From an optimization exercise on the open Yosys and OpenROAD flow, aimed at small area, a short achievable clock period and few clock cycles; shortcuts taken in it are not production practice. At most, simulation tests tie the RTL to the original design; equivalence was not proved. The series may have gaps, and a smaller design here may also do less where the tests do not look. No functional check of the RTL was part of runs 5 to 8.

Fig. 1: run 1, full-chip view from the flow's report step
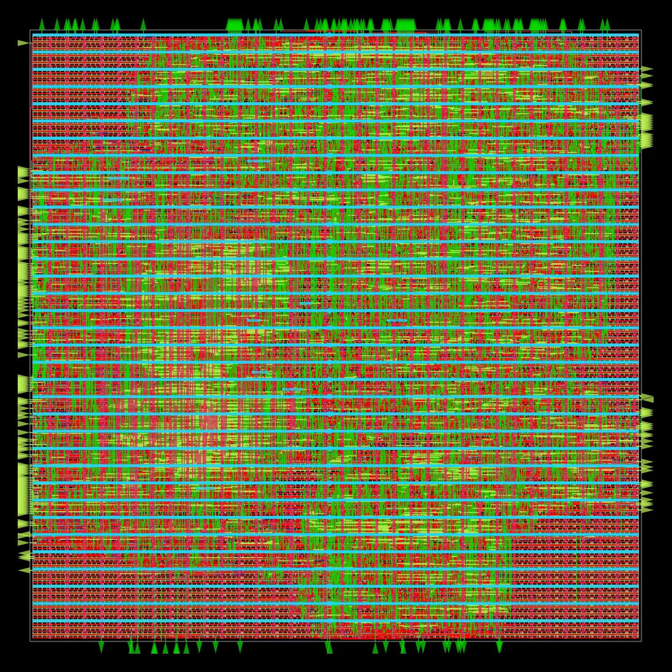
Fig. 2: run 1, signal wires on met3
Cells faint in the background.
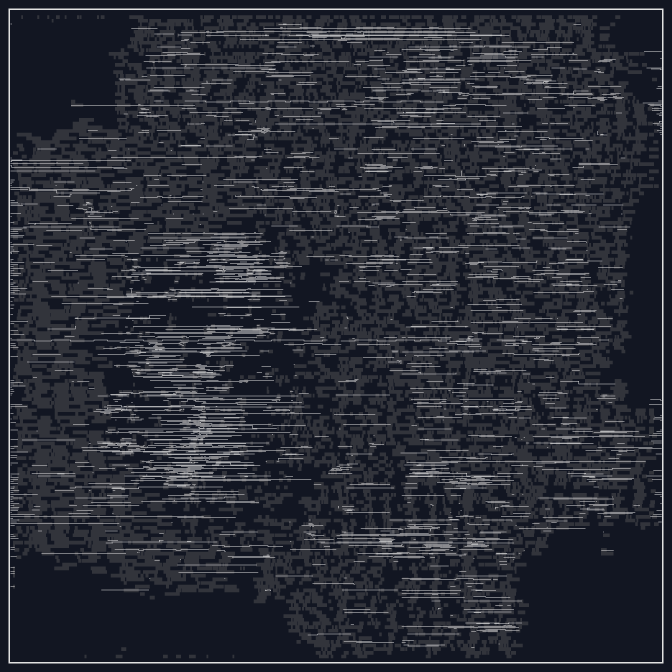
Fig. 3: run 1, signal metal coverage by tile
Scale bar: 100 microns. 24 x 24 tiles, from white (low) to dark blue (high), scaled to the fullest tile. Values are wire area over tile area, all layers added.
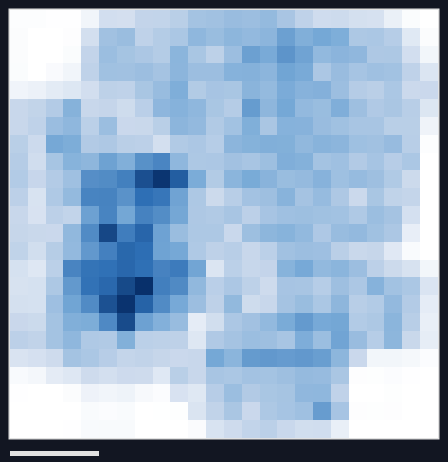
Fig. 4: run 1, where the registers sit
Scale bar: 100 microns. Other sequential cells in the stronger grey, the rest of the logic in the fainter grey.
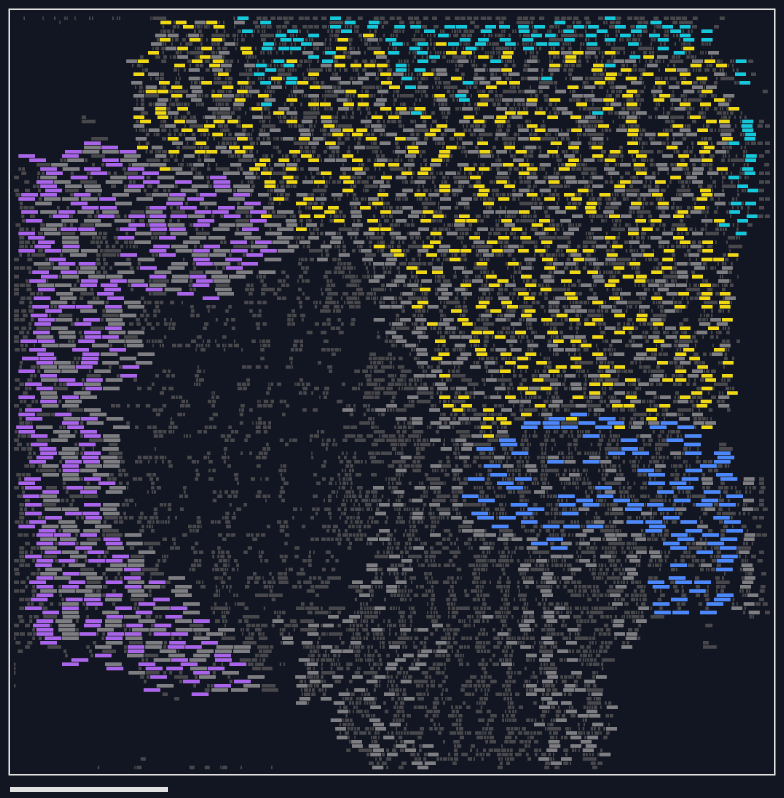
==> flow/design.v <==
`timescale 1ns / 1ps
module ddr_rw
(
   input               c3_clk0,
   input               c3_rst0,                
   input               pic_store_done,         
   output reg          lbp_finish,             
   output reg          c3_p0_cmd_en,
   output reg [2:0]    c3_p0_cmd_instr,
   output reg [5:0]    c3_p0_cmd_bl,
   output reg [29:0]   c3_p0_cmd_byte_addr,
   input               c3_p0_cmd_full,
   output reg          c3_p0_wr_en,
   output reg [15:0]   c3_p0_wr_mask,
   output reg [127:0]  c3_p0_wr_data,
   input               c3_p0_wr_full,
   output              c3_p0_rd_en,
   input  [127:0]      c3_p0_rd_data,
   input               c3_p0_rd_empty
);
reg [5:0] ddr_write_state;
parameter write_idle=6'b000000;
parameter write_exd_idle=6'b100000;
parameter write_exd_fifo=6'b100001;
parameter write_exd_done=6'b100010;
parameter write_exdcmd=6'b100100;
parameter read_exd_idle=6'b100110;
parameter read_exdcmd_start=6'b100111;
parameter read_exdcmd=6'b101000;
parameter read_exd_done=6'b101010;
parameter read_exd_stay=6'b101100;
reg            c3_p0_lbprd_en;
assign c3_p0_rd_en = c3_p0_lbprd_en;
wire pic_store_done_w = pic_store_done;
parameter exd_n = 15;    
parameter exd_m = 126;   
reg [31:0] exd_i;
reg [31:0] exd_j;
reg exd_rd_on;
reg exd_rd_off;
reg exd_wr_on;
reg exd_wr_off;
reg exd_rd_flag;
reg exd_rd_flag1;
reg exd_wr_flag;
reg exd_wr_flag1;
reg [29:0] exd_ddr_addr [3:0];
reg [127:0] exd_ddr_data [3:0];
reg [4:0] exd_code_data [17:0];
reg [5:0] exd_code_datwo [17:0];
reg [4:0] exd_code_dathree [17:0];
reg [15:0] exd_code_cnt;
reg [7:0] exd_cnt;
reg exd_cal_sign;
reg [3:0] exd_wr_cnt;
reg exd_rd_state;
reg exd_wr_state;
reg exd_wr_data_on;
reg exd_wr_data_off;
reg [4:0] i_B;
reg [5:0] i_G;
reg [4:0] i_R;
reg [4:0] j_B;
reg [5:0] j_G;
reg [4:0] j_R;
reg [4:0] u_B;
reg [5:0] u_G;
reg [4:0] u_R;
reg [31:0] exd_addr;
reg [15:0] exdt_code_cnt;
reg [127:0] exd_line [3:0];
reg [127:0] exd_line_one;
reg [127:0] exd_line_two;
reg [127:0] exd_line_three;
reg [127:0] exd_line_four;
reg [127:0] exdt_ddr_addr [3:0];
reg [7:0] delay_cnt;
always @(posedge c3_clk0)
begin
  if(c3_rst0) begin
     c3_p0_wr_en<=1'b0;
     c3_p0_wr_mask<=16'd0;
     c3_p0_wr_data<=128'd0;
     c3_p0_cmd_en<=1'b0;
     c3_p0_cmd_instr<=3'd0;
     c3_p0_cmd_bl<=6'd0;
     c3_p0_cmd_byte_addr<=30'd0;
     ddr_write_state<=write_idle;
     exd_ddr_data[0] <= 128'd0;
     exd_ddr_data[1] <= 128'd0;
     exd_ddr_data[2] <= 128'd0;
     exd_ddr_data[3] <= 128'd0;
     exd_rd_off <= 1'b0;
     exd_cnt <= 8'd0;
     exd_wr_cnt <= 4'd0;
     exd_wr_off <= 1'b0;
     c3_p0_lbprd_en <= 0;
     delay_cnt <= 8'd0;
  end
  else begin
  case(ddr_write_state)
    write_idle:begin
            c3_p0_wr_en<=1'b0;
            c3_p0_wr_mask<=16'd0;
            if(pic_store_done_w)
            begin
               if(lbp_finish == 1'b0)
               begin
                  if(exd_wr_on == 1'b1)
                  begin
                     delay_cnt <= 0;
                     exd_wr_off <= 1'b0;
                     ddr_write_state<=write_exd_idle;
                  end
                  else if(exd_rd_on == 1'b1)
                  begin
                     delay_cnt <= 0;
                     exd_rd_off <= 1'b0;
                     ddr_write_state<=read_exd_idle;
                  end
               end
            end
    end
    read_exd_idle:begin
            c3_p0_cmd_en<=1'b0;
            c3_p0_cmd_instr<=3'd0;
            c3_p0_cmd_bl<=6'd0;
            c3_p0_lbprd_en <= 0;
            if(exd_cnt <= 3)
            begin
               ddr_write_state<=read_exdcmd_start;
               delay_cnt <= 0;
            end
            else if(exd_cnt > 3)
            begin
               exd_rd_off <= 1'b1;
               exd_cnt <= 0;
               ddr_write_state<=write_idle;
               delay_cnt <= 0;
            end
    end
    read_exdcmd_start:begin
            c3_p0_cmd_byte_addr <= 30'd16 + exd_ddr_addr[exd_cnt];
            c3_p0_cmd_en<=1'b0;
            c3_p0_cmd_instr<=3'b001;               
            c3_p0_cmd_bl<=6'd0;                    
            ddr_write_state<=read_exdcmd;
    end
    read_exdcmd:begin
            if (!c3_p0_cmd_full)
            begin
               exd_cnt <= exd_cnt + 1;
               c3_p0_cmd_en<=1'b1;
               ddr_write_state<=read_exd_done;
            end
    end
    read_exd_done:begin
            c3_p0_cmd_en<=1'b0;
            if (!c3_p0_rd_empty)
            begin
               c3_p0_lbprd_en <= 1;
               ddr_write_state<=read_exd_stay;
            end
    end
    read_exd_stay:begin
            c3_p0_lbprd_en <= 0;
            c3_p0_cmd_en<=1'b0;
            exd_ddr_data[exd_cnt-1] <= c3_p0_rd_data;
            ddr_write_state<=read_exd_idle;
    end
    write_exd_idle:begin
            c3_p0_wr_en<=1'b0;
            c3_p0_wr_mask<=16'd0;
            c3_p0_cmd_en <= 0;
            c3_p0_cmd_instr <= 0;
            c3_p0_cmd_bl <= 0;
            c3_p0_cmd_byte_addr <=0;
            if(delay_cnt <= 2)
            begin
               delay_cnt <= delay_cnt + 1;
            end
            else begin
               if(exd_wr_cnt < 4)
               begin
                  delay_cnt <= 0;
                  ddr_write_state <= write_exd_fifo;
               end
               else begin
                  delay_cnt <= 0;
                  exd_wr_off <= 1'b1;
                  exd_wr_cnt <= 0;
                  ddr_write_state<=write_idle;
               end
            end
    end
    write_exd_fifo:begin
            if(!c3_p0_wr_full) begin
               c3_p0_wr_en<=1'b1;
               c3_p0_wr_data <= exd_line[exd_wr_cnt];
               c3_p0_cmd_instr<=3'b010;                   
               c3_p0_cmd_bl<=6'd0;                        
               c3_p0_cmd_byte_addr<= exdt_ddr_addr[exd_wr_cnt];
               ddr_write_state <= write_exdcmd;
            end
    end
    write_exdcmd:begin
            c3_p0_wr_en<=1'b0;
            if (!c3_p0_cmd_full)
            begin
               c3_p0_cmd_en<=1'b1;
               ddr_write_state<=write_exd_done;
            end
    end
    write_exd_done:begin
            c3_p0_cmd_en<=1'b0;
            ddr_write_state<=write_exd_idle;
            exd_wr_cnt <= exd_wr_cnt + 1;
    end
    default:begin
            c3_p0_wr_en<=1'b0;
            c3_p0_cmd_en<=1'b0;
            c3_p0_cmd_instr<=3'd0;
            c3_p0_cmd_bl<=6'd0;
            ddr_write_state<=write_idle;
    end
  endcase
  end
end
always @(posedge c3_clk0)
begin
	if(c3_rst0)
	begin
		exd_i <= 32'd0;
		exd_j <= 32'd0;
		i_B <= 5'd0;
		i_G <= 6'd0;
		i_R <= 5'd0;
		j_B <= 5'd0;
		j_G <= 6'd0;
		j_R <= 5'd0;
		u_B <= 5'd0;
		u_G <= 6'd0;
		u_R <= 5'd0;
		exd_addr <= 266512;
		exdt_code_cnt <= 9;
		exd_line[0] <= 0;
		exd_line[1] <= 0;
		exd_line[2] <= 0;
		exd_line[3] <= 0;
		exd_line_one <= 0;
		exd_line_two <= 0;
		exd_line_three <= 0;
		exd_line_four <= 0;
		exd_rd_on <= 1'b0;
		exd_rd_flag <= 1'b0;
		exd_rd_flag1 <= 1'b0;
		exd_wr_flag <= 1'b1;
		exd_wr_flag1 <= 1'b0;
		exd_ddr_addr[0] <= 30'd0;
		exd_ddr_addr[1] <= 30'd0;
		exd_ddr_addr[2] <= 30'd0;
		exd_ddr_addr[3] <= 30'd0;
		exd_code_cnt <= 16'd0;
		exd_wr_data_on <= 1'b0;
		exd_wr_data_off <= 1'b0;
		exd_cal_sign <= 1'b0;
		exd_wr_on <= 1'b0;
		lbp_finish <= 1'b0;
		exd_rd_state <= 1'b0;
		exd_wr_state <= 1'b0;
	end
	else begin
	   if(pic_store_done_w)
		begin
		   if(exd_i <= exd_m && exd_wr_flag == 1'b1 && exd_j < exd_n)
			begin
				exd_ddr_addr[2] <= (exd_i<<11) + (exd_j<<4);
				exd_ddr_addr[3] <= (exd_i<<11) + ((exd_j+1)<<4);
				exd_ddr_addr[0] <= ((exd_i+1)<<11) + (exd_j<<4);
				exd_ddr_addr[1] <= ((exd_i+1)<<11) + ((exd_j+1)<<4);
				exd_rd_on <= 1'b1;
				exd_rd_state <= 1'b1;
				exd_wr_flag <= 1'b0;
			end
			else if(exd_i <= exd_m && exd_wr_flag == 1'b1 && exd_j == exd_n)
			begin
			   exd_ddr_addr[2] <= (exd_i<<11) + (exd_j<<4);
				exd_ddr_addr[3] <= (exd_i<<11) + ((exd_j)<<4);
				exd_ddr_addr[0] <= ((exd_i+1)<<11) + (exd_j<<4);
				exd_ddr_addr[1] <= ((exd_i+1)<<11) + ((exd_j)<<4);
				exd_rd_on <= 1'b1;
				exd_rd_state <= 1'b1;
				exd_wr_flag <= 1'b0;
			end
			else if(exd_i > exd_m && exd_wr_flag == 1'b1 && exd_j <= exd_n)
			begin
				exd_j <= exd_j + 1;
				exd_i <= 32'd0;
				exd_wr_flag <= 1'b1;
				exd_addr <= 266512 + ((exd_j+1)<<5);
				exd_code_cnt <= 16'd0;
				exdt_code_cnt <= 9;
				exd_line[0] <= 0;
				exd_line[1] <= 0;
				exd_line[2] <= 0;
				exd_line[3] <= 0;
				exd_line_one <= 0;
				exd_line_two <= 0;
				exd_line_three <= 0;
				exd_line_four <= 0;
				exdt_ddr_addr[0] <= 0;
				exdt_ddr_addr[1] <= 0;
				exdt_ddr_addr[2] <= 0;
				exdt_ddr_addr[3] <= 0;
				i_B <= 5'd0;
		      i_G <= 6'd0;
		      i_R <= 5'd0;
		      j_B <= 5'd0;
		      j_G <= 6'd0;
		      j_R <= 5'd0;
				u_B <= 5'd0;
				u_G <= 6'd0;
				u_R <= 5'd0;
            exd_ddr_addr[0] <= 30'd0;
		      exd_ddr_addr[1] <= 30'd0;
		      exd_ddr_addr[2] <= 30'd0;
		      exd_ddr_addr[3] <= 30'd0;
			end
			else if(exd_j > exd_n)
			begin
			   lbp_finish <= 1'b1;
			end
			if(exd_cnt == 1)
			begin
			   exd_rd_on <= 1'b0;
			end
			if(exd_wr_cnt == 2)
			begin
			   exd_wr_on <= 1'b0;
			end
         exd_rd_flag1 <= exd_rd_off;
			if(!exd_rd_flag1 && exd_rd_off)
			begin
				exd_rd_flag <= 1'b1;
				exd_rd_state <= 1'b0;
				exd_code_data[0] <= (exd_ddr_data[0]>>112); 
				exd_code_data[1] <= (exd_ddr_data[0]>>96);
				exd_code_data[2] <= (exd_ddr_data[0]>>80);
				exd_code_data[3] <= (exd_ddr_data[0]>>64);
				exd_code_data[4] <= (exd_ddr_data[0]>>48);
				exd_code_data[5] <= (exd_ddr_data[0]>>32);
				exd_code_data[6] <= (exd_ddr_data[0]>>16);
				exd_code_data[7] <= exd_ddr_data[0];
				exd_code_data[8] <= (exd_ddr_data[1]>>112);
				exd_code_data[9] <= (exd_ddr_data[2]>>112);
				exd_code_data[10] <= (exd_ddr_data[2]>>96);
				exd_code_data[11] <= (exd_ddr_data[2]>>80);
				exd_code_data[12] <= (exd_ddr_data[2]>>64);
				exd_code_data[13] <= (exd_ddr_data[2]>>48);
				exd_code_data[14] <= (exd_ddr_data[2]>>32);
				exd_code_data[15] <= (exd_ddr_data[2]>>16);
				exd_code_data[16] <= exd_ddr_data[2];
				exd_code_data[17] <= (exd_ddr_data[3]>>112);
				exd_code_datwo[0] <= (exd_ddr_data[0]>>117); 
				exd_code_datwo[1] <= (exd_ddr_data[0]>>101);
				exd_code_datwo[2] <= (exd_ddr_data[0]>>85);
				exd_code_datwo[3] <= (exd_ddr_data[0]>>69);
				exd_code_datwo[4] <= (exd_ddr_data[0]>>53);
				exd_code_datwo[5] <= (exd_ddr_data[0]>>37);
				exd_code_datwo[6] <= (exd_ddr_data[0]>>21);
				exd_code_datwo[7] <= (exd_ddr_data[0]>>5);
				exd_code_datwo[8] <= (exd_ddr_data[1]>>117);
				exd_code_datwo[9] <= (exd_ddr_data[2]>>117);
				exd_code_datwo[10] <= (exd_ddr_data[2]>>101);
				exd_code_datwo[11] <= (exd_ddr_data[2]>>85);
				exd_code_datwo[12] <= (exd_ddr_data[2]>>69);
				exd_code_datwo[13] <= (exd_ddr_data[2]>>53);
				exd_code_datwo[14] <= (exd_ddr_data[2]>>37);
				exd_code_datwo[15] <= (exd_ddr_data[2]>>21);
				exd_code_datwo[16] <= (exd_ddr_data[2]>>5);
				exd_code_datwo[17] <= (exd_ddr_data[3]>>117);
				exd_code_dathree[0] <= (exd_ddr_data[0]>>123); 
				exd_code_dathree[1] <= (exd_ddr_data[0]>>107);
				exd_code_dathree[2] <= (exd_ddr_data[0]>>91);
				exd_code_dathree[3] <= (exd_ddr_data[0]>>75);
				exd_code_dathree[4] <= (exd_ddr_data[0]>>59);
				exd_code_dathree[5] <= (exd_ddr_data[0]>>43);
				exd_code_dathree[6] <= (exd_ddr_data[0]>>27);
				exd_code_dathree[7] <= (exd_ddr_data[0]>>11);
				exd_code_dathree[8] <= (exd_ddr_data[1]>>123);
				exd_code_dathree[9] <= (exd_ddr_data[2]>>123);
				exd_code_dathree[10] <= (exd_ddr_data[2]>>107);
				exd_code_dathree[11] <= (exd_ddr_data[2]>>91);
				exd_code_dathree[12] <= (exd_ddr_data[2]>>75);
				exd_code_dathree[13] <= (exd_ddr_data[2]>>59);
				exd_code_dathree[14] <= (exd_ddr_data[2]>>43);
				exd_code_dathree[15] <= (exd_ddr_data[2]>>27);
				exd_code_dathree[16] <= (exd_ddr_data[2]>>11);
				exd_code_dathree[17] <= (exd_ddr_data[3]>>123);
			end
			if(exd_rd_flag == 1'b1)
			begin
			   if(exd_code_cnt <= 7)
			   begin
					i_B <= (exd_code_data[exd_code_cnt]>>1) + (exd_code_data[exdt_code_cnt]>>1);
					i_G <= (exd_code_datwo[exd_code_cnt]>>1) + (exd_code_datwo[exdt_code_cnt]>>1);
					i_R <= (exd_code_dathree[exd_code_cnt]>>1) + (exd_code_dathree[exdt_code_cnt]>>1);
					j_B <= (exd_code_data[exd_code_cnt]>>2) + (exd_code_data[exd_code_cnt+1]>>2) + (exd_code_data[exdt_code_cnt]>>2) + (exd_code_data[exdt_code_cnt+1]>>2);
					j_G <= (exd_code_datwo[exd_code_cnt]>>2) + (exd_code_datwo[exd_code_cnt+1]>>2) + (exd_code_datwo[exdt_code_cnt]>>2) + (exd_code_datwo[exdt_code_cnt+1]>>2);
					j_R <= (exd_code_dathree[exd_code_cnt]>>2) + (exd_code_dathree[exd_code_cnt+1]>>2) + (exd_code_dathree[exdt_code_cnt]>>2) + (exd_code_dathree[exdt_code_cnt+1]>>2);
					u_B <= (exd_code_data[exdt_code_cnt]>>1) + (exd_code_data[exdt_code_cnt+1]>>1);
               u_G <= (exd_code_datwo[exdt_code_cnt]>>1) + (exd_code_datwo[exdt_code_cnt+1]>>1);
					u_R <= (exd_code_dathree[exdt_code_cnt]>>1) + (exd_code_dathree[exdt_code_cnt+1]>>1);
					exd_rd_flag <= 1'b0;
					exd_cal_sign <= 1'b1;
				end
				else begin
				   exd_code_cnt <= 0;
					exdt_code_cnt <= 9;
				   exd_wr_on <= 1'b1;
					exd_wr_state <= 1'b1;
					exd_line[0] <= exd_line_one;
					exd_line[1] <= exd_line_two;
					exd_line[2] <= exd_line_three;
					exd_line[3] <= exd_line_four;
					exdt_ddr_addr[0] <= exd_addr;
				   exdt_ddr_addr[1] <= exd_addr + 16;
				   exdt_ddr_addr[2] <= exd_addr + 2048;
				   exdt_ddr_addr[3] <= exd_addr + 2064;
					exd_addr <= exd_addr + 4096;
				   exd_rd_flag <= 1'b0;
				   exd_cal_sign <= 1'b0;
				end
			end
			if(exd_cal_sign == 1'b1)
		   begin
			    if(exd_code_cnt <= 3)
			    begin
			    exd_line_one <= {exd_line_one[95:0],exd_code_dathree[exdt_code_cnt],exd_code_datwo[exdt_code_cnt],exd_code_data[exdt_code_cnt],u_R,u_G,u_B}; 
				 exd_line_three <= {exd_line_three[95:0],i_R,i_G,i_B,j_R,j_G,j_B}; 
				 end
				 else begin
				 exd_line_two <= {exd_line_two[95:0],exd_code_dathree[exdt_code_cnt],exd_code_datwo[exdt_code_cnt],exd_code_data[exdt_code_cnt],u_R,u_G,u_B}; 
				 exd_line_four <= {exd_line_four[95:0],i_R,i_G,i_B,j_R,j_G,j_B}; 
				 end
				 exd_cal_sign <= 1'b0;
				 exd_wr_data_on <= 1'b1;
				 exd_code_cnt <= exd_code_cnt + 1;
             exdt_code_cnt <= exdt_code_cnt + 1;
		   end
			if(exd_wr_data_on == 1'b1)
			begin
				exd_wr_data_on <= 1'b0;
				exd_wr_data_off <= 1'b1;
			end
			if(exd_wr_data_off == 1'b1)
			begin
				exd_wr_data_off <= 1'b0;
				exd_rd_flag <= 1'b1;
			end
			exd_wr_flag1 <= exd_wr_off;
			if(!exd_wr_flag1 && exd_wr_off)
			begin
			   exd_wr_flag <= 1'b1;
				exd_wr_state <= 1'b0;
				exd_i <= exd_i + 1;
			end
		end
	end
end
endmodule
==> flow/run.sh <==
#!/bin/bash
# synth_recipe.tcl (not shown) runs the flow's synth.tcl, then flattens the netlist and writes it again
# the make line also repeats each setting of config.mk as NAME=value (left out here)
make -C /OpenROAD-flow-scripts/flow DESIGN_CONFIG=/design/flow/config.mk WORK_HOME=/design/flow/orfs CLKGATE_MAP_FILE= SYNTH_SCRIPT=/design/flow/synth_recipe.tcl finish
==> flow/config.mk <==
export PLATFORM = sky130hd
export DESIGN_NAME = ddr_rw
export DESIGN_NICKNAME = ddr_rw
export VERILOG_FILES = /design/flow/design.v
export SDC_FILE = /design/flow/constraint.sdc
export NUM_CORES = 4
export LEC_CHECK = 0
export CAP_MARGIN = 20
export CORE_MARGIN = 2
export CORE_UTILIZATION = 40
export PLACE_DENSITY = 0.6
export SLEW_MARGIN = 20
==> flow/constraint.sdc <==
create_clock -name core_clock -period 8.0 [get_ports {c3_clk0}]
set_input_delay 1.6000 -clock core_clock [delete_from_list [all_inputs] [get_ports {c3_clk0}]]
set_output_delay 1.6000 -clock core_clock [all_outputs]
set_load 0.01 [all_outputs]
==> key figures, run 1 <==
Placed design
  • Placer Congestion: 0.984
  • IO buf count: 297

GRT
  • Largest net degree at the start of global routing: 204
  • Initial antenna violation count: 18
  • Number of global-route vias before repair: roughly 71k

CTS
  • Post_cts resized: 0
  • Setup Fix Bufs, Post-CTS: 0
  • Clk slew on worst S/H paths: about 0.060 ns
  • TritonCTS Buffers: 220
  • CTS tree: yes
  • H-tree depth: 4
  • Clock Path Buffers: 3
  • Hold_buf cts: 0
  • Clk latency of the worst-skew pair: 0.92 ns

Setup path
  • Worst EP arrival: 6.62 ns
  • Slowest cell on crit path: nor2_1
  • Family with the most delay on the worst path: simple AND/OR/NAND/NOR gates
  • Crit. End Element: register
  • CP max FO: 19
  • CP required: 8.77 ns
  • Crit path cell chain: nand2_1 -> nor2_1 -> ha_1 -> nand2_1 -> nor2_1 -> or4_1 -> nor3_2 -> buf_4 -> nor4_1 -> a21oi_1 -> fa_1 -> inv_1 -> fa_1 -> inv_1 -> ha_1 -> inv_1 -> fa_1 -> xnor2_1 -> a22oi_1 -> nor2_1

Yosys
  • Post-synth top area cell: dfxtp_1
  • Ys async rst share: 0
  • Synth warn: 7
  • Distinct cell type count after synthesis: 93
  • Top_reg_cell synth: dfxtp_1
  • Register bit total from synthesis: between 2k and 2.5k
  • Most numerous cell in the Yosys netlist: nor2_1
  • Most frequent cells after synthesis: 1,733 x nor2_1, 1,477 x dfxtp_1, 1,203 x a22oi_1, 696 x edfxtp_1, 623 x clkbuf_1
  • Syn Std Cell Area: 91,600 sq um

STA
  • Worst slew margin: 0.192
  • RSZ-0062 raised after global routing: false
  • Fmax: ~0.17 GHz
  • Worst Max-Slew Pin Slew: ~1.2 ns

Floorplan
  • Core area: around 230,000 sq um
  • Die width: roughly 480 microns
  • Starting density of the core: 0.403
  • Die Area: 233,000 sq um

Drt
  • DRC violations left: 0
  • Detailed Routing Iterations Pass 1: 10
  • Top Layer Used: met5
  • Routed wl met3: between 30,000 and 40,000 microns

Worst hold path
  • Min-Delay Path Class: reg -> reg

Job
  • Max_cap viols: 0

Run status
  • Outcome: no timing/DRC/antenna violations

Final layout
  • Fill count: 21.1k
Testbench counts for the RTL of run 1, summed over its fixed seeds: cycles 2,111,502.
Back to the opening pictures, Fig. 1:
I/O pins: 321
Die Y: 483 microns
Site Rows: 175
final instance area: 105,000 sq um
post-layout util: 0.460

Back to the opening pictures, Fig. 2:
The layer holds 9.0% of the routed length. The wires run mostly horizontal. The layer carries 30.7 mm of wire. 972 nets have wire on it. The longest straight run is 179 microns.
total number of vias: 75.4k
grt met3 use: 0.0576
DRT Wirelength: 340,000 microns

Back to the opening pictures, Fig. 3:
The mean over all tiles is 0.24. The densest ninth of the die: middle left. The fullest tile reaches 0.75. 11% of the tiles are nearly empty.
GR Util All Layers: 0.284
Routed WL per cell: 27.7 microns

Back to the opening pictures, Fig. 4:
exdt_ddr_addr: drawn in blue, placed flops 120. exd_ddr_data: drawn in purple, placed flops 288. c3_p0_wr_data: drawn in cyan, placed flops 128. exd_line: drawn in yellow, placed flops 512.
Another 1,125 sequential cells are not coloured.
sequential share of cell area: 0.482
FF/Latch Area: 50,500 sq um

## run 1: registers in the layout (all words and copies together) (netlist names), 90 cells and up
name	count
c3_p0_wr_data	128
exd_code_data	90
exd_code_dathree	90
exd_code_datwo	108
exd_ddr_addr	90
exd_ddr_data	288
exd_line	512
exd_line_four	128
exd_line_one	128
exd_line_three	128
exd_line_two	128
exdt_ddr_addr	120
## run 1: metrics by stage
| stage | setup slack, ns | std cells | hold slack, ns |
|---|---|---|---|
| after global placement | 2.29 | 11900 | 0.400 |
| after global routing | 1.70 | 12300 | 0.382 |
| final | 2.16 | 12300 | 0.365 |
| after CTS | 2.10 | 12300 | 0.369 |
| after detailed placement | 2.07 | 11900 | 0.405 |
| after floorplan | -0.418 | 9186 | 0.400 |
## run 1: metal layers
| layer | up-vias | global-route usage |
|---|---|---|
| li1 | 33600 | - |
| met1 | 37500 | 0.406 |
| met2 | 3637 | 0.421 |
| met3 | 579 | 0.0576 |
| met4 | 18 | 0.110 |
| met5 | - | 0 |
## run 1: worst reg2reg max path, delay by kind of cell (launching register included)
| kind | cells | cell delay, ns |
|---|---|---|
| AND/OR/NAND/NOR | 8 | 2.30 |
| buffers and inverters | 4 | 0.40 |
| flip-flops | 1 | 0.78 |
| adder cells (fa/ha/maj) | 5 | 1.85 |
| XOR/XNOR | 1 | 0.14 |
| AO/OA/AOI/OAI | 2 | 0.27 |
## run 1: placed cells by master (no fill, tap or decap), types with 36 or more instances in the layout
cell and n:
a21oi_1 502, o21ai_0 182, buf_4 134, and2_1 317, and3_1 58, nand4_1 86, nor2b_1 36, ha_1 137
a221oi_1 101, a222oi_1 218, a22o_1 209, dfxtp_1 1477, clkbuf_16 221, clkbuf_1 49, inv_1 83, nor3_1 95
a22oi_1 1203, edfxtp_1 696, xnor2_1 133, nor2_1 1710, nand3_1 125, clkdlybuf4s50_1 295, a21o_1 50, xor2_1 86
nand2_1 369
## run 1: final timing paths
kind,from,end,slack [ns],cells after the start
worst max-delay path,exd_code_cnt[3]$_SDFFE_PP0P_,j_B[3]$_SDFFE_PP0P_,2.16,20
worst min-delay path,exd_ddr_data[2][87]$_SDFFCE_PN0P_,exd_code_datwo[11][2]$_DFFE_PP_,0.36,0
worst max register to register,exd_code_cnt[3]$_SDFFE_PP0P_,j_B[3]$_SDFFE_PP0P_,2.16,20
worst min register to register,exd_ddr_data[2][87]$_SDFFCE_PN0P_,exd_code_datwo[11][2]$_DFFE_PP_,0.36,0
## run 1: cell families after synthesis
group                    synth area share
adder cells (fa/ha/maj)            0.0258
multiplexers                      0.00642
XOR/XNOR                           0.0211
AO/OA/AOI/OAI                       0.213
buffers and inverters              0.0376
flip-flops                          0.551
other                           0.0000409
AND/OR/NAND/NOR                     0.145
## run 1: cell type report
type                       count  area (sq um)  area share
tap                         3009          3760      0.0360
clock inverter                99          1280      0.0122
clock buffer                 304          6180      0.0590
multi-input combinational   6147         38300       0.366
sequential                  2173         50500       0.482
timing repair buffer         451          4370      0.0418
antenna                        9          22.5    0.000215
inverter                      86           323     0.00308
Fig. 5: run 1, zoomed window
Scale bar: 20 microns. Window x 96 to 146, y 96 to 146 microns. Cells in grey, sequential cells in the stronger grey; small squares are vias.
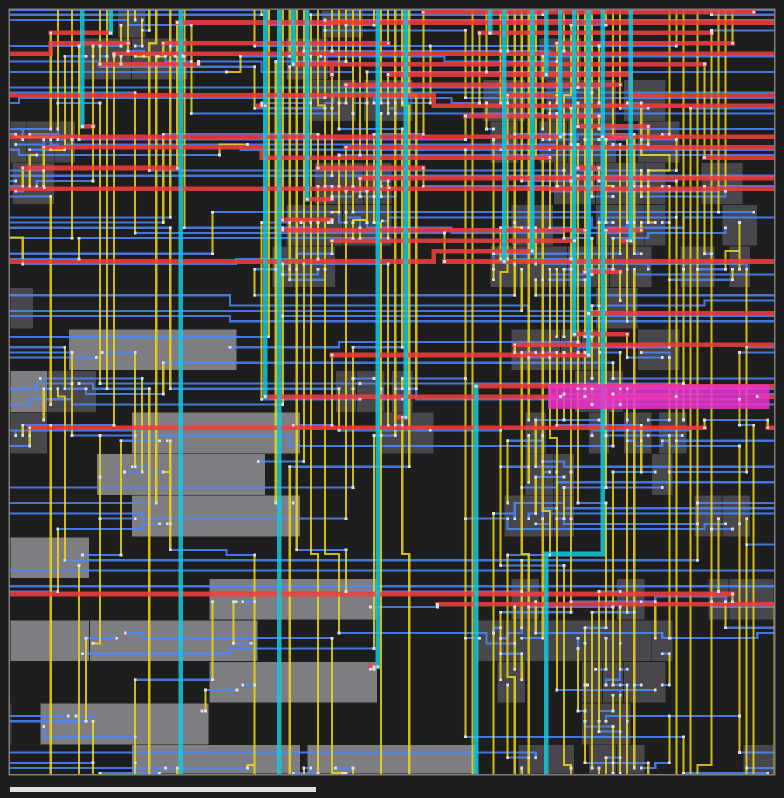

## Run 2: files that changed since run 1, shown whole
==> flow/design.v <==
`timescale 1ns / 1ps
module ddr_rw
(
   input               c3_clk0,
   input               c3_rst0,                
   input               pic_store_done,         
   output reg          lbp_finish,             
   output reg          c3_p0_cmd_en,
   output reg [2:0]    c3_p0_cmd_instr,
   output reg [5:0]    c3_p0_cmd_bl,
   output reg [29:0]   c3_p0_cmd_byte_addr,
   input               c3_p0_cmd_full,
   output reg          c3_p0_wr_en,
   output reg [15:0]   c3_p0_wr_mask,
   output reg [127:0]  c3_p0_wr_data,
   input               c3_p0_wr_full,
   output reg          c3_p0_rd_en,
   input  [127:0]      c3_p0_rd_data,
   input               c3_p0_rd_empty
);
function [12:0] hp;
   input [15:0] p;
   hp = {p[15:12], p[10:6], p[4:1]};
endfunction
function [15:0] add2;
   input [12:0] x;
   input [12:0] y;
   add2 = {{1'b0, x[12:9]} + {1'b0, y[12:9]},
           {1'b0, x[8:4]}  + {1'b0, y[8:4]},
           {1'b0, x[3:0]}  + {1'b0, y[3:0]}};
endfunction
function [15:0] add4;
   input [12:0] a;
   input [12:0] b;
   input [12:0] c;
   input [12:0] d;
   add4 = {{2'b0, a[12:10]} + {2'b0, b[12:10]} + {2'b0, c[12:10]} + {2'b0, d[12:10]},
           {2'b0, a[8:5]}   + {2'b0, b[8:5]}   + {2'b0, c[8:5]}   + {2'b0, d[8:5]},
           {2'b0, a[3:1]}   + {2'b0, b[3:1]}   + {2'b0, c[3:1]}   + {2'b0, d[3:1]}};
endfunction
localparam PH_O0 = 3'd0,    
           PH_LD = 3'd1,    
           PH_O1 = 3'd2,    
           PH_E0 = 3'd3,    
           PH_E1 = 3'd4;    
reg        run;
reg [2:0]  ph;
reg [3:0]  dj;
reg [6:0]  dr;
reg        ddone;
reg        ld1;
reg [1:0]  pc;
reg [3:0]  rj;
reg [6:0]  rr;
reg        rdone;
reg [6:0]  ocnt;       
reg [3:0]  wj;
reg [8:0]  wrow;       
reg        wdone;
reg [63:0] pa;         
reg [63:0] tw;         
reg [51:0] pb;         
reg [12:0] p8;         
wire [15:0] hd [0:7];
genvar g;
generate for (g = 0; g < 8; g = g + 1) begin : hdsplit
   assign hd[g] = c3_p0_rd_data[127-16*g -: 16];
end endgenerate
wire hsel = (ph == PH_O1) || (ph == PH_E1);    
wire esel = (ph == PH_E0) || (ph == PH_E1);    
wire [12:0] xh [0:4];
wire [15:0] xf [0:3];
wire [12:0] yh [0:4];
generate for (g = 0; g < 4; g = g + 1) begin : win
   assign xf[g] = hsel ? tw[63-16*g -: 16] : pa[63-16*g -: 16];
   assign xh[g] = hsel ? pb[51-13*g -: 13] : hp(pa[63-16*g -: 16]);
   assign yh[g] = hsel ? hp(tw[63-16*g -: 16]) : hp(hd[g]);
end endgenerate
assign xh[4] = hsel ? p8 : hp(tw[63:48]);
assign yh[4] = hsel ? hp(hd[0]) : hp(hd[4]);
wire [127:0] word;
generate for (g = 0; g < 4; g = g + 1) begin : slot
   wire [15:0] a = add2(xh[g], esel ? xh[g+1] : yh[g]);
   wire [15:0] c = add4(xh[g], xh[g+1], yh[g], yh[g+1]);
   assign word[127-32*g -: 32] = esel ? {xf[g], a} : {a, c};
end endgenerate
wire hv  = !c3_p0_rd_empty && !c3_p0_rd_en;         
wire cr  = !pc[1] && !c3_p0_wr_full;                
wire act = run && !ddone;
wire can    = run && !lbp_finish && !wdone && !c3_p0_cmd_full && !c3_p0_cmd_en;
wire want_w = (pc != 2'd0);
wire want_r = !rdone && (ocnt <= 7'd62);
wire push_r = can && want_r && (!want_w || ocnt < 7'd32);
wire push_w = can && want_w && !push_r;
wire grp_done = act && ((ph == PH_O1 && hv && dr != 7'd0) || ph == PH_E1);
always @(posedge c3_clk0) begin
   if (c3_rst0) begin
      run <= 1'b0;
      lbp_finish <= 1'b0;
      ph <= PH_O0;
      dj <= 4'd0;
      dr <= 7'd0;
      ddone <= 1'b0;
      ld1 <= 1'b0;
      pc <= 2'd0;
      rj <= 4'd0;
      rr <= 7'd0;
      rdone <= 1'b0;
      ocnt <= 7'd0;
      wj <= 4'd0;
      wrow <= 9'd130;
      wdone <= 1'b0;
      c3_p0_cmd_en <= 1'b0;
      c3_p0_wr_en <= 1'b0;
      c3_p0_rd_en <= 1'b0;
   end else begin
      run <= pic_store_done;
      if (c3_p0_cmd_en && wdone)
         lbp_finish <= 1'b1;
      c3_p0_cmd_en <= push_r || push_w;
      if (push_r) begin
         rr <= rr + 7'd1;
         if (rr == 7'd127) begin
            rj <= rj + 4'd1;
            if (rj == 4'd15)
               rdone <= 1'b1;
         end
      end
      if (push_w) begin
         if (wrow == 9'd383) begin
            wrow <= 9'd130;
            wj <= wj + 4'd1;
            if (wj == 4'd15)
               wdone <= 1'b1;
         end else
            wrow <= wrow + 9'd1;
      end
      ocnt <= ocnt + (push_r ? ((rj == 4'd15) ? 7'd1 : 7'd2) : 7'd0) - {6'd0, c3_p0_rd_en};
      pc <= pc + {1'b0, grp_done} - {1'b0, push_w};
      c3_p0_wr_en <= 1'b0;
      c3_p0_rd_en <= 1'b0;
      ld1 <= 1'b0;
      if (act) begin
         case (ph)
            PH_O0: if (hv && (dr == 7'd0 || cr)) begin
               c3_p0_wr_en <= (dr != 7'd0);
               c3_p0_rd_en <= (dj != 4'd15);
               ph <= PH_LD;
            end
            PH_LD: ph <= PH_O1;
            PH_O1: if (hv) begin
               c3_p0_wr_en <= (dr != 7'd0);
               c3_p0_rd_en <= 1'b1;
               ld1 <= 1'b1;
               if (dr == 7'd127) begin
                  dr <= 7'd0;
                  dj <= dj + 4'd1;
                  if (dj == 4'd15)
                     ddone <= 1'b1;
                  ph <= PH_O0;
               end else
                  ph <= PH_E0;
            end
            PH_E0: if (cr) begin
               c3_p0_wr_en <= 1'b1;
               ph <= PH_E1;
            end
            default: begin
               c3_p0_wr_en <= 1'b1;
               dr <= dr + 7'd1;
               ph <= PH_O0;
            end
         endcase
      end
   end
end
always @(posedge c3_clk0) begin
   c3_p0_cmd_instr <= push_r ? 3'b001 : 3'b010;
   c3_p0_cmd_bl <= {5'd0, !(push_r && rj == 4'd15)};
   if (push_r)
      c3_p0_cmd_byte_addr <= {10'd0, 2'd0, rr, 2'd0, ({1'b0, rj} + 5'd1), 4'd0};
   else
      c3_p0_cmd_byte_addr <= {10'd0, wrow, 1'b0, wj[3], !wj[3], wj[2:0], 1'b1, 4'd0};
   c3_p0_wr_mask <= 16'd0;
   c3_p0_wr_data <= word;
   if (ph == PH_LD) begin
      pa <= c3_p0_rd_data[127:64];
      tw <= c3_p0_rd_data[63:0];
   end
   if (ld1) begin
      p8 <= hp(hd[0]);
      pb <= {hp(tw[63:48]), hp(tw[47:32]), hp(tw[31:16]), hp(tw[15:0])};
   end
end
endmodule
==> flow/config.mk <==
export PLATFORM = sky130hd
export DESIGN_NAME = ddr_rw
export DESIGN_NICKNAME = ddr_rw
export VERILOG_FILES = /design/flow/design.v
export SDC_FILE = /design/flow/constraint.sdc
export NUM_CORES = 4
export LEC_CHECK = 0
export ABC_CLOCK_PERIOD_IN_PS = 3000
export CAP_MARGIN = 20
export CORE_MARGIN = 2
export CORE_UTILIZATION = 40
export PLACE_DENSITY = 0.6
export SETUP_SLACK_MARGIN = 5
export SLEW_MARGIN = 20
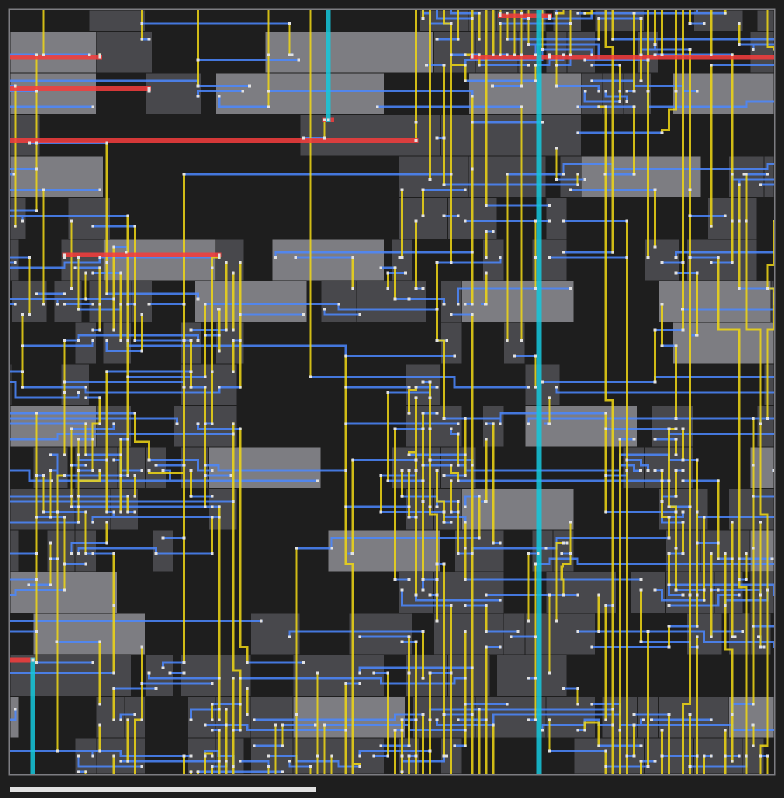
Fig. 6. Zoomed window (run 2).
Scale bar: 20 microns. Window x 33 to 83, y 33 to 83 microns. Cells in grey, sequential cells in the stronger grey; small squares are vias.
M4: drawn in cyan. M1: drawn in blue. M2: drawn in yellow. M3: drawn in red.
152 logic cells have their middle in the window. Most frequent: dfxtp_1 (17), nor2_1 (15), ha_1 (13). Sequential cells in the window: 22. Netlist names of flops here include wrow (7), tw (3), c3_p0_wr_data (2).

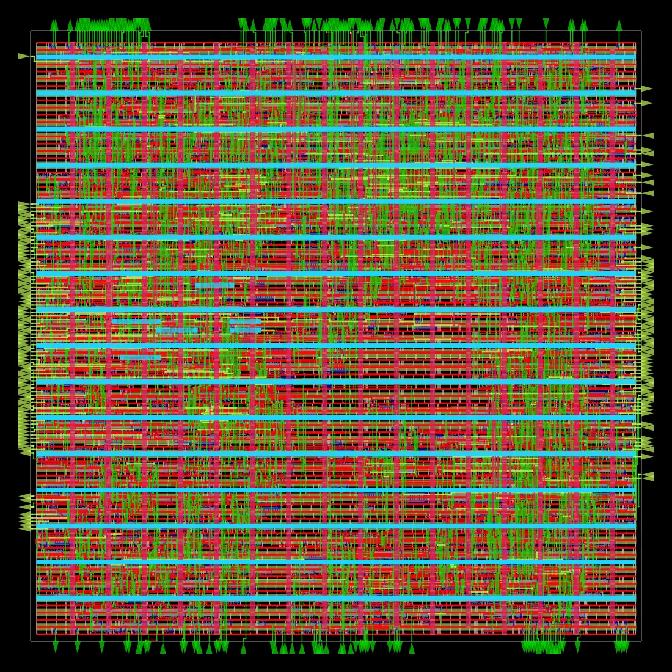
Fig. 7. Full-chip view from the flow's report step (run 2).
die width: 230 microns
final instance area: 29,800 sq um
Post-Layout Cell Count: 3,197
Site Rows: 82
Die Y: 230 microns

==> key figures, run 2 <==
Yosys
  • Post-Synth Simple-Gate Area: 0.133 (-0.0117)
  • Multiplexer share of the synthesized area: 0.0240 (+0.0176)
  • Adder-Cell Fraction of Synth Area: 0.168 (+0.142)
  • Most numerous cell in the Yosys netlist: nand2_1
  • Top_reg_cell synth: dfxtp_1
  • Synth Area in XOR/XNOR: 0.0303 (+0.00922)
  • Register bit total from synthesis: 395 (-82%)
  • Largest family of logic cells by synthesized area: adder cells
  • Most frequent cells after synthesis: 359 x nand2_1, 202 x dfxtp_1, 193 x edfxtp_1, 183 x inv_1, 126 x ha_1
  • Syn Std Cell Area: 20,500 sq um (-78%)
  • Ys async rst share: 0 (unchanged)
  • Synth warn: 1 (-6)
  • Post-synth top area cell: edfxtp_1
  • Post-Synthesis Cells: 1,988
  • Sequential-to-total area share from yosys stat: 0.480
  • Compound-gate portion of the synthesized area: 0.102 (-0.111)
  • Distinct cell type count after synthesis: 65 (-30%)
  • Syn Area/Cell: slightly above 10 sq um

GRT
  • Initial antenna violation count: 8 (-10)
  • GR Util All Layers: 0.239 (-0.0455)
  • Number of global-route vias before repair: 16.7k (-76%)
  • Largest net degree at the start of global routing: 129 (-37%)

Drt
  • DRT Wirelength: 65,700 microns (-81%)
  • DRC violations left: 0 (unchanged)
  • Total number of vias: 16.4k (-78%)
  • Routed WL per cell: 20.6 microns (-26%)
  • Starting DRT DRC Count: 955
  • Detailed Routing Iterations Pass 1: 5 (-5)

Setup path
  • Slowest cell on crit path: fa_1
  • Crit. End Element: register
  • CP peak stage delay: 0.57 ns
  • Crit path cell chain: buf_2 -> a21boi_4 -> inv_2 -> fa_1 -> inv_2 -> fa_1 -> inv_1 -> ha_1 -> a21o_1 -> a21oi_2 -> xor2_1 -> o21ai_1
  • CP required: 8.46 ns (-0.31 ns)
  • Worst Setup Start Kind: input port
  • CP max FO: 2 (-17)
  • Worst EP arrival: 3.99 ns (-2.63 ns)

CTS
  • Clk slew on worst S/H paths: 0.06 ns (about the same)
  • Clk latency of the worst-skew pair: 0.59 ns (-0.33 ns)
  • Total clock sinks: slightly below 400
  • Hold_buf cts: 0 (unchanged)
  • CTS tree: yes
  • TritonCTS Buffers: 45 (-80%)
  • Clock Path Buffers: 3 (unchanged)
  • H-tree depth: 2 (-2)

Final layout
  • Most frequent cells in the layout: 293 x nand2_1, 197 x dfxtp_1, 193 x edfxtp_1
  • Fraction of layout cells with a size suffix above 1: 0.281
  • Top Registers: c3_p0_wr_data (128), pa (64), tw (64)
  • Largest register FFs: 128 (-75%)
  • Most common cell after layout, fill and taps aside: nand2_1
  • Reg with most FFs: c3_p0_wr_data
  • Synthesis-to-finish area growth: 45.6%

Run status
  • Outcome: no timing/DRC/antenna violations

STA
  • Worst slew margin: 0.349 (+0.158)
  • Fmax: 0.283 GHz (+66%)
  • Slew Viols, Final: 0
  • Final hold slack: 0.439 ns (+0.0745 ns)
  • Fin crit period: 3.53 ns
  • Worst Max-Slew Pin Slew: 0.975 ns (-0.238 ns)
  • RSZ-0062 raised after global routing: true

Floorplan
  • Die Area: 53,100 sq um (-77%)
  • Starting density of the core: 0.407 (+0.00410)
  • I/O pins: 321 (unchanged)
  • Core area: 50,400 sq um (-78%)

Worst hold path
  • Min-Delay Path Class: reg -> reg

Placed design
  • IO buf count: 283 (-4.7%)
  • Placer Congestion: 0.884 (-10%)
  • DPL Wire Length: about 39,000 microns
  • Placed instance area: about 25,000 sq um

Job
  • Max_cap viols: 0 (unchanged)
Testbench counts for the RTL of run 2, summed over its fixed seeds: cycles 79,443.
## run 2: changes by cell type after synthesis, sizes merged, moves of 308 or more
cell | previous run | this run
nor2 | 1736 | 124
dfxtp | 1477 | 202
a22oi | 1203 | 0
clkbuf | 624 | 62
edfxtp | 696 | 193
a21oi | 510 | 97
and2 | 319 | 11
## run 2: area by class of cell
cell class / instances / area (sq um)
antenna: 1 / 2.50
clock buffer: 68 / 1330
clock inverter: 16 / 158
fill: 4201 / 20500
inverter: 184 / 698
multi-input combinational: 1332 / 11500
sequential: 395 / 9860
tap: 672 / 841
timing repair buffer: 529 / 5490
## run 2: final timing paths
path / startpoint / endpoint / slack [ns] / cells past startpoint
worst min-delay path: rj[0]$_SDFFE_PP0P_ / c3_p0_cmd_byte_addr[4]$_SDFF_PP1_ / 0.44 / 1
worst max register to register: ph[1]$_SDFFE_PP0P_ / c3_p0_wr_data[74]$_DFF_P_ / 4.49 / 16
worst min register to register: rj[0]$_SDFFE_PP0P_ / c3_p0_cmd_byte_addr[4]$_SDFF_PP1_ / 0.44 / 1
worst max-delay path: c3_p0_rd_data[73] / c3_p0_wr_data[9]$_DFF_P_ / 4.47 / 12
## run 2: repair_timing
action | CTS | global route
pin swaps | 129 | 130
cloned | 24 | 3
endpoints found under the setup margin | 284 | 89
resized for setup | 515 | 186
buffers inserted | 136 | 72
## run 2: per-stage QoR
stage | cells | worst slack, ns | utilization
finish | 3197 | 4.47 | 0.592
global route | 3197 | 4.37 | 0.592
CTS | 3121 | 4.48 | 0.565
detailed placement | 2877 | 2.83 | 0.488
global placement | 2877 | 2.99 | 0.488
floorplan | 2024 | 3.71 | -
## run 2: layer usage
layer,share of wire,track usage
met1,0.43,0.310
met2,0.47,0.383
met3,0.070,0.0606
met4,0.035,0.0927
met5,0.0012,0
## run 2: logic make-up after synthesis
group | after synthesis
simple gates | 626
flops | 395
compound gates | 332
buf+inv | 300
fa+ha+maj | 219
xor+xnor | 71
mux | 44
other cells | 1
## run 2: worst max-delay path, delay by kind of cell
family | cells | cell delay (ns)
AO/OA/AOI/OAI | 4 | 0.57
XOR/XNOR | 1 | 0.17
adder cells (fa/ha/maj) | 3 | 1.35
buffers and inverters | 4 | 0.31
==> run 3: changes to the inputs <==
--- a/flow/config.mk
+++ b/flow/config.mk
@@ -5,7 +5,6 @@
 export SDC_FILE = /design/flow/constraint.sdc
 export NUM_CORES = 4
 export LEC_CHECK = 0
-export ABC_CLOCK_PERIOD_IN_PS = 3000
 export CAP_MARGIN = 20
 export CORE_MARGIN = 2
 export CORE_UTILIZATION = 40
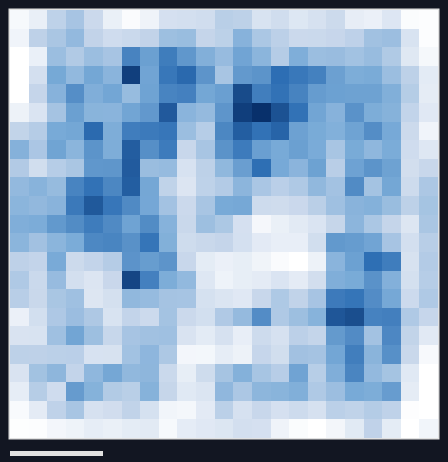
Fig. 8. Signal metal coverage by tile (run 3).
Scale bar: 50 microns. 23 x 23 tiles, from white (low) to dark blue (high), scaled to the fullest tile. Values are wire area over tile area, all layers added.
25% of the tiles are over half the peak. 2.6% of the tiles are nearly empty. The mean over all tiles is 0.20. The fullest tile reaches 0.56.
DRT Wirelength: 65,700 microns
Routed WL per cell: 20.6 microns
total number of vias: 16.4k
GR Util All Layers: 0.239

==> key figures, run 3 <==
Drt
  • Starting DRT DRC Count: 955 (unchanged)
  • DRC violations left: 0 (unchanged)
  • Met2 routed WL: 30,700 microns (unchanged)
  • Met1 wire length: 28,100 microns (unchanged)
  • Detailed Routing Iterations Pass 1: 5 (unchanged)
  • Top Layer Used: met5

Final layout
  • Post-Layout Cell Count: 3,197 (unchanged)
  • Final instance area: 29,800 sq um (unchanged)
  • Top Registers: c3_p0_wr_data (128), pa (64), tw (64)
  • Synthesis-to-finish area growth: 45.6% (unchanged)
  • Most common cell after layout, fill and taps aside: nand2_1
  • Reg with most FFs: c3_p0_wr_data
  • Post-layout util: 0.592 (unchanged)

Setup path
  • Reg-to-reg slack, setup: 4.49 ns (about the same)
  • Family with the most delay on the worst path: adder cells
  • Worst Setup Start Kind: input port
  • CP required: 8.46 ns (about the same)
  • FF-to-FF Start: ph[1]$_SDFFE_PP0P_
  • Reg-to-Reg End: c3_p0_wr_data[74]$_DFF_P_
  • Reg2Reg Depth: 16 (unchanged)
  • Crit. End Element: register
  • Slowest cell on crit path: fa_1
  • CP peak stage delay: 0.57 ns (about the same)
  • Crit path cell chain: buf_2 -> a21boi_4 -> inv_2 -> fa_1 -> inv_2 -> fa_1 -> inv_1 -> ha_1 -> a21o_1 -> a21oi_2 -> xor2_1 -> o21ai_1

Floorplan
  • Starting density of the core: 0.407 (unchanged)
  • Die Area: 53,100 sq um (unchanged)
  • Core area: 50,400 sq um (unchanged)
  • Die width: 230 microns (unchanged)
  • I/O pins: 321 (unchanged)

Yosys
  • Ys async rst share: 0 (unchanged)
  • Register bit total from synthesis: 395 (unchanged)
  • Syn Area/Cell: 10.3 sq um (unchanged)
  • Post-synth top area cell: edfxtp_1
  • Sequential-to-total area share from yosys stat: 0.480 (unchanged)
  • Syn Std Cell Area: 20,500 sq um (unchanged)
  • Distinct cell type count after synthesis: 65 (unchanged)
  • Most numerous cell in the Yosys netlist: nand2_1
  • Top_reg_cell synth: dfxtp_1

CTS
  • Total clock sinks: 395 (unchanged)
  • Clk latency of the worst-skew pair: 0.59 ns (about the same)
  • CTS tree: yes
  • Clock Path Buffers: 3 (unchanged)
  • Clk slew on worst S/H paths: 0.06 ns (about the same)
  • TritonCTS Buffers: 45 (unchanged)

STA
  • Slew Viols, Final: 0 (unchanged)
  • Fin crit period: 3.53 ns (unchanged)
  • RSZ-0062 raised after global routing: true
  • Worst slew margin: 0.349 (unchanged)

Worst hold path
  • Hold path cells: 1 (unchanged)
  • Hold Path End: c3_p0_cmd_byte_addr[4]$_SDFF_PP1_
  • Min-Delay Path Class: reg -> reg

GRT
  • Initial antenna violation count: 8 (unchanged)
  • Number of global-route vias before repair: 16.7k (unchanged)
  • Largest net degree at the start of global routing: 129 (unchanged)

Placed design
  • Placer Congestion: 0.884 (unchanged)
  • Placed instance area: 24,600 sq um (unchanged)

Job
  • Max_cap viols: 0 (unchanged)

Run status
  • Outcome: no timing/DRC/antenna violations
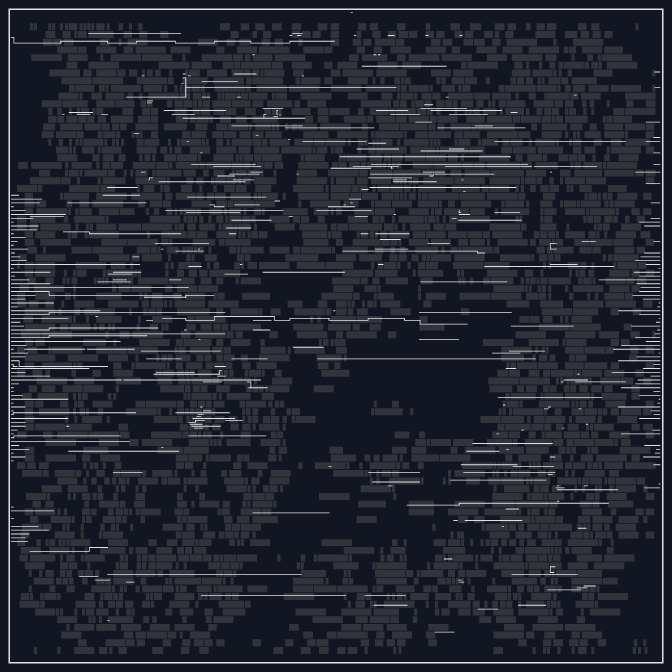
Fig. 9. Signal wires on met3 (run 3).
Cells faint in the background.
The longest straight run is 76.8 microns. The layer holds 7.0% of the routed length.
grt met3 use: 0.0606

-- run 3: through the flow --
stage / setup WS, ns / hold slack, ns
after floorplan: 3.71 / 0.399
after CTS: 4.48 / 0.438
after global placement: 2.99 / 0.425
after detailed placement: 2.83 / 0.423
after global routing: 4.37 / 0.455
final: 4.47 / 0.439
-- run 3: what timing repair did --
action	in CTS	in global routing
cloned	24	3
gates resized for setup	515	186
hold buffers	0	0
setup endpoints to repair	284	89
buffers inserted	136	72
pin swaps	129	130
-- run 3: routing by layer --
layer / global-route usage / vias to the layer above
met5: 0 / -
met2: 0.383 / 543
li1: - / 7678
met1: 0.310 / 8021
met3: 0.0606 / 143
met4: 0.0927 / 12
-- run 3: worst register-to-register path, stage by stage, from the launching register on --
cell and delay [ns]:
dfxtp_4 0.37, nand2b_4 0.16, a21o_4 0.29, buf_16 0.20
nand2_4 0.07, a21boi_4 0.14, buf_6 0.12, fa_1 0.54
inv_2 0.04, fa_1 0.55, ha_4 0.15, inv_2 0.04
fa_2 0.39, nor2b_1 0.12, o21a_1 0.12, nor3_1 0.04
a21oi_1 0.11
-- run 3: worst max-delay path by stage --
stage | cells past startpoint | slack [ns] | end
3_3_place_gp | 15 | 2.99 | c3_p0_wr_data[74]$_DFF_P_
2_1_floorplan | 3 | 3.71 | pa[0]$_DFFE_PP_
4_1_cts | 15 | 4.48 | c3_p0_wr_data[46]$_DFF_P_
3_5_place_dp | 15 | 2.83 | c3_p0_wr_data[74]$_DFF_P_
6_report | 12 | 4.47 | c3_p0_wr_data[9]$_DFF_P_
5_1_grt | 16 | 4.37 | c3_p0_wr_data[74]$_DFF_P_
-- run 3: cell families after synthesis --
| kind of cell | synth area share |
|---|---|
| AOI/OAI and AO/OA | 0.102 |
| xor gates and xnor gates | 0.0303 |
| adders and majority gates | 0.168 |
| buffers and inverters | 0.0624 |
| DFF | 0.480 |
| muxes | 0.0240 |
| other | 0.000183 |
| and+or+nand+nor | 0.133 |
-- run 3: cell type report --
cell class              count  area, sq um
flip-flops and latches    395         9860
clock inverters            16          158
diodes                      1         2.50
clock buffers              68         1330
repair buffers            529         5490
multi-input cells        1332        11500
well taps                 672          841
fillers                  4201        20500
inverters                 184          698
Fig. 10: run 3, where the registers sit
Scale bar: 50 microns. Other sequential cells in the stronger grey, the rest of the logic in the fainter grey.
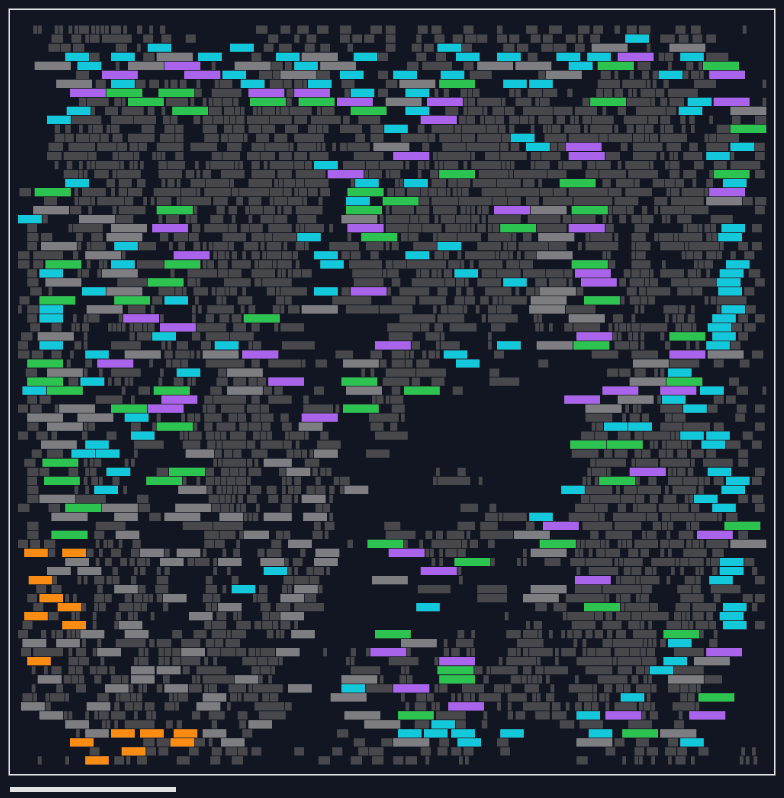

==> run 4: changes to the inputs <==
--- a/flow/config.mk
+++ b/flow/config.mk
@@ -9,5 +9,4 @@
 export CORE_MARGIN = 2
 export CORE_UTILIZATION = 40
 export PLACE_DENSITY = 0.6
-export SETUP_SLACK_MARGIN = 5
 export SLEW_MARGIN = 20
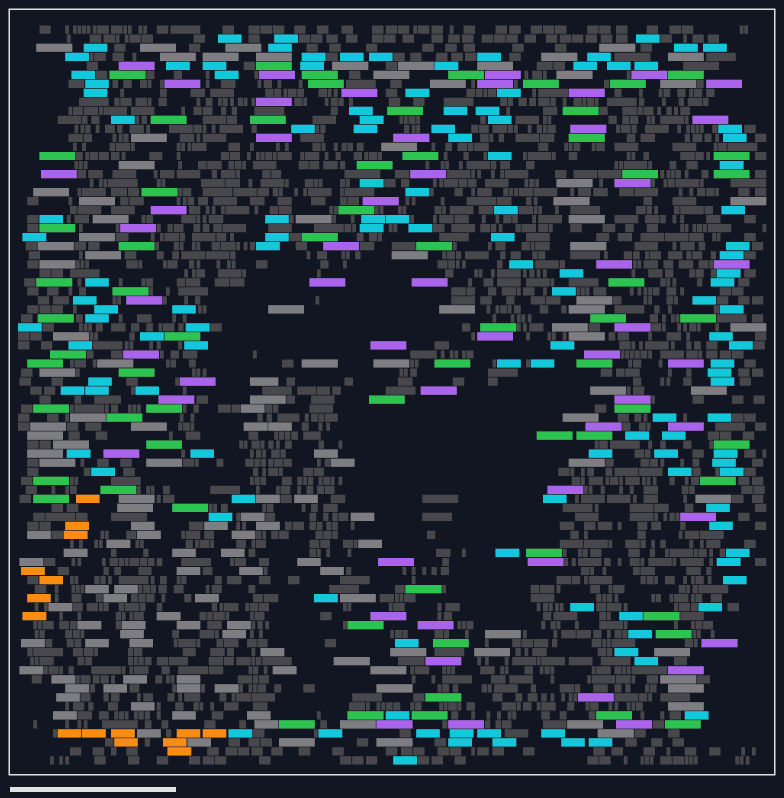
Fig. 11. Where the registers sit (run 4).
Scale bar: 50 microns. Other sequential cells in the stronger grey, the rest of the logic in the fainter grey.
c3_p0_wr_data: drawn in cyan, placed flops 128, where all over the die. pa: drawn in green, placed flops 64, where all over the die. c3_p0_cmd_byte_addr: drawn in orange, placed flops 15. pb: drawn in purple, placed flops 52, where all over the die.
Another 136 sequential cells are not coloured.
post-layout util: 0.508

==> key figures, run 4 <==
GRT
  • Largest net degree at the start of global routing: 134 (+3.9%)
  • Number of global-route vias before repair: 15.2k (-9.1%)
  • GR Util All Layers: 0.205 (-0.0339)
  • Initial antenna violation count: 6 (-2)

Yosys
  • Largest family of logic cells by synthesized area: adder cells
  • Area contributors post-synth: edfxtp_1 28%, dfxtp_1 20%, fa_1 9.1%, ha_1 7.7%, nand2_1 6.6%
  • Syn Std Cell Area: 20,500 sq um (unchanged)
  • Most numerous cell in the Yosys netlist: nand2_1
  • Register bit total from synthesis: 395 (unchanged)
  • Compound-gate portion of the synthesized area: 0.102 (unchanged)
  • Top_reg_cell synth: dfxtp_1
  • Sequential-to-total area share from yosys stat: 0.480 (unchanged)
  • Post-Synth Simple-Gate Area: 0.133 (unchanged)
  • Ys async rst share: 0 (unchanged)
  • Distinct cell type count after synthesis: 65 (unchanged)
  • Syn Area/Cell: 10.3 sq um (unchanged)
  • Synth warn: 1
  • Post-synth top area cell: edfxtp_1
  • Adder-Cell Fraction of Synth Area: 0.168 (unchanged)
  • Multiplexer share of the synthesized area: 0.0240 (unchanged)
  • Yosys top cell area share: 0.283

Setup path
  • CP max FO: 50
  • Reg2Reg Depth: 15 (-1)
  • Reg-to-reg slack, setup: 2.84 ns (-1.65 ns)
  • Family with the most delay on the worst path: adder cells
  • Slowest cell on crit path: dfxtp_1
  • FF-to-FF Start: ph[2]$_SDFFE_PP0P_
  • Reg-to-Reg End: c3_p0_wr_data[99]$_DFF_P_
  • Worst Setup Start Kind: register
  • Crit Path Class: reg -> reg
  • Crit path cell chain: nand2b_1 -> a21o_4 -> buf_4 -> nand2_1 -> a21boi_0 -> inv_1 -> fa_1 -> inv_1 -> fa_1 -> inv_1 -> ha_1 -> inv_1 -> fa_1 -> xor2_1 -> o21ai_0
  • Crit. path cell count: 15 (+3)
  • Crit. End Element: register
  • CP endpoint: c3_p0_wr_data[99]$_DFF_P_
  • CP peak stage delay: 0.73 ns (+0.16 ns)
  • CP required: 8.49 ns (+0.03 ns)

CTS
  • Clock Path Buffers: 3 (unchanged)
  • Clk latency of the worst-skew pair: 0.59 ns (about the same)
  • Post_cts resized: 0 (-100%)
  • CTS tree: yes
  • Hold_buf cts: 0 (unchanged)
  • TritonCTS Buffers: 46 (+2.2%)
  • Setup Fix Bufs, Post-CTS: 0 (-100%)
  • Total clock sinks: 395 (unchanged)
  • Clk slew on worst S/H paths: 0.06 ns (about the same)

Drt
  • DRC violations left: 0 (unchanged)
  • Total number of vias: 14.9k (-9.3%)
  • Routed WL per cell: 18.4 microns (-10%)
  • DRT Wirelength: 54,600 microns (-17%)
  • Detailed Routing Iterations Pass 1: 5 (unchanged)
  • Starting DRT DRC Count: 883 (-7.5%)

Final layout
  • Top Registers: c3_p0_wr_data (128), pa (64), tw (64)
  • Most common cell after layout, fill and taps aside: nand2_1
  • Most frequent cells in the layout: 359 x nand2_1, 283 x clkdlybuf4s50_1, 201 x dfxtp_1
  • Fill count: 4,575 (+8.9%)
  • Synthesis-to-finish area growth: 24.8%
  • Reg with most FFs: c3_p0_wr_data
  • Largest register FFs: 128

Run status
  • Outcome: no timing/DRC/antenna violations

STA
  • Worst slew margin: 0.311 (-0.0387)
  • Slew Viols, Final: 0 (unchanged)
  • RSZ-0062 raised after global routing: false
  • Fin crit period: 5.16 ns (+1.63 ns)

Floorplan
  • Die width: 230 microns (unchanged)
  • Starting density of the core: 0.407 (unchanged)
  • Die Area: 53,100 sq um (unchanged)
  • Core area: 50,400 sq um (unchanged)

Job
  • Max_cap viols: 0 (unchanged)

Worst hold path
  • Min-Delay Path Class: reg -> reg

Placed design
  • Placer Congestion: 0.836 (-5.4%)
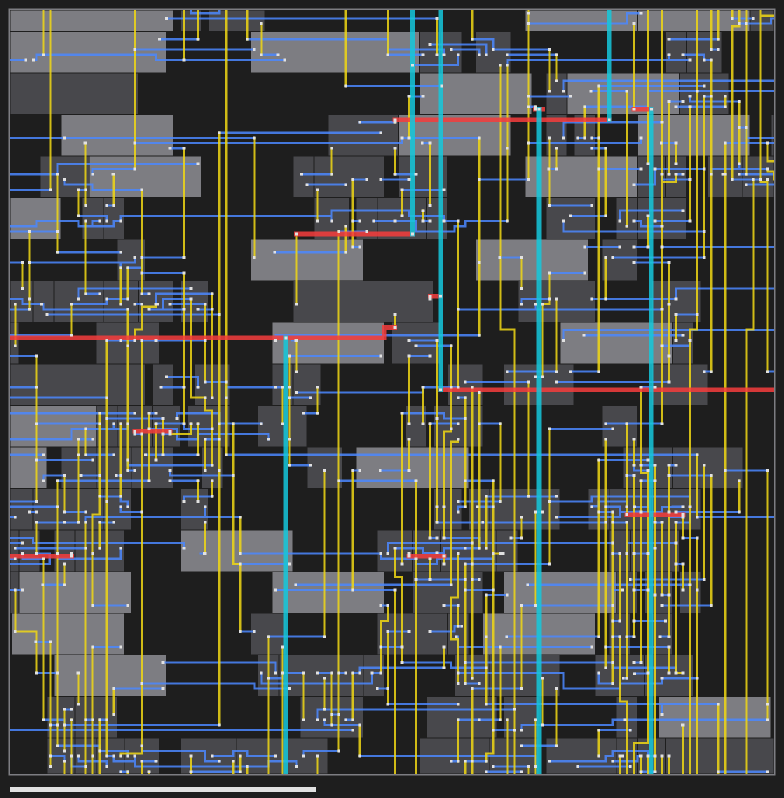
Fig. 12. Zoomed window (run 4).
Scale bar: 20 microns. Window x 33 to 83, y 33 to 83 microns. Cells in grey, sequential cells in the stronger grey; small squares are vias.
M3: drawn in red. M4: drawn in cyan. M2: drawn in yellow. M1: drawn in blue.
Sequential cells in the window: 26. Most frequent: dfxtp_1 (23), nor2_1 (19), ha_1 (12). Netlist names of flops here include wrow (6), ocnt (5), dj (4). 147 logic cells have their middle in the window.

## run 4: stage by stage
| stage | hold slack (ns) | instance area [sq um] | setup WS [ns] | cells |
|---|---|---|---|---|
| 5_1_grt | 0.452 | 25600 | 2.49 | 2964 |
| 2_1_floorplan | 0.399 | 20600 | 1.74 | 2024 |
| 3_5_place_dp | 0.417 | 23900 | 2.85 | 2877 |
| 6_report | 0.430 | 25600 | 2.84 | 2964 |
| 3_3_place_gp | 0.420 | 23900 | 2.92 | 2877 |
| 4_1_cts | 0.433 | 25600 | 2.82 | 2963 |
## run 4: kinds of logic after synthesis
group           count (synthesis)
compound gates                332
buf+inv                       300
xor+xnor                       71
simple gates                  626
flops                         395
other cells                     1
fa+ha+maj                     219
mux                            44
## run 4: cell type report
cell class                      instances  area (sq um)  area share
Antenna cell                            1          2.50   0.0000978
Clock buffer                           60          1310      0.0511
Multi-Input combinational cell       1329          9560       0.374
Clock inverter                         26           368      0.0144
Inverter                              184           691      0.0270
Sequential cell                       395          9840       0.385
Timing Repair Buffer                  297          2960       0.116
Tap cell                              672           841      0.0329
## run 4: worst min-delay path by stage
stage	from	endpoint	slack, ns	depth (start not counted)
after detailed placement	rj[0]$_SDFFE_PP0P_	c3_p0_cmd_byte_addr[4]$_SDFF_PP1_	0.42	1
after global placement	rj[0]$_SDFFE_PP0P_	c3_p0_cmd_byte_addr[4]$_SDFF_PP1_	0.42	1
final	rj[0]$_SDFFE_PP0P_	c3_p0_cmd_byte_addr[4]$_SDFF_PP1_	0.43	1
after global routing	rj[0]$_SDFFE_PP0P_	c3_p0_cmd_byte_addr[4]$_SDFF_PP1_	0.45	1
after CTS	rj[0]$_SDFFE_PP0P_	c3_p0_cmd_byte_addr[4]$_SDFF_PP1_	0.43	1
after floorplan	rj[0]$_SDFFE_PP0P_	c3_p0_cmd_byte_addr[4]$_SDFF_PP1_	0.40	1
## run 4: routing by layer
| metal | GRT usage | up-vias | share of wire |
|---|---|---|---|
| li1 | - | 7197 | - |
| met5 | 0 | - | 0.0012 |
| met1 | 0.271 | 7166 | 0.45 |
| met3 | 0.0421 | 91 | 0.056 |
| met4 | 0.0637 | 10 | 0.026 |
| met2 | 0.337 | 400 | 0.47 |
Fig. 13: run 4, signal metal coverage by tile
Scale bar: 50 microns. 23 x 23 tiles, from white (low) to dark blue (high), scaled to the fullest tile. Values are wire area over tile area, all layers added.
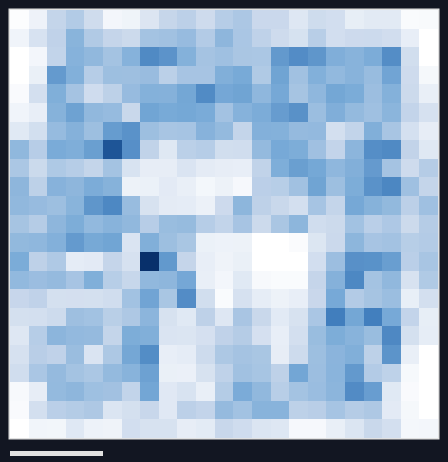

--- run 5 (changed files replaced; the others as in run 4) ---
==> flow/design.v <==
`timescale 1ns / 1ps
module ddr_rw
(
   input               c3_clk0,
   input               c3_rst0,                
   input               pic_store_done,         
   output reg          lbp_finish,             
   output reg          c3_p0_cmd_en,
   output reg [2:0]    c3_p0_cmd_instr,
   output reg [5:0]    c3_p0_cmd_bl,
   output reg [29:0]   c3_p0_cmd_byte_addr,
   input               c3_p0_cmd_full,
   output reg          c3_p0_wr_en,
   output reg [15:0]   c3_p0_wr_mask,
   output reg [127:0]  c3_p0_wr_data,
   input               c3_p0_wr_full,
   output reg          c3_p0_rd_en,
   input  [127:0]      c3_p0_rd_data,
   input               c3_p0_rd_empty
);
function [12:0] hp;
   input [15:0] p;
   hp = {p[15:12], p[10:6], p[4:1]};
endfunction
function [15:0] add2;
   input [12:0] x;
   input [12:0] y;
   add2 = {{1'b0, x[12:9]} + {1'b0, y[12:9]},
           {1'b0, x[8:4]}  + {1'b0, y[8:4]},
           {1'b0, x[3:0]}  + {1'b0, y[3:0]}};
endfunction
function [15:0] add4;
   input [12:0] a;
   input [12:0] b;
   input [12:0] c;
   input [12:0] d;
   add4 = {{2'b0, a[12:10]} + {2'b0, b[12:10]} + {2'b0, c[12:10]} + {2'b0, d[12:10]},
           {2'b0, a[8:5]}   + {2'b0, b[8:5]}   + {2'b0, c[8:5]}   + {2'b0, d[8:5]},
           {2'b0, a[3:1]}   + {2'b0, b[3:1]}   + {2'b0, c[3:1]}   + {2'b0, d[3:1]}};
endfunction
localparam PH_O0 = 3'd0,    
           PH_LD = 3'd1,    
           PH_O1 = 3'd2,    
           PH_X1 = 3'd3,    
           PH_E0 = 3'd4,    
           PH_E1 = 3'd5;    
reg        run;
reg [2:0]  ph;
reg [3:0]  dj;
reg [6:0]  dr;
reg        ddone;
reg [1:0]  pc;
reg [3:0]  rj;
reg [6:0]  rr;
reg        rdone;
reg [6:0]  ocnt;       
reg [3:0]  wj;
reg [8:0]  wrow;       
reg        wdone;
reg [63:0] pa;         
reg [63:0] tw;         
reg [51:0] pb;         
reg [12:0] p8;         
wire [15:0] hd [0:7];
genvar g;
generate for (g = 0; g < 8; g = g + 1) begin : hdsplit
   assign hd[g] = c3_p0_rd_data[127-16*g -: 16];
end endgenerate
reg  hsel;             
reg  esel;             
reg  [64:0] yq;        
wire [12:0] xh [0:4];
wire [15:0] xf [0:3];
wire [12:0] yh [0:4];
generate for (g = 0; g < 4; g = g + 1) begin : win
   assign xf[g] = hsel ? tw[63-16*g -: 16] : pa[63-16*g -: 16];
   assign xh[g] = hsel ? pb[51-13*g -: 13] : hp(pa[63-16*g -: 16]);
   assign yh[g] = hsel ? hp(tw[63-16*g -: 16]) : yq[64-13*g -: 13];
end endgenerate
assign xh[4] = hsel ? p8 : hp(tw[63:48]);
assign yh[4] = hsel ? yq[64:52] : yq[12:0];
wire [127:0] word;
generate for (g = 0; g < 4; g = g + 1) begin : slot
   wire [15:0] a = add2(xh[g], esel ? xh[g+1] : yh[g]);
   wire [15:0] c = add4(xh[g], xh[g+1], yh[g], yh[g+1]);
   assign word[127-32*g -: 32] = esel ? {xf[g], a} : {a, c};
end endgenerate
wire hv  = !c3_p0_rd_empty && !c3_p0_rd_en;         
wire cr  = !pc[1] && !c3_p0_wr_full;                
wire act = run && !ddone;
wire can    = run && !lbp_finish && !wdone && !c3_p0_cmd_full && !c3_p0_cmd_en;
wire want_w = (pc != 2'd0);
wire want_r = !rdone && (ocnt <= 7'd62);
wire push_r = can && want_r && (!want_w || ocnt < 7'd32);
wire push_w = can && want_w && !push_r;
reg [2:0] ph_n;
always @* begin
   ph_n = ph;
   if (act)
      case (ph)
         PH_O0: if (hv && (dr == 7'd0 || cr)) ph_n = PH_LD;
         PH_LD: ph_n = PH_O1;
         PH_O1: if (hv) ph_n = PH_X1;
         PH_X1: ph_n = (dr == 7'd127) ? PH_O0 : PH_E0;
         PH_E0: if (cr) ph_n = PH_E1;
         default: ph_n = (hv && cr) ? PH_LD : PH_O0;
      endcase
end
wire grp_done = act && ((ph == PH_X1 && dr != 7'd0) || ph == PH_E1);
always @(posedge c3_clk0) begin
   if (c3_rst0) begin
      run <= 1'b0;
      lbp_finish <= 1'b0;
      ph <= PH_O0;
      hsel <= 1'b0;
      esel <= 1'b0;
      dj <= 4'd0;
      dr <= 7'd0;
      ddone <= 1'b0;
      pc <= 2'd0;
      rj <= 4'd0;
      rr <= 7'd0;
      rdone <= 1'b0;
      ocnt <= 7'd0;
      wj <= 4'd0;
      wrow <= 9'd130;
      wdone <= 1'b0;
      c3_p0_cmd_en <= 1'b0;
      c3_p0_wr_en <= 1'b0;
      c3_p0_rd_en <= 1'b0;
   end else begin
      run <= pic_store_done;
      if (c3_p0_cmd_en && wdone)
         lbp_finish <= 1'b1;
      c3_p0_cmd_en <= push_r || push_w;
      if (push_r) begin
         rr <= rr + 7'd1;
         if (rr == 7'd127) begin
            rj <= rj + 4'd1;
            if (rj == 4'd15)
               rdone <= 1'b1;
         end
      end
      if (push_w) begin
         if (wrow == 9'd383) begin
            wrow <= 9'd130;
            wj <= wj + 4'd1;
            if (wj == 4'd15)
               wdone <= 1'b1;
         end else
            wrow <= wrow + 9'd1;
      end
      ocnt <= ocnt + (push_r ? ((rj == 4'd15) ? 7'd1 : 7'd2) : 7'd0) - {6'd0, c3_p0_rd_en};
      pc <= pc + {1'b0, grp_done} - {1'b0, push_w};
      hsel <= (ph_n == PH_X1) || (ph_n == PH_E1);
      esel <= (ph_n == PH_E0) || (ph_n == PH_E1);
      c3_p0_wr_en <= 1'b0;
      c3_p0_rd_en <= 1'b0;
      if (act) begin
         ph <= ph_n;
         case (ph)
            PH_O0: c3_p0_rd_en <= (ph_n == PH_LD) && (dj != 4'd15);
            PH_LD: c3_p0_wr_en <= (dr != 7'd0);
            PH_O1: c3_p0_rd_en <= (ph_n == PH_X1);
            PH_X1: begin
               c3_p0_wr_en <= (dr != 7'd0);
               if (dr == 7'd127) begin
                  dr <= 7'd0;
                  dj <= dj + 4'd1;
                  if (dj == 4'd15)
                     ddone <= 1'b1;
               end
            end
            PH_E0: c3_p0_wr_en <= (ph_n == PH_E1);
            default: begin
               c3_p0_wr_en <= 1'b1;
               c3_p0_rd_en <= (ph_n == PH_LD) && (dj != 4'd15);
               dr <= dr + 7'd1;
            end
         endcase
      end
   end
end
always @(posedge c3_clk0) begin
   c3_p0_cmd_instr <= push_r ? 3'b001 : 3'b010;
   c3_p0_cmd_bl <= {5'd0, !(push_r && rj == 4'd15)};
   if (push_r)
      c3_p0_cmd_byte_addr <= {10'd0, 2'd0, rr, 2'd0, ({1'b0, rj} + 5'd1), 4'd0};
   else
      c3_p0_cmd_byte_addr <= {10'd0, wrow, 1'b0, wj[3], !wj[3], wj[2:0], 1'b1, 4'd0};
   c3_p0_wr_mask <= 16'd0;
   c3_p0_wr_data <= word;
   if (ph == PH_LD) begin
      pa <= c3_p0_rd_data[127:64];
      tw <= c3_p0_rd_data[63:0];
   end
   yq <= {hp(hd[0]), hp(hd[1]), hp(hd[2]), hp(hd[3]), hp(hd[4])};
   if (ph == PH_X1) begin
      p8 <= yq[64:52];
      pb <= {hp(tw[63:48]), hp(tw[47:32]), hp(tw[31:16]), hp(tw[15:0])};
   end
end
endmodule
==> flow/config.mk <==
export PLATFORM = sky130hd
export DESIGN_NAME = ddr_rw
export DESIGN_NICKNAME = ddr_rw
export VERILOG_FILES = /design/flow/design.v
export SDC_FILE = /design/flow/constraint.sdc
export NUM_CORES = 4
export LEC_CHECK = 0
export CAP_MARGIN = 20
export CORE_MARGIN = 2
export CORE_UTILIZATION = 60
export PLACE_DENSITY = 0.7
export SETUP_SLACK_MARGIN = 5
export SLEW_MARGIN = 20
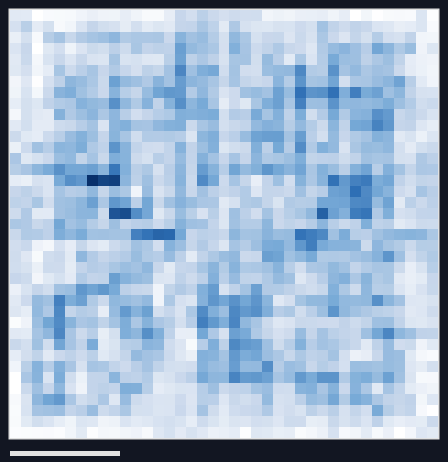
Fig. 14. Signal metal coverage by tile (run 5).
Scale bar: 50 microns. 39 x 39 tiles, from white (low) to dark blue (high), scaled to the fullest tile. Values are wire area over tile area, all layers added.
The mean over all tiles is 0.25. 10% of the tiles are over half the peak. The fullest tile reaches 0.82. 0.90% of the tiles are nearly empty.
GR Util All Layers: 0.301
total number of vias: 15.7k

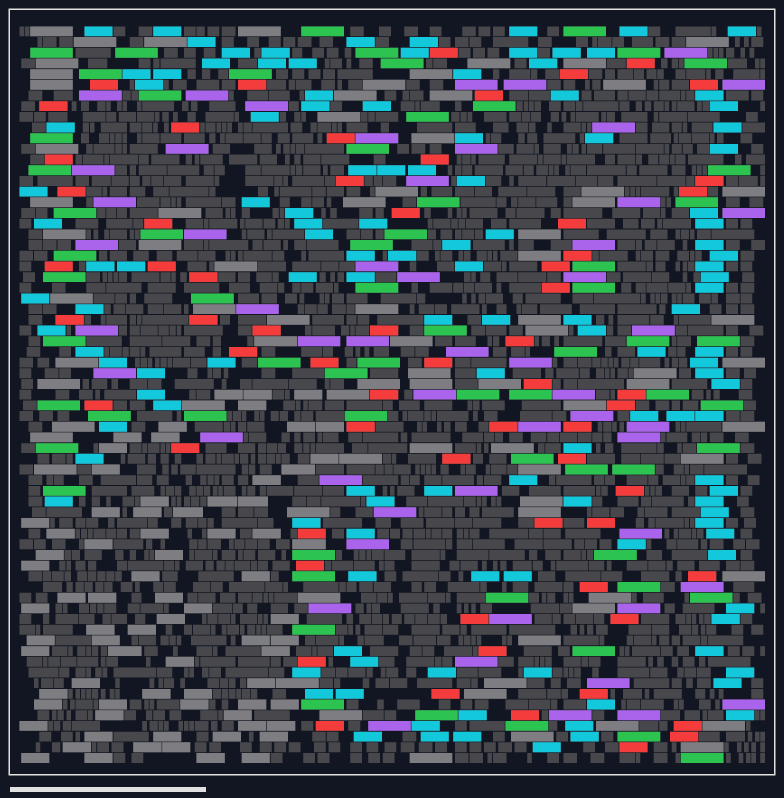
Fig. 15. Where the registers sit (run 5).
Scale bar: 50 microns. Other sequential cells in the stronger grey, the rest of the logic in the fainter grey.
yq: drawn in red, placed flops 62, where all over the die. c3_p0_wr_data: drawn in cyan, placed flops 128, where all over the die. pa: drawn in green, placed flops 64, where all over the die. pb: drawn in purple, placed flops 52, where all over the die.
Another 152 sequential cells are not coloured.
FF/Latch Area: 11,100 sq um
post-layout util: 0.828
sequential share of cell area: 0.376

==> key figures, run 5 <==
Run status
  • Outcome: no timing/DRC/antenna violations

Final layout
  • Synthesis-to-finish area growth: 35.6%
  • Fill count: 2,058 (-55%)
  • Most common cell after layout, fill and taps aside: dfxtp_1
  • Reg with most FFs: c3_p0_wr_data
  • Most frequent cells in the layout: 259 x dfxtp_1, 193 x edfxtp_1, 150 x dlygate4sd2_1
  • Top Registers: c3_p0_wr_data (128), pa (64), tw (64)
  • Final instance area: 29,500 sq um (+15%)

Setup path
  • Family with the most delay on the worst path: simple AND/OR/NAND/NOR gates
  • CP max FO: 2 (-96%)
  • FF-to-FF Start: hsel$_SDFF_PP0_
  • Crit. End Element: register
  • Reg-to-Reg End: c3_p0_wr_data[42]$_DFF_P_
  • Crit Path Class: in -> reg
  • Crit path cell chain: buf_6 -> or4b_4 -> or2_4 -> nor2_4 -> buf_8 -> nand2_4 -> ha_4 -> buf_4 -> inv_2 -> ha_4 -> a21o_1 -> a21oi_2 -> buf_4 -> xnor2_2 -> nor2_1
  • Reg-to-reg slack, setup: 4.82 ns (+1.98 ns)
  • Worst Setup Start Kind: input port
  • Slowest cell on crit path: or4b_4
  • CP required: 8.44 ns (-0.05 ns)
  • Reg2Reg Depth: 14 (-1)
  • CP peak stage delay: 0.54 ns (-0.19 ns)

CTS
  • CTS tree: yes
  • Clk latency of the worst-skew pair: 0.57 ns (-0.02 ns)
  • Clock Path Buffers: 3 (unchanged)
  • Root buffer cell: clkbuf_16
  • Clk slew on worst S/H paths: 0.06 ns (about the same)
  • TritonCTS Buffers: 48 (+4.3%)
  • Total clock sinks: 458 (+16%)
  • H-tree depth: 2

Yosys
  • Post-Synth Simple-Gate Area: 0.0919 (-0.0414)
  • Compound-gate portion of the synthesized area: 0.0849 (-0.0169)
  • Top_reg_cell synth: dfxtp_1
  • Yosys top cell area share: 0.266 (-0.0166)
  • Area contributors post-synth: edfxtp_1 27%, dfxtp_1 24%, fa_1 8.6%, ha_1 7.2%, mux2_2 4.0%
  • Multiplexer share of the synthesized area: 0.0706 (+0.0466)
  • Ys async rst share: 0 (unchanged)
  • Largest family of logic cells by synthesized area: adder cells
  • Post-synth top area cell: edfxtp_1
  • Synth warn: 1 (unchanged)
  • Syn Area/Cell: 11.4 sq um (+10%)
  • Sequential-to-total area share from yosys stat: 0.510 (+0.0298)
  • Distinct cell type count after synthesis: 56 (-14%)

Floorplan
  • Core area: 35,700 sq um (-29%)
  • Starting density of the core: 0.610 (+0.204)
  • Die width: 194 microns (-16%)
  • Die Area: 37,800 sq um (-29%)

Drt
  • DRC violations left: 0 (unchanged)
  • Starting DRT DRC Count: 997 (+13%)
  • Routed WL per cell: 20.7 microns (+12%)
  • Detailed Routing Iterations Pass 1: 6 (+1)

STA
  • Post-layout worst setup margin: 4.32 ns (+1.48 ns)
  • Fin crit period: 3.68 ns (-1.48 ns)
  • Slew Viols, Final: 0 (unchanged)
  • RSZ-0062 raised after global routing: true
  • Worst slew margin: 0.387 (+0.0760)

Placed design
  • Pre-CTS setup slack: 2.90 ns (+0.0523 ns)
  • Placer Congestion: 0.849 (+1.5%)
  • DPL Wire Length: 34,500 microns
  • Placed instance area: 25,200 sq um (+5.3%)

Worst hold path
  • Hold Path End: c3_p0_cmd_byte_addr[4]$_SDFF_PP1_
  • Hold path cells: 1 (unchanged)
  • Min-Delay Path Class: reg -> reg
  • Hold_sp: rj[0]$_SDFFE_PP0P_

GRT
  • Largest net degree at the start of global routing: 110 (-18%)

Job
  • Max_cap viols: 0 (unchanged)
[run 5: cell types whose count changed in the layout (fill, tap and decap cells not counted), sizes merged, moves of 63 or more]
cell and delta:
buf +139, clkdlybuf4s50 -151, dfxtp +63, dlygate4sd2 +150
mux2 +67, nand2 -208
[run 5: worst max-delay path by stage]
| stage | from | to | slack (ns) | cells past startpoint |
|---|---|---|---|---|
| finish | c3_p0_cmd_full | ocnt[3]$_SDFF_PP0_ | 4.32 | 15 |
| global route | c3_p0_cmd_full | ocnt[6]$_SDFF_PP0_ | 4.27 | 13 |
| CTS | c3_p0_cmd_full | ocnt[6]$_SDFF_PP0_ | 4.35 | 13 |
| detailed placement | c3_p0_cmd_full | ocnt[6]$_SDFF_PP0_ | 2.90 | 14 |
| global placement | c3_p0_cmd_full | ocnt[6]$_SDFF_PP0_ | 3.05 | 14 |
| floorplan | ph[0]$_SDFFE_PP0P_ | pa[0]$_DFFE_PP_ | 3.82 | 2 |
[run 5: area by class of cell]
cell class | count | share of cell area
clock inverters | 26 | 0.00894
repair buffers | 441 | 0.157
inverters | 171 | 0.0223
well taps | 461 | 0.0195
clock buffers | 62 | 0.0459
multi-input cells | 1210 | 0.369
flip-flops and latches | 458 | 0.376
diodes | 4 | 0.000339
[run 5: what timing repair did]
| action | 4_1_cts | 5_1_grt |
|---|---|---|
| cloned | 19 | 1 |
| setup endpoints to repair | 303 | 85 |
| pin swaps | 111 | 71 |
| resized for setup | 403 | 86 |
| hold buffers | 0 | 0 |
| setup buffers | 88 | 40 |
[run 5: stage by stage]
step	cells	hold WS, ns
after global placement	2592	0.414
after CTS	2787	0.437
after global routing	2832	0.456
final	2833	0.442
after detailed placement	2592	0.423
after floorplan	1952	0.399
[run 5: routing by layer]
| metal | up-vias | GRT usage | wire (microns) |
|---|---|---|---|
| met5 | - | 0 | 58 |
| met4 | 10 | 0.111 | 1990 |
| met3 | 117 | 0.0710 | 4020 |
| met2 | 559 | 0.512 | 29000 |
| met1 | 7735 | 0.376 | 23500 |
| li1 | 7325 | - | - |
[run 5: cells by family after synthesis]
logic type / count (synthesis)
DFF: 458
xor gates and xnor gates: 72
AOI/OAI and AO/OA: 320
buffers and inverters: 284
adders and majority gates: 219
other: 1
muxes: 140
and+or+nand+nor: 422
[run 5: worst register-to-register path, cell delays in order, from the launching register on]
cell	delay, ns
dfxtp_4	0.38
buf_12	0.15
buf_12	0.14
buf_16	0.14
buf_12	0.12
mux2_4	0.30
fa_2	0.35
fa_1	0.50
ha_2	0.18
inv_1	0.06
fa_2	0.37
nor2b_2	0.13
o21a_1	0.12
nor3_1	0.05
a21oi_1	0.11
Fig. 16: run 5, zoomed window
Scale bar: 20 microns. Window x 24 to 74, y 24 to 74 microns. Cells in grey, sequential cells in the stronger grey; small squares are vias.
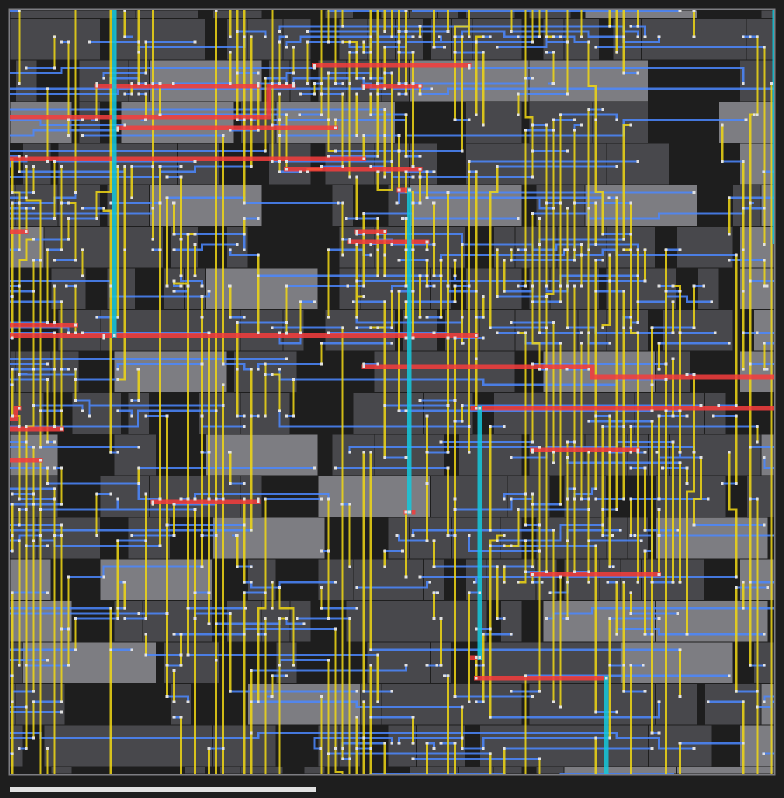

==> run 6: changes to the inputs <==
--- a/flow/config.mk
+++ b/flow/config.mk
@@ -9,5 +9,5 @@
 export CORE_MARGIN = 2
 export CORE_UTILIZATION = 60
 export PLACE_DENSITY = 0.7
-export SETUP_SLACK_MARGIN = 5
+export SETUP_SLACK_MARGIN = 4.5
 export SLEW_MARGIN = 20
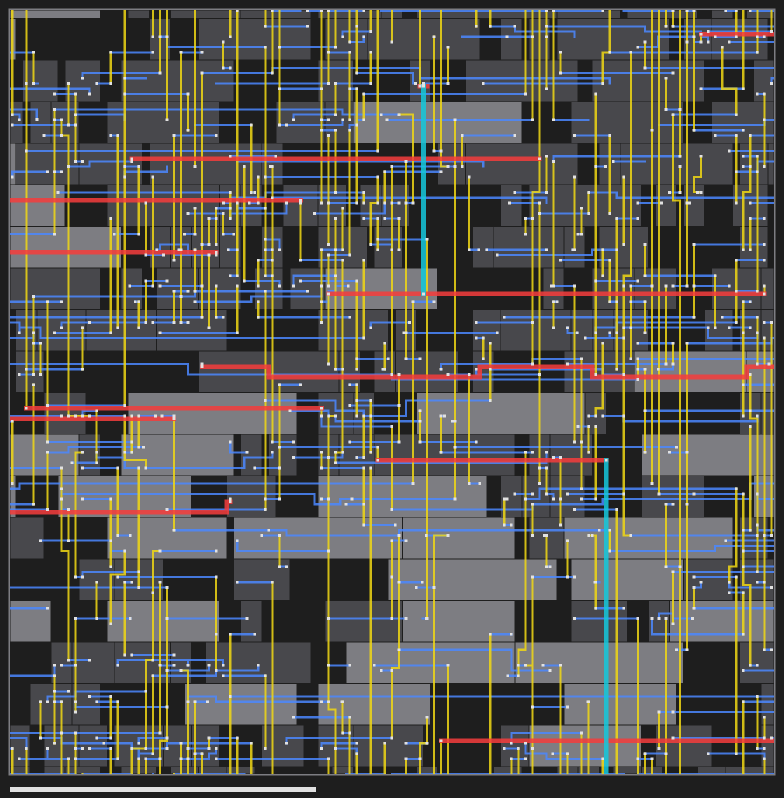
Fig. 17. Zoomed window (run 6).
Scale bar: 20 microns. Window x 24 to 74, y 24 to 74 microns. Cells in grey, sequential cells in the stronger grey; small squares are vias.
M1: drawn in blue. M4: drawn in cyan. M3: drawn in red. M2: drawn in yellow.
161 logic cells have their middle in the window. Netlist names of flops here include pb (5), c3_p0_wr_data (3), pa (3). Most frequent: inv_1 (22), fa_1 (12), dfxtp_1 (12). Sequential cells in the window: 25.

==> key figures, run 6 <==
Run status
  • Outcome: no timing/DRC/antenna violations

Worst hold path
  • Hold_sp: tw[25]$_DFFE_PP_
  • Min-Delay Path Class: reg -> reg

Final layout
  • Top Registers: c3_p0_wr_data (128), pa (64), tw (64)
  • Reg with most FFs: c3_p0_wr_data
  • FF/Latch Area: 11,100 sq um (about the same)
  • Most common cell after layout, fill and taps aside: clkdlybuf4s50_1
  • Most frequent cells in the layout: 282 x clkdlybuf4s50_1, 261 x dfxtp_1, 193 x edfxtp_1
  • Fill count: 2,428 (+18%)
  • Synthesis-to-finish area growth: 23.4%

STA
  • Fin crit period: 3.60 ns (-0.0736 ns)
  • Worst slew margin: 0.277 (-0.110)
  • Post-layout worst setup margin: 4.40 ns (+0.0736 ns)
  • Slew Viols, Final: 0 (unchanged)
  • RSZ-0062 raised after global routing: true

Yosys
  • Top_reg_cell synth: dfxtp_1
  • Yosys top cell area share: 0.266 (unchanged)
  • Post-synth top area cell: edfxtp_1
  • Ys async rst share: 0 (unchanged)
  • Area contributors post-synth: edfxtp_1 27%, dfxtp_1 24%, fa_1 8.6%, ha_1 7.2%, mux2_2 4.0%
  • Compound-gate portion of the synthesized area: 0.0849 (unchanged)
  • Largest family of logic cells by synthesized area: adder cells
  • Sequential-to-total area share from yosys stat: 0.510 (unchanged)
  • Distinct cell type count after synthesis: 56 (unchanged)
  • Synth warn: 1 (unchanged)
  • Multiplexer share of the synthesized area: 0.0706 (unchanged)

GRT
  • Grt met3 use: 0.0637 (-0.00729)
  • Met2 usage: 0.423 (-0.0887)
  • GR Util All Layers: 0.274 (-0.0276)
  • Gr busiest metal: met2
  • Met1 Use GR: 0.387 (+0.0104)
  • Largest net degree at the start of global routing: 132 (+20%)

Setup path
  • Origin of the worst setup path: c3_p0_cmd_full
  • Crit. End Element: register
  • Crit path cell chain: buf_6 -> or4b_4 -> or2_4 -> nor2_4 -> buf_8 -> nand2_4 -> ha_4 -> fa_2 -> nor2b_4 -> o21ai_2 -> a21boi_2 -> mux2i_1 -> nand2_1
  • FF-to-FF Start: hsel$_SDFF_PP0_
  • CP required: 8.47 ns (+0.03 ns)
  • CP peak stage delay: 0.53 ns (about the same)
  • CP max FO: 2 (unchanged)
  • Worst Setup Start Kind: input port
  • Slowest cell on crit path: or4b_4
  • Crit Path Class: in -> reg

CTS
  • Root buffer cell: clkbuf_16
  • TritonCTS Buffers: 46 (-4.2%)
  • Hold_buf cts: 0 (unchanged)
  • Clk latency of the worst-skew pair: 0.58 ns (about the same)
  • Clock Path Buffers: 3 (unchanged)
  • Total clock sinks: 458 (unchanged)
  • Clk slew on worst S/H paths: 0.06 ns (about the same)

Drt
  • Detailed Routing Iterations Pass 1: 6 (unchanged)
  • Starting DRT DRC Count: 924 (-7.3%)
  • Routed WL per cell: 19.3 microns (-6.8%)
  • DRC violations left: 0 (unchanged)
  • Total number of vias: 14.7k (-6.4%)

Placed design
  • DPL Wire Length: 36,100 microns (+4.6%)
  • Placer Congestion: 0.893 (+5.2%)
  • Pre-CTS setup slack: 3.02 ns (+0.116 ns)

Floorplan
  • Starting density of the core: 0.610 (unchanged)

Job
  • Max_cap viols: 0 (unchanged)
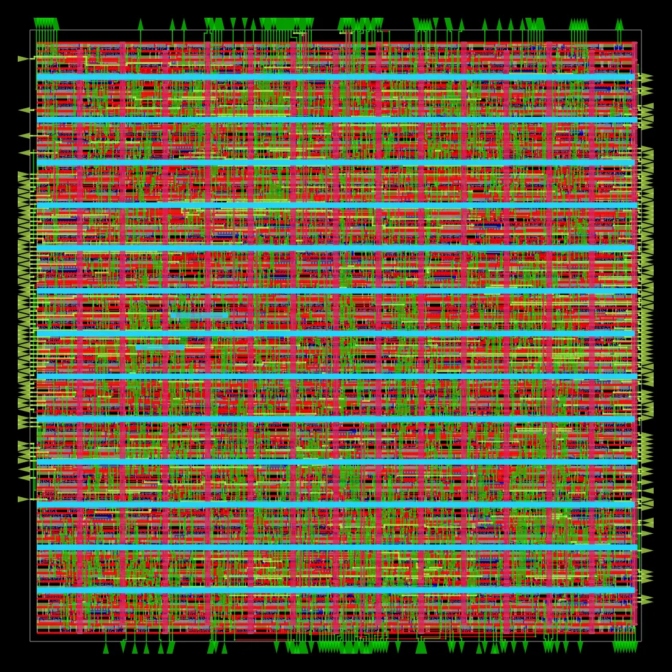
Fig. 18. Full-chip view from the flow's report step (run 6).
Post-Layout Cell Count: 2,703
DRT Wirelength: 52,100 microns
die width: 194 microns
Die Area: 37,800 sq um
post-layout util: 0.753

==> run 6: layout make-up <==
| class | count | area share |
|---|---|---|
| Multi-Input combinational cell | 1210 | 0.364 |
| Sequential cell | 458 | 0.414 |
| Clock buffer | 60 | 0.0483 |
| Inverter | 171 | 0.0242 |
| Tap cell | 461 | 0.0215 |
| Clock inverter | 25 | 0.00801 |
| Timing Repair Buffer | 314 | 0.120 |
| Antenna cell | 4 | 0.000373 |
==> run 6: per-layer routing <==
metal / up-vias / part of all wire / wire length (microns)
met2: 472 / 0.45 / 23400
met1: 7131 / 0.45 / 23300
met3: 79 / 0.078 / 4050
li1: 7055 / - / -
met5: - / 0.00058 / 30
met4: 4 / 0.025 / 1290
==> run 6: what timing repair did <==
action / CTS / global route
buffers inserted: 12 / 7
gates cloned: 2 / 2
resized for setup: 22 / 31
endpoints found under the setup margin: 86 / 44
pin swaps: 14 / 7
==> run 6: path summary, 6_finish.rpt <==
check / endpoint / slack (ns) / cells past startpoint
min reg2reg: pb[20]$_DFFE_PP_ / 0.45 / 0
max reg2reg: c3_p0_wr_data[74]$_DFF_P_ / 4.61 / 12
max: ocnt[6]$_SDFF_PP0_ / 4.40 / 13
min: pb[20]$_DFFE_PP_ / 0.45 / 0
==> run 6: logic make-up (layout without fill, tap and decap cells) <==
logic type,Yosys count,in the layout
XOR/XNOR,72,72
AO/OA/AOI/OAI,320,320
adder cells (fa/ha/maj),219,219
multiplexers,140,140
other,1,41
AND/OR/NAND/NOR,422,422
buffers and inverters,284,570
flip-flops,458,458
==> run 6: metrics by stage <==
step / std cells / hold slack, ns / cell area (sq um) / utilization
after CTS: 2690 / 0.446 / 26700 / 0.748
after global routing: 2702 / 0.472 / 26900 / 0.753
after floorplan: 1952 / 0.399 / 22000 / -
after detailed placement: 2591 / 0.432 / 24900 / 0.699
after global placement: 2591 / 0.424 / 24900 / 0.699
final: 2703 / 0.447 / 26900 / 0.753
==> run 6: worst max-delay path: cells and delay by family <==
kind                     cells  cell delay (ns)
buffers and inverters        2             0.23
multiplexers                 1             0.20
adder cells (fa/ha/maj)      2             0.61
AND/OR/NAND/NOR              6             1.18
AO/OA/AOI/OAI                2             0.27
Fig. 19: run 6, signal wires on met3
Cells faint in the background.
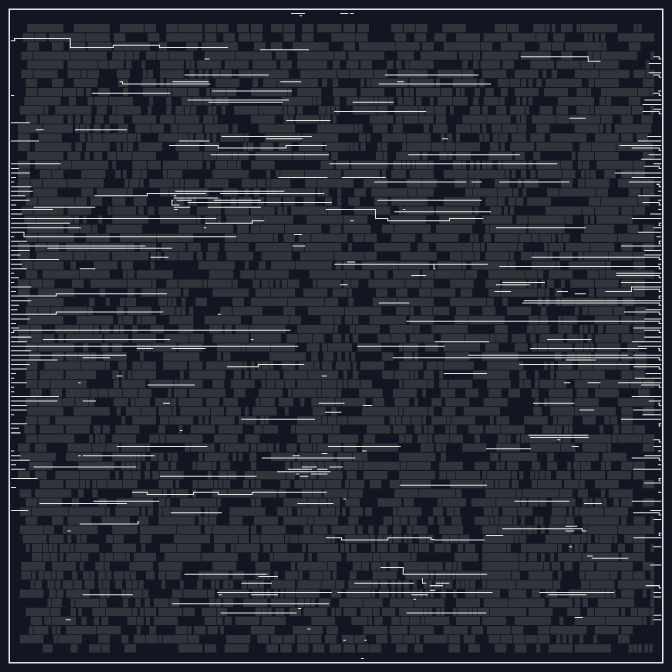

==> run 7: changes to the inputs <==
--- a/flow/design.v
+++ b/flow/design.v
@@ -75,10 +75,10 @@
 generate for (g = 0; g < 4; g = g + 1) begin : win
    assign xf[g] = hsel ? tw[63-16*g -: 16] : pa[63-16*g -: 16];
    assign xh[g] = hsel ? pb[51-13*g -: 13] : hp(pa[63-16*g -: 16]);
-   assign yh[g] = hsel ? hp(tw[63-16*g -: 16]) : yq[64-13*g -: 13];
+   assign yh[g] = yq[64-13*g -: 13];
 end endgenerate
 assign xh[4] = hsel ? p8 : hp(tw[63:48]);
-assign yh[4] = hsel ? yq[64:52] : yq[12:0];
+assign yh[4] = yq[12:0];
 wire [127:0] word;
 generate for (g = 0; g < 4; g = g + 1) begin : slot
    wire [15:0] a = add2(xh[g], esel ? xh[g+1] : yh[g]);
@@ -88,11 +88,15 @@
 wire hv  = !c3_p0_rd_empty && !c3_p0_rd_en;         
 wire cr  = !pc[1] && !c3_p0_wr_full;                
 wire act = run && !ddone;
-wire can    = run && !lbp_finish && !wdone && !c3_p0_cmd_full && !c3_p0_cmd_en;
+wire can    = run && !wdone && !c3_p0_cmd_en;
 wire want_w = (pc != 2'd0);
 wire want_r = !rdone && (ocnt <= 7'd62);
-wire push_r = can && want_r && (!want_w || ocnt < 7'd32);
-wire push_w = can && want_w && !push_r;
+wire sel_r  = can && want_r && (!want_w || ocnt < 7'd32);
+wire sel_w  = can && want_w && !sel_r;
+wire push_r = sel_r && !c3_p0_cmd_full;
+wire push_w = sel_w && !c3_p0_cmd_full;
+wire [6:0] ocnt_k = ocnt - {6'd0, c3_p0_rd_en};
+wire [6:0] ocnt_r = ocnt_k + ((rj == 4'd15) ? 7'd1 : 7'd2);
 reg [2:0] ph_n;
 always @* begin
    ph_n = ph;
@@ -107,6 +111,8 @@
       endcase
 end
 wire grp_done = act && ((ph == PH_X1 && dr != 7'd0) || ph == PH_E1);
+wire [1:0] pc_k   = pc + {1'b0, grp_done};
+wire [1:0] pc_w   = pc_k - 2'd1;
 always @(posedge c3_clk0) begin
    if (c3_rst0) begin
       run <= 1'b0;
@@ -150,8 +156,8 @@
          end else
             wrow <= wrow + 9'd1;
       end
-      ocnt <= ocnt + (push_r ? ((rj == 4'd15) ? 7'd1 : 7'd2) : 7'd0) - {6'd0, c3_p0_rd_en};
-      pc <= pc + {1'b0, grp_done} - {1'b0, push_w};
+      ocnt <= push_r ? ocnt_r : ocnt_k;
+      pc <= push_w ? pc_w : pc_k;
       hsel <= (ph_n == PH_X1) || (ph_n == PH_E1);
       esel <= (ph_n == PH_E0) || (ph_n == PH_E1);
       c3_p0_wr_en <= 1'b0;
@@ -182,9 +188,9 @@
    end
 end
 always @(posedge c3_clk0) begin
-   c3_p0_cmd_instr <= push_r ? 3'b001 : 3'b010;
-   c3_p0_cmd_bl <= {5'd0, !(push_r && rj == 4'd15)};
-   if (push_r)
+   c3_p0_cmd_instr <= sel_r ? 3'b001 : 3'b010;
+   c3_p0_cmd_bl <= {5'd0, !(sel_r && rj == 4'd15)};
+   if (sel_r)
       c3_p0_cmd_byte_addr <= {10'd0, 2'd0, rr, 2'd0, ({1'b0, rj} + 5'd1), 4'd0};
    else
       c3_p0_cmd_byte_addr <= {10'd0, wrow, 1'b0, wj[3], !wj[3], wj[2:0], 1'b1, 4'd0};
@@ -194,9 +200,12 @@
       pa <= c3_p0_rd_data[127:64];
       tw <= c3_p0_rd_data[63:0];
    end
-   yq <= {hp(hd[0]), hp(hd[1]), hp(hd[2]), hp(hd[3]), hp(hd[4])};
+   if (ph == PH_O1)
+      yq <= {hp(tw[63:48]), hp(tw[47:32]), hp(tw[31:16]), hp(tw[15:0]), hp(hd[0])};
+   else
+      yq <= {hp(hd[0]), hp(hd[1]), hp(hd[2]), hp(hd[3]), hp(hd[4])};
    if (ph == PH_X1) begin
-      p8 <= yq[64:52];
+      p8 <= yq[12:0];
       pb <= {hp(tw[63:48]), hp(tw[47:32]), hp(tw[31:16]), hp(tw[15:0])};
    end
 end
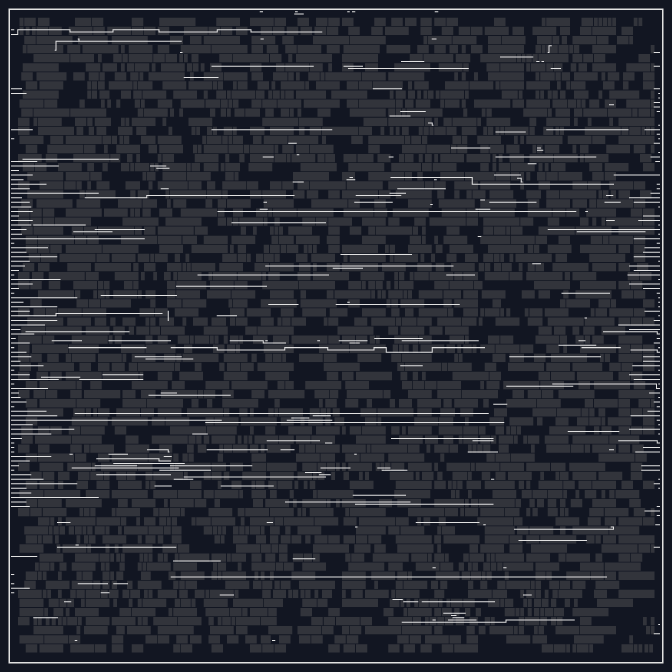
Fig. 20. Signal wires on met3 (run 7).
Cells faint in the background.
The wires run mostly horizontal. The layer carries 3,670 microns of wire.
grt met3 use: 0.0541
DRT Wirelength: 51,500 microns
total number of vias: 14.4k

==> key figures, run 7 <==
Floorplan
  • I/O pins: ~320
  • Site Rows: 70
  • Die width: 195 microns (+0.44%)
  • Die Area: 38,200 sq um (+0.88%)
  • Die Y: roughly 200 microns
  • Starting density of the core: 0.604 (-0.00622)
  • Core area: 36,300 sq um

Drt
  • Antenna Nets Post-Route: 0
  • Starting DRT DRC Count: 962 (+4.1%)
  • DRC violations left: 0 (unchanged)
  • Met1 wire length: 24,800 microns (+6.4%)
  • Routed wl met3: 3670 microns (-9.4%)
  • Detailed Routing Iterations Pass 1: 5 (-1)
  • Routed WL per cell: 19.3 microns (+0.28%)
  • Top Layer Used: met5
  • Met2 routed WL: 21,700 microns (-7.4%)
  • DR vias/cell: 5.41

CTS
  • Total clock sinks: 461 (+0.66%)
  • Clk latency of the worst-skew pair: 0.58 ns (about the same)
  • H-tree depth: 2
  • Hold_buf cts: 0 (unchanged)
  • CTS tree: yes
  • Clock Path Buffers: 3 (unchanged)
  • Root buffer cell: clkbuf_16
  • Clk slew on worst S/H paths: 0.06 ns (about the same)
  • TritonCTS Buffers: 47 (+2.2%)

Yosys
  • Top_reg_cell synth: dfxtp_1
  • Most frequent cells after synthesis: 268 x dfxtp_1, 193 x edfxtp_1, 180 x inv_1, 138 x a21oi_1, 130 x nor2_1
  • Post-synth EDFFs: 193
  • Area contributors post-synth: edfxtp_1 26%, dfxtp_1 24%, fa_1 8.5%, ha_1 6.6%, mux2_2 5.3%
  • Synth warn: 1 (unchanged)
  • Most numerous cell in the Yosys netlist: dfxtp_1
  • Register bit total from synthesis: between 400 and 500
  • Syn Area/Cell: 11.7 sq um
  • Syn Std Cell Area: around 22,000 sq um
  • Yosys top cell area share: 0.264 (-0.00238)
  • Post-synth top area cell: edfxtp_1
  • Distinct cell type count after synthesis: 52 (-7.1%)
  • Sequential-to-total area share from yosys stat: 0.508 (-0.00183)
  • Ys async rst share: 0 (unchanged)
  • Post-Synthesis Cells: 1,873

Setup path
  • Crit path cell chain: buf_12 -> nor2b_1 -> a21oi_2 -> fa_1 -> fa_1 -> inv_1 -> ha_1 -> fa_1 -> a21o_1 -> a211oi_1 -> a31oi_1
  • Worst EP arrival: 3.83 ns
  • CP required: 8.42 ns (-0.05 ns)
  • Slowest cell on crit path: fa_1
  • Crit Path Class: reg -> reg
  • CP max FO: 35 (+33)
  • Most used cell, CP: fa_1
  • Crit. End Element: register
  • CP peak stage delay: 0.54 ns (about the same)
  • Worst Setup Start Kind: register

Placed design
  • Dpl cells: 2,564 (-1.0%)
  • DPL Wire Length: 36,100 microns (about the same)
  • IO buf count: 283
  • Placer Congestion: 0.870 (-2.6%)

Final layout
  • Fraction of layout cells with a size suffix above 1: 0.0981
  • Post-Layout Cell Count: 2,664 (-1.4%)
  • Reg with most FFs: c3_p0_wr_data
  • Nets: around 2.5k
  • Synthesis-to-finish area growth: 21.9%
  • Top Registers: c3_p0_wr_data (128), yq (65)
  • Largest register FFs: 128
  • Multi-input gate area: 9770 sq um
  • Most frequent cells in the layout: 283 x clkdlybuf4s50_1, 266 x dfxtp_1, 193 x edfxtp_1
  • Post-layout util: 0.737 (-0.0165)
  • Fill count: 2,549 (+5.0%)
  • Most common cell after layout, fill and taps aside: clkdlybuf4s50_1
  • FF/Latch Area: 11,200 sq um (+0.52%)

STA
  • Slew Viols, Final: 0 (unchanged)
  • Final count of hold timing violations: 0
  • Period utilization: 0.425
  • Fmax: between 0.2 and 0.3 GHz
  • Worst Max-Slew Pin Slew: around 1.1 ns
  • Setup TNS: 0 ns
  • RSZ-0062 raised after global routing: true
  • Worst slew margin: 0.280 (+0.00285)
  • Fin crit period: 3.40 ns (-0.202 ns)
  • Final setup fails: 0
  • Fin Clk Skew: about 0.014 ns

Job
  • Max_cap viols: 0 (unchanged)

GRT
  • Largest net degree at the start of global routing: 143 (+8.3%)
  • GRT Residual Overflow: 0
  • GR Util All Layers: 0.271 (-0.00224)
  • Number of global-route vias before repair: 14.4k
  • Initial antenna violation count: 7
  • Global-route wire length before repair: 80,000 microns

Run status
  • Outcome: no timing/DRC/antenna violations

Worst hold path
  • Min-Delay Path Class: reg -> reg
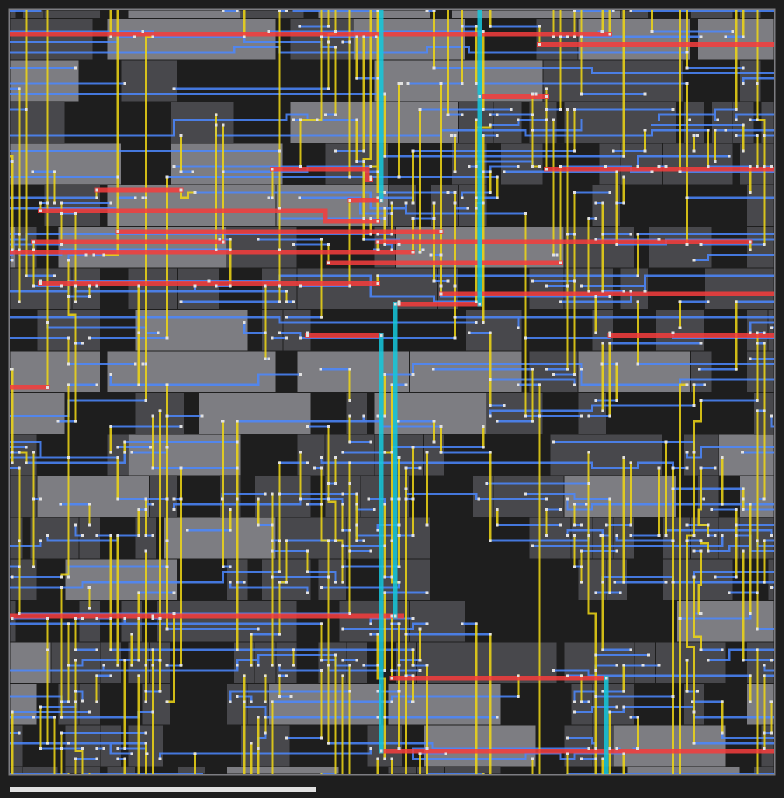
Fig. 21. Zoomed window (run 7).
Scale bar: 20 microns. Window x 24 to 74, y 24 to 74 microns. Cells in grey, sequential cells in the stronger grey; small squares are vias.
M1: drawn in blue. M2: drawn in yellow. M3: drawn in red. M4: drawn in cyan.
159 logic cells have their middle in the window. Most frequent: dfxtp_1 (23), nor2_1 (21), nand2_1 (15). Netlist names of flops here include c3_p0_wr_data (7), rj (4), ocnt (3). Sequential cells in the window: 30.

-- run 7: cell types whose count changed after synthesis, sizes merged, moves of 8 or more --
cell    delta
a211oi     +8
a21boi     -8
a21o      +20
a31oi     -16
ha        -10
inv       +10
mux2      +26
mux2i     +43
nand2     -76
nand2b    -16
nor2      +24
o21ai     -40
-- run 7: worst paths after layout --
kind / start / end / slack [ns] / cells past startpoint
worst max-delay path: hsel$_SDFF_PP0_ / c3_p0_wr_data[10]$_DFF_P_ / 4.60 / 11
worst min-delay path: yq[9]$_DFF_P_ / p8[9]$_DFFE_PN_ / 0.41 / 0
worst max register to register: hsel$_SDFF_PP0_ / c3_p0_wr_data[10]$_DFF_P_ / 4.60 / 11
worst min register to register: yq[9]$_DFF_P_ / p8[9]$_DFFE_PN_ / 0.41 / 0
-- run 7: cell type report --
cell class | instances | area share
antenna | 5 | 0.000467
tap | 468 | 0.0219
inverter | 180 | 0.0252
sequential | 461 | 0.417
clock buffer | 70 | 0.0513
clock inverter | 16 | 0.00486
timing repair buffer | 305 | 0.115
multi-input combinational | 1159 | 0.365
-- run 7: routing by layer --
layer,global-route usage,up-vias
met2,0.391,485
li1,-,6917
met3,0.0541,87
met1,0.411,6932
met4,0.0916,2
met5,0,-
-- run 7: repair_timing --
item                       CTS  global route
setup buffers                6             3
pin swaps                    0             0
resized for setup           10             9
setup endpoints to repair   42            39
-- run 7: logic make-up (layout without fill, tap and decap cells) --
logic type | Yosys count | after routing | share of synthesized area
AO/OA/AOI/OAI | 290 | 290 | 0.0786
XOR/XNOR | 80 | 80 | 0.0319
adder cells (fa/ha/maj) | 210 | 210 | 0.151
buffers and inverters | 289 | 571 | 0.0559
flip-flops | 461 | 461 | 0.508
multiplexers | 206 | 206 | 0.0998
other | 1 | 42 | 0.000171
AND/OR/NAND/NOR | 336 | 336 | 0.0741
-- run 7: through the flow --
stage | hold WS (ns) | instance area, sq um | setup WS [ns]
2_1_floorplan | 0.386 | 22100 | 4.55
3_3_place_gp | 0.388 | 25100 | 4.03
3_5_place_dp | 0.392 | 25100 | 3.89
4_1_cts | 0.407 | 26700 | 4.52
5_1_grt | 0.402 | 26800 | 4.43
6_report | 0.406 | 26800 | 4.60
-- run 7: critical path: cells and delay by family, from the launching register on --
kind / cells / cell delay [ns]
compound gates: 4 / 0.71
fa+ha+maj: 4 / 1.69
flops: 1 / 0.44
simple gates: 1 / 0.10
buf+inv: 2 / 0.30
Fig. 22: run 7, signal metal coverage by tile
Scale bar: 50 microns. 39 x 39 tiles, from white (low) to dark blue (high), scaled to the fullest tile. Values are wire area over tile area, all layers added.
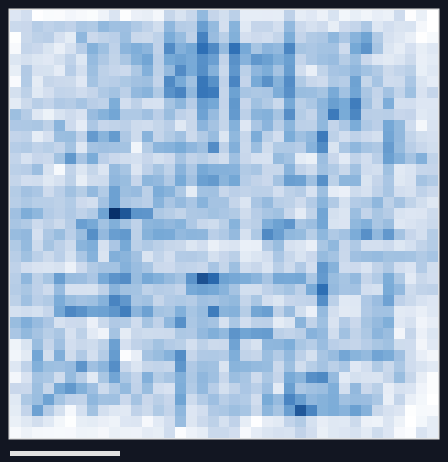

==> run 8: changes to the inputs <==
--- a/flow/design.v
+++ b/flow/design.v
@@ -81,9 +81,10 @@
 assign yh[4] = yq[12:0];
 wire [127:0] word;
 generate for (g = 0; g < 4; g = g + 1) begin : slot
-   wire [15:0] a = add2(xh[g], esel ? xh[g+1] : yh[g]);
+   wire [15:0] u = add2(xh[g], xh[g+1]);
+   wire [15:0] v = add2(xh[g], yh[g]);
    wire [15:0] c = add4(xh[g], xh[g+1], yh[g], yh[g+1]);
-   assign word[127-32*g -: 32] = esel ? {xf[g], a} : {a, c};
+   assign word[127-32*g -: 32] = esel ? {xf[g], u} : {v, c};
 end endgenerate
 wire hv  = !c3_p0_rd_empty && !c3_p0_rd_en;         
 wire cr  = !pc[1] && !c3_p0_wr_full;                
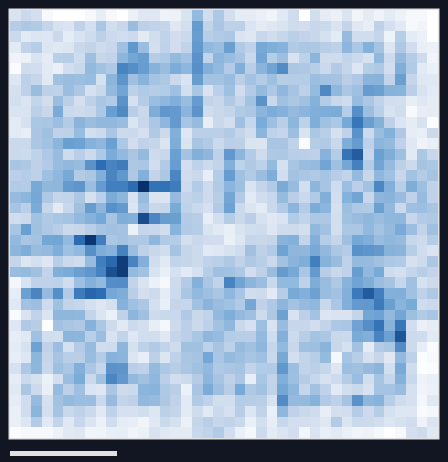
Fig. 23. Signal metal coverage by tile (run 8).
Scale bar: 50 microns. 40 x 40 tiles, from white (low) to dark blue (high), scaled to the fullest tile. Values are wire area over tile area, all layers added.
The fullest tile reaches 0.68. 0.70% of the tiles are nearly empty. The densest ninth of the die: middle left. The mean over all tiles is 0.21.
total number of vias: 15.1k
Routed WL per cell: 18.9 microns

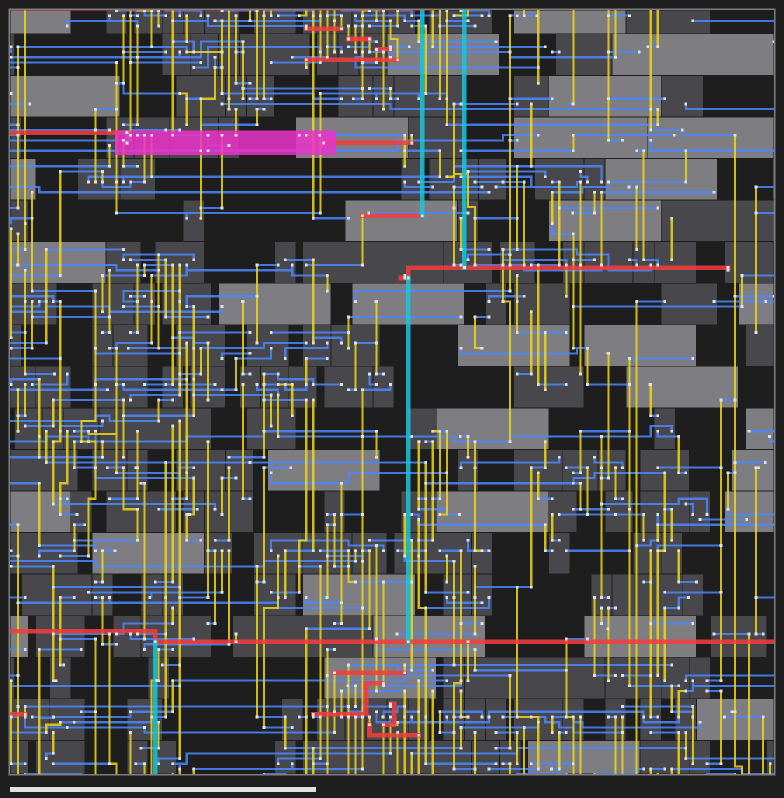
Fig. 24. Zoomed window (run 8).
Scale bar: 20 microns. Window x 25 to 75, y 25 to 75 microns. Cells in grey, sequential cells in the stronger grey; small squares are vias.
M1: drawn in blue. M5: drawn in magenta. M2: drawn in yellow. M3: drawn in red. M4: drawn in cyan.
Most frequent: nor2_1 (27), nand2_1 (25), dfxtp_1 (25). Netlist names of flops here include ocnt (6), rr (6), dj (4). Sequential cells in the window: 28. 191 logic cells have their middle in the window.

==> key figures, run 8 <==
Run status
  • Outcome: no timing/DRC/antenna violations

Yosys
  • Post-Synthesis Cells: 1,965 (+4.9%)
  • Most numerous cell in the Yosys netlist: dfxtp_1
  • Syn Std Cell Area: 23,000 sq um (+4.9%)
  • Syn Area/Cell: 11.7 sq um (about the same)
  • Yosys top cell area share: 0.252 (-0.0122)
  • Post-synth top area cell: edfxtp_1
  • Distinct cell type count after synthesis: 59 (+13%)

Final layout
  • Largest register FFs: 128 (unchanged)
  • Synthesis-to-finish area growth: 21.6%
  • Post-Layout Cell Count: 2,805 (+5.3%)
  • Fraction of layout cells with a size suffix above 1: 0.104 (+0.00628)
  • Reg with most FFs: c3_p0_wr_data

Drt
  • DRC violations left: 0 (unchanged)
  • DR vias/cell: 5.39 (-0.43%)
  • DRT Wirelength: 52,900 microns (+2.8%)
  • Starting DRT DRC Count: 823 (-14%)

Worst hold path
  • Min-Delay Path Class: reg -> reg

Placed design
  • Pre-CTS setup slack: 3.73 ns (-0.156 ns)
  • DPL Wire Length: 36,800 microns (+1.8%)

STA
  • Final setup fails: 0 (unchanged)
  • Slew Viols, Final: 0 (unchanged)
  • Fin crit period: 3.44 ns (+0.0432 ns)
  • RSZ-0062 raised after global routing: true
  • Worst slew margin: 0.243 (-0.0373)
  • Post-layout worst setup margin: 4.56 ns (-0.0432 ns)
  • Worst Max-Slew Pin Slew: 1.14 ns (+0.0559 ns)
  • Setup TNS: 0 ns (unchanged)

Setup path
  • Crit. End Element: register
  • CP required: 8.41 ns (about the same)
  • CP max FO: 7 (-80%)
  • Crit Path Class: reg -> reg
  • Slowest cell on crit path: fa_1
  • Worst EP arrival: 3.86 ns (+0.03 ns)
  • Worst Setup Start Kind: register

Floorplan
  • Site Rows: 71 (+1.4%)
  • Die Y: 200 microns (+2.4%)
  • I/O pins: 321 (unchanged)
  • Die Area: 40,000 sq um (+4.8%)

GRT
  • Largest net degree at the start of global routing: 81 (-43%)

CTS
  • Total clock sinks: 461 (unchanged)
  • Clk latency of the worst-skew pair: 0.58 ns (about the same)
-- run 8: cell count changes in the layout (fill, tap and decap cells not counted), moves of 9 or more --
cell / previous run / this run
mux2i_1: 100 / 60
ha_1: 116 / 168
mux2_2: 104 / 117
xor2_1: 38 / 56
xnor2_1: 42 / 52
o21ai_0: 41 / 31
nand2b_1: 7 / 21
and2_1: 9 / 20
fa_1: 93 / 105
a21oi_1: 132 / 148
a32oi_1: 3 / 12
-- run 8: routing by layer --
layer / vias to the layer above / GRT usage / wire [microns]
met5: - / 0 / 70
met4: 10 / 0.0765 / 1180
met3: 84 / 0.0514 / 2870
met2: 344 / 0.440 / 25400
met1: 7423 / 0.356 / 23400
li1: 7260 / - / -
-- run 8: layout make-up --
type	instances	area, sq um	area share
clock inverters	22	223	0.00795
clock buffers	66	1340	0.0479
diodes	5	12.5	0.000447
multi-input cells	1255	10900	0.388
flip-flops and latches	461	11200	0.399
well taps	511	639	0.0228
inverters	182	683	0.0244
repair buffers	303	3080	0.110
-- run 8: path summary, 6_finish.rpt --
kind                                      start                  endpoint  slack [ns]
worst max register to register  hsel$_SDFF_PP0_  c3_p0_wr_data[3]$_DFF_P_        4.56
worst min-delay path              yq[0]$_DFF_P_           p8[0]$_DFFE_PN_        0.40
worst max-delay path            hsel$_SDFF_PP0_  c3_p0_wr_data[3]$_DFF_P_        4.56
worst min register to register    yq[0]$_DFF_P_           p8[0]$_DFFE_PN_        0.40
-- run 8: logic make-up (layout without fill, tap and decap cells) --
kind of cell | Yosys count | in the layout | synth area share
flip-flops | 461 | 461 | 0.485
buffers and inverters | 285 | 573 | 0.0529
adder cells (fa/ha/maj) | 273 | 273 | 0.183
XOR/XNOR | 108 | 108 | 0.0411
other | 1 | 42 | 0.000163
AO/OA/AOI/OAI | 299 | 299 | 0.0778
multiplexers | 177 | 177 | 0.0833
AND/OR/NAND/NOR | 361 | 361 | 0.0777
-- run 8: worst max-delay path, delay by kind of cell (launching register included) --
| kind | cells | cell delay (ns) |
|---|---|---|
| AOI/OAI and AO/OA | 1 | 0.07 |
| adders and majority gates | 4 | 1.60 |
| muxes | 1 | 0.43 |
| xor gates and xnor gates | 1 | 0.15 |
| and+or+nand+nor | 1 | 0.08 |
| DFF | 1 | 0.46 |
| buffers and inverters | 3 | 0.48 |
-- run 8: repair_timing --
item / in CTS / in global routing
setup buffers: 5 / 3
hold buffers: 0 / 0
pin swaps: 0 / 0
endpoints found under the setup margin: 50 / 18
resized for setup: 11 / 8
cloned: 1 / 1

==> what the ideal ports hide <==
No port has a modelled driver above. Below, the same layouts with a new extraction and two added sets of constraints.
Step 1: set_driving_cell puts a clkbuf_16 on c3_clk0 and a buf_2 on each other input, an assumption about the parent block.
Step 2 times the ports against the registers' clock, not the clock port: input delays grow and output delays shrink by t, the midpoint of the rising clock arrivals with the driver on.
Three values: no drivers, after step 1, after step 2; two values: the first two.
run | shift t [ns] | slack for setup (ns) | hold WS [ns] | pins driven straight from the clock port
run 1 | 0.960 | 2.155 / 2.155 / 2.155 | 0.365 / 0.365 / 0.365 | 1
run 2 | 0.636 | 4.471 / 4.488 / 3.874 | 0.439 / 0.439 / 0.439 | 1
run 3 | 0.636 | 4.471 / 4.488 / 3.874 | 0.439 / 0.439 / 0.439 | 1
run 4 | 0.637 | 2.840 / 2.840 / 2.840 | 0.430 / 0.430 / 0.430 | 1
run 5 | 0.623 | 4.324 / 4.348 / 3.725 | 0.442 / 0.442 / 0.442 | 1
run 6 | 0.626 | 4.398 / 4.418 / 3.792 | 0.447 / 0.447 / 0.447 | 1
run 7 | 0.625 | 4.600 / 4.600 / 4.109 | 0.406 / 0.406 / 0.406 | 1
run 8 | 0.631 | 4.556 / 4.556 / 4.217 | 0.405 / 0.405 / 0.405 | 1
After both steps setup and hold are still met in every run listed. For run 6, which loses most, drivers alone change the setup slack by +0.020 ns; drivers and shift together by -0.606 ns.
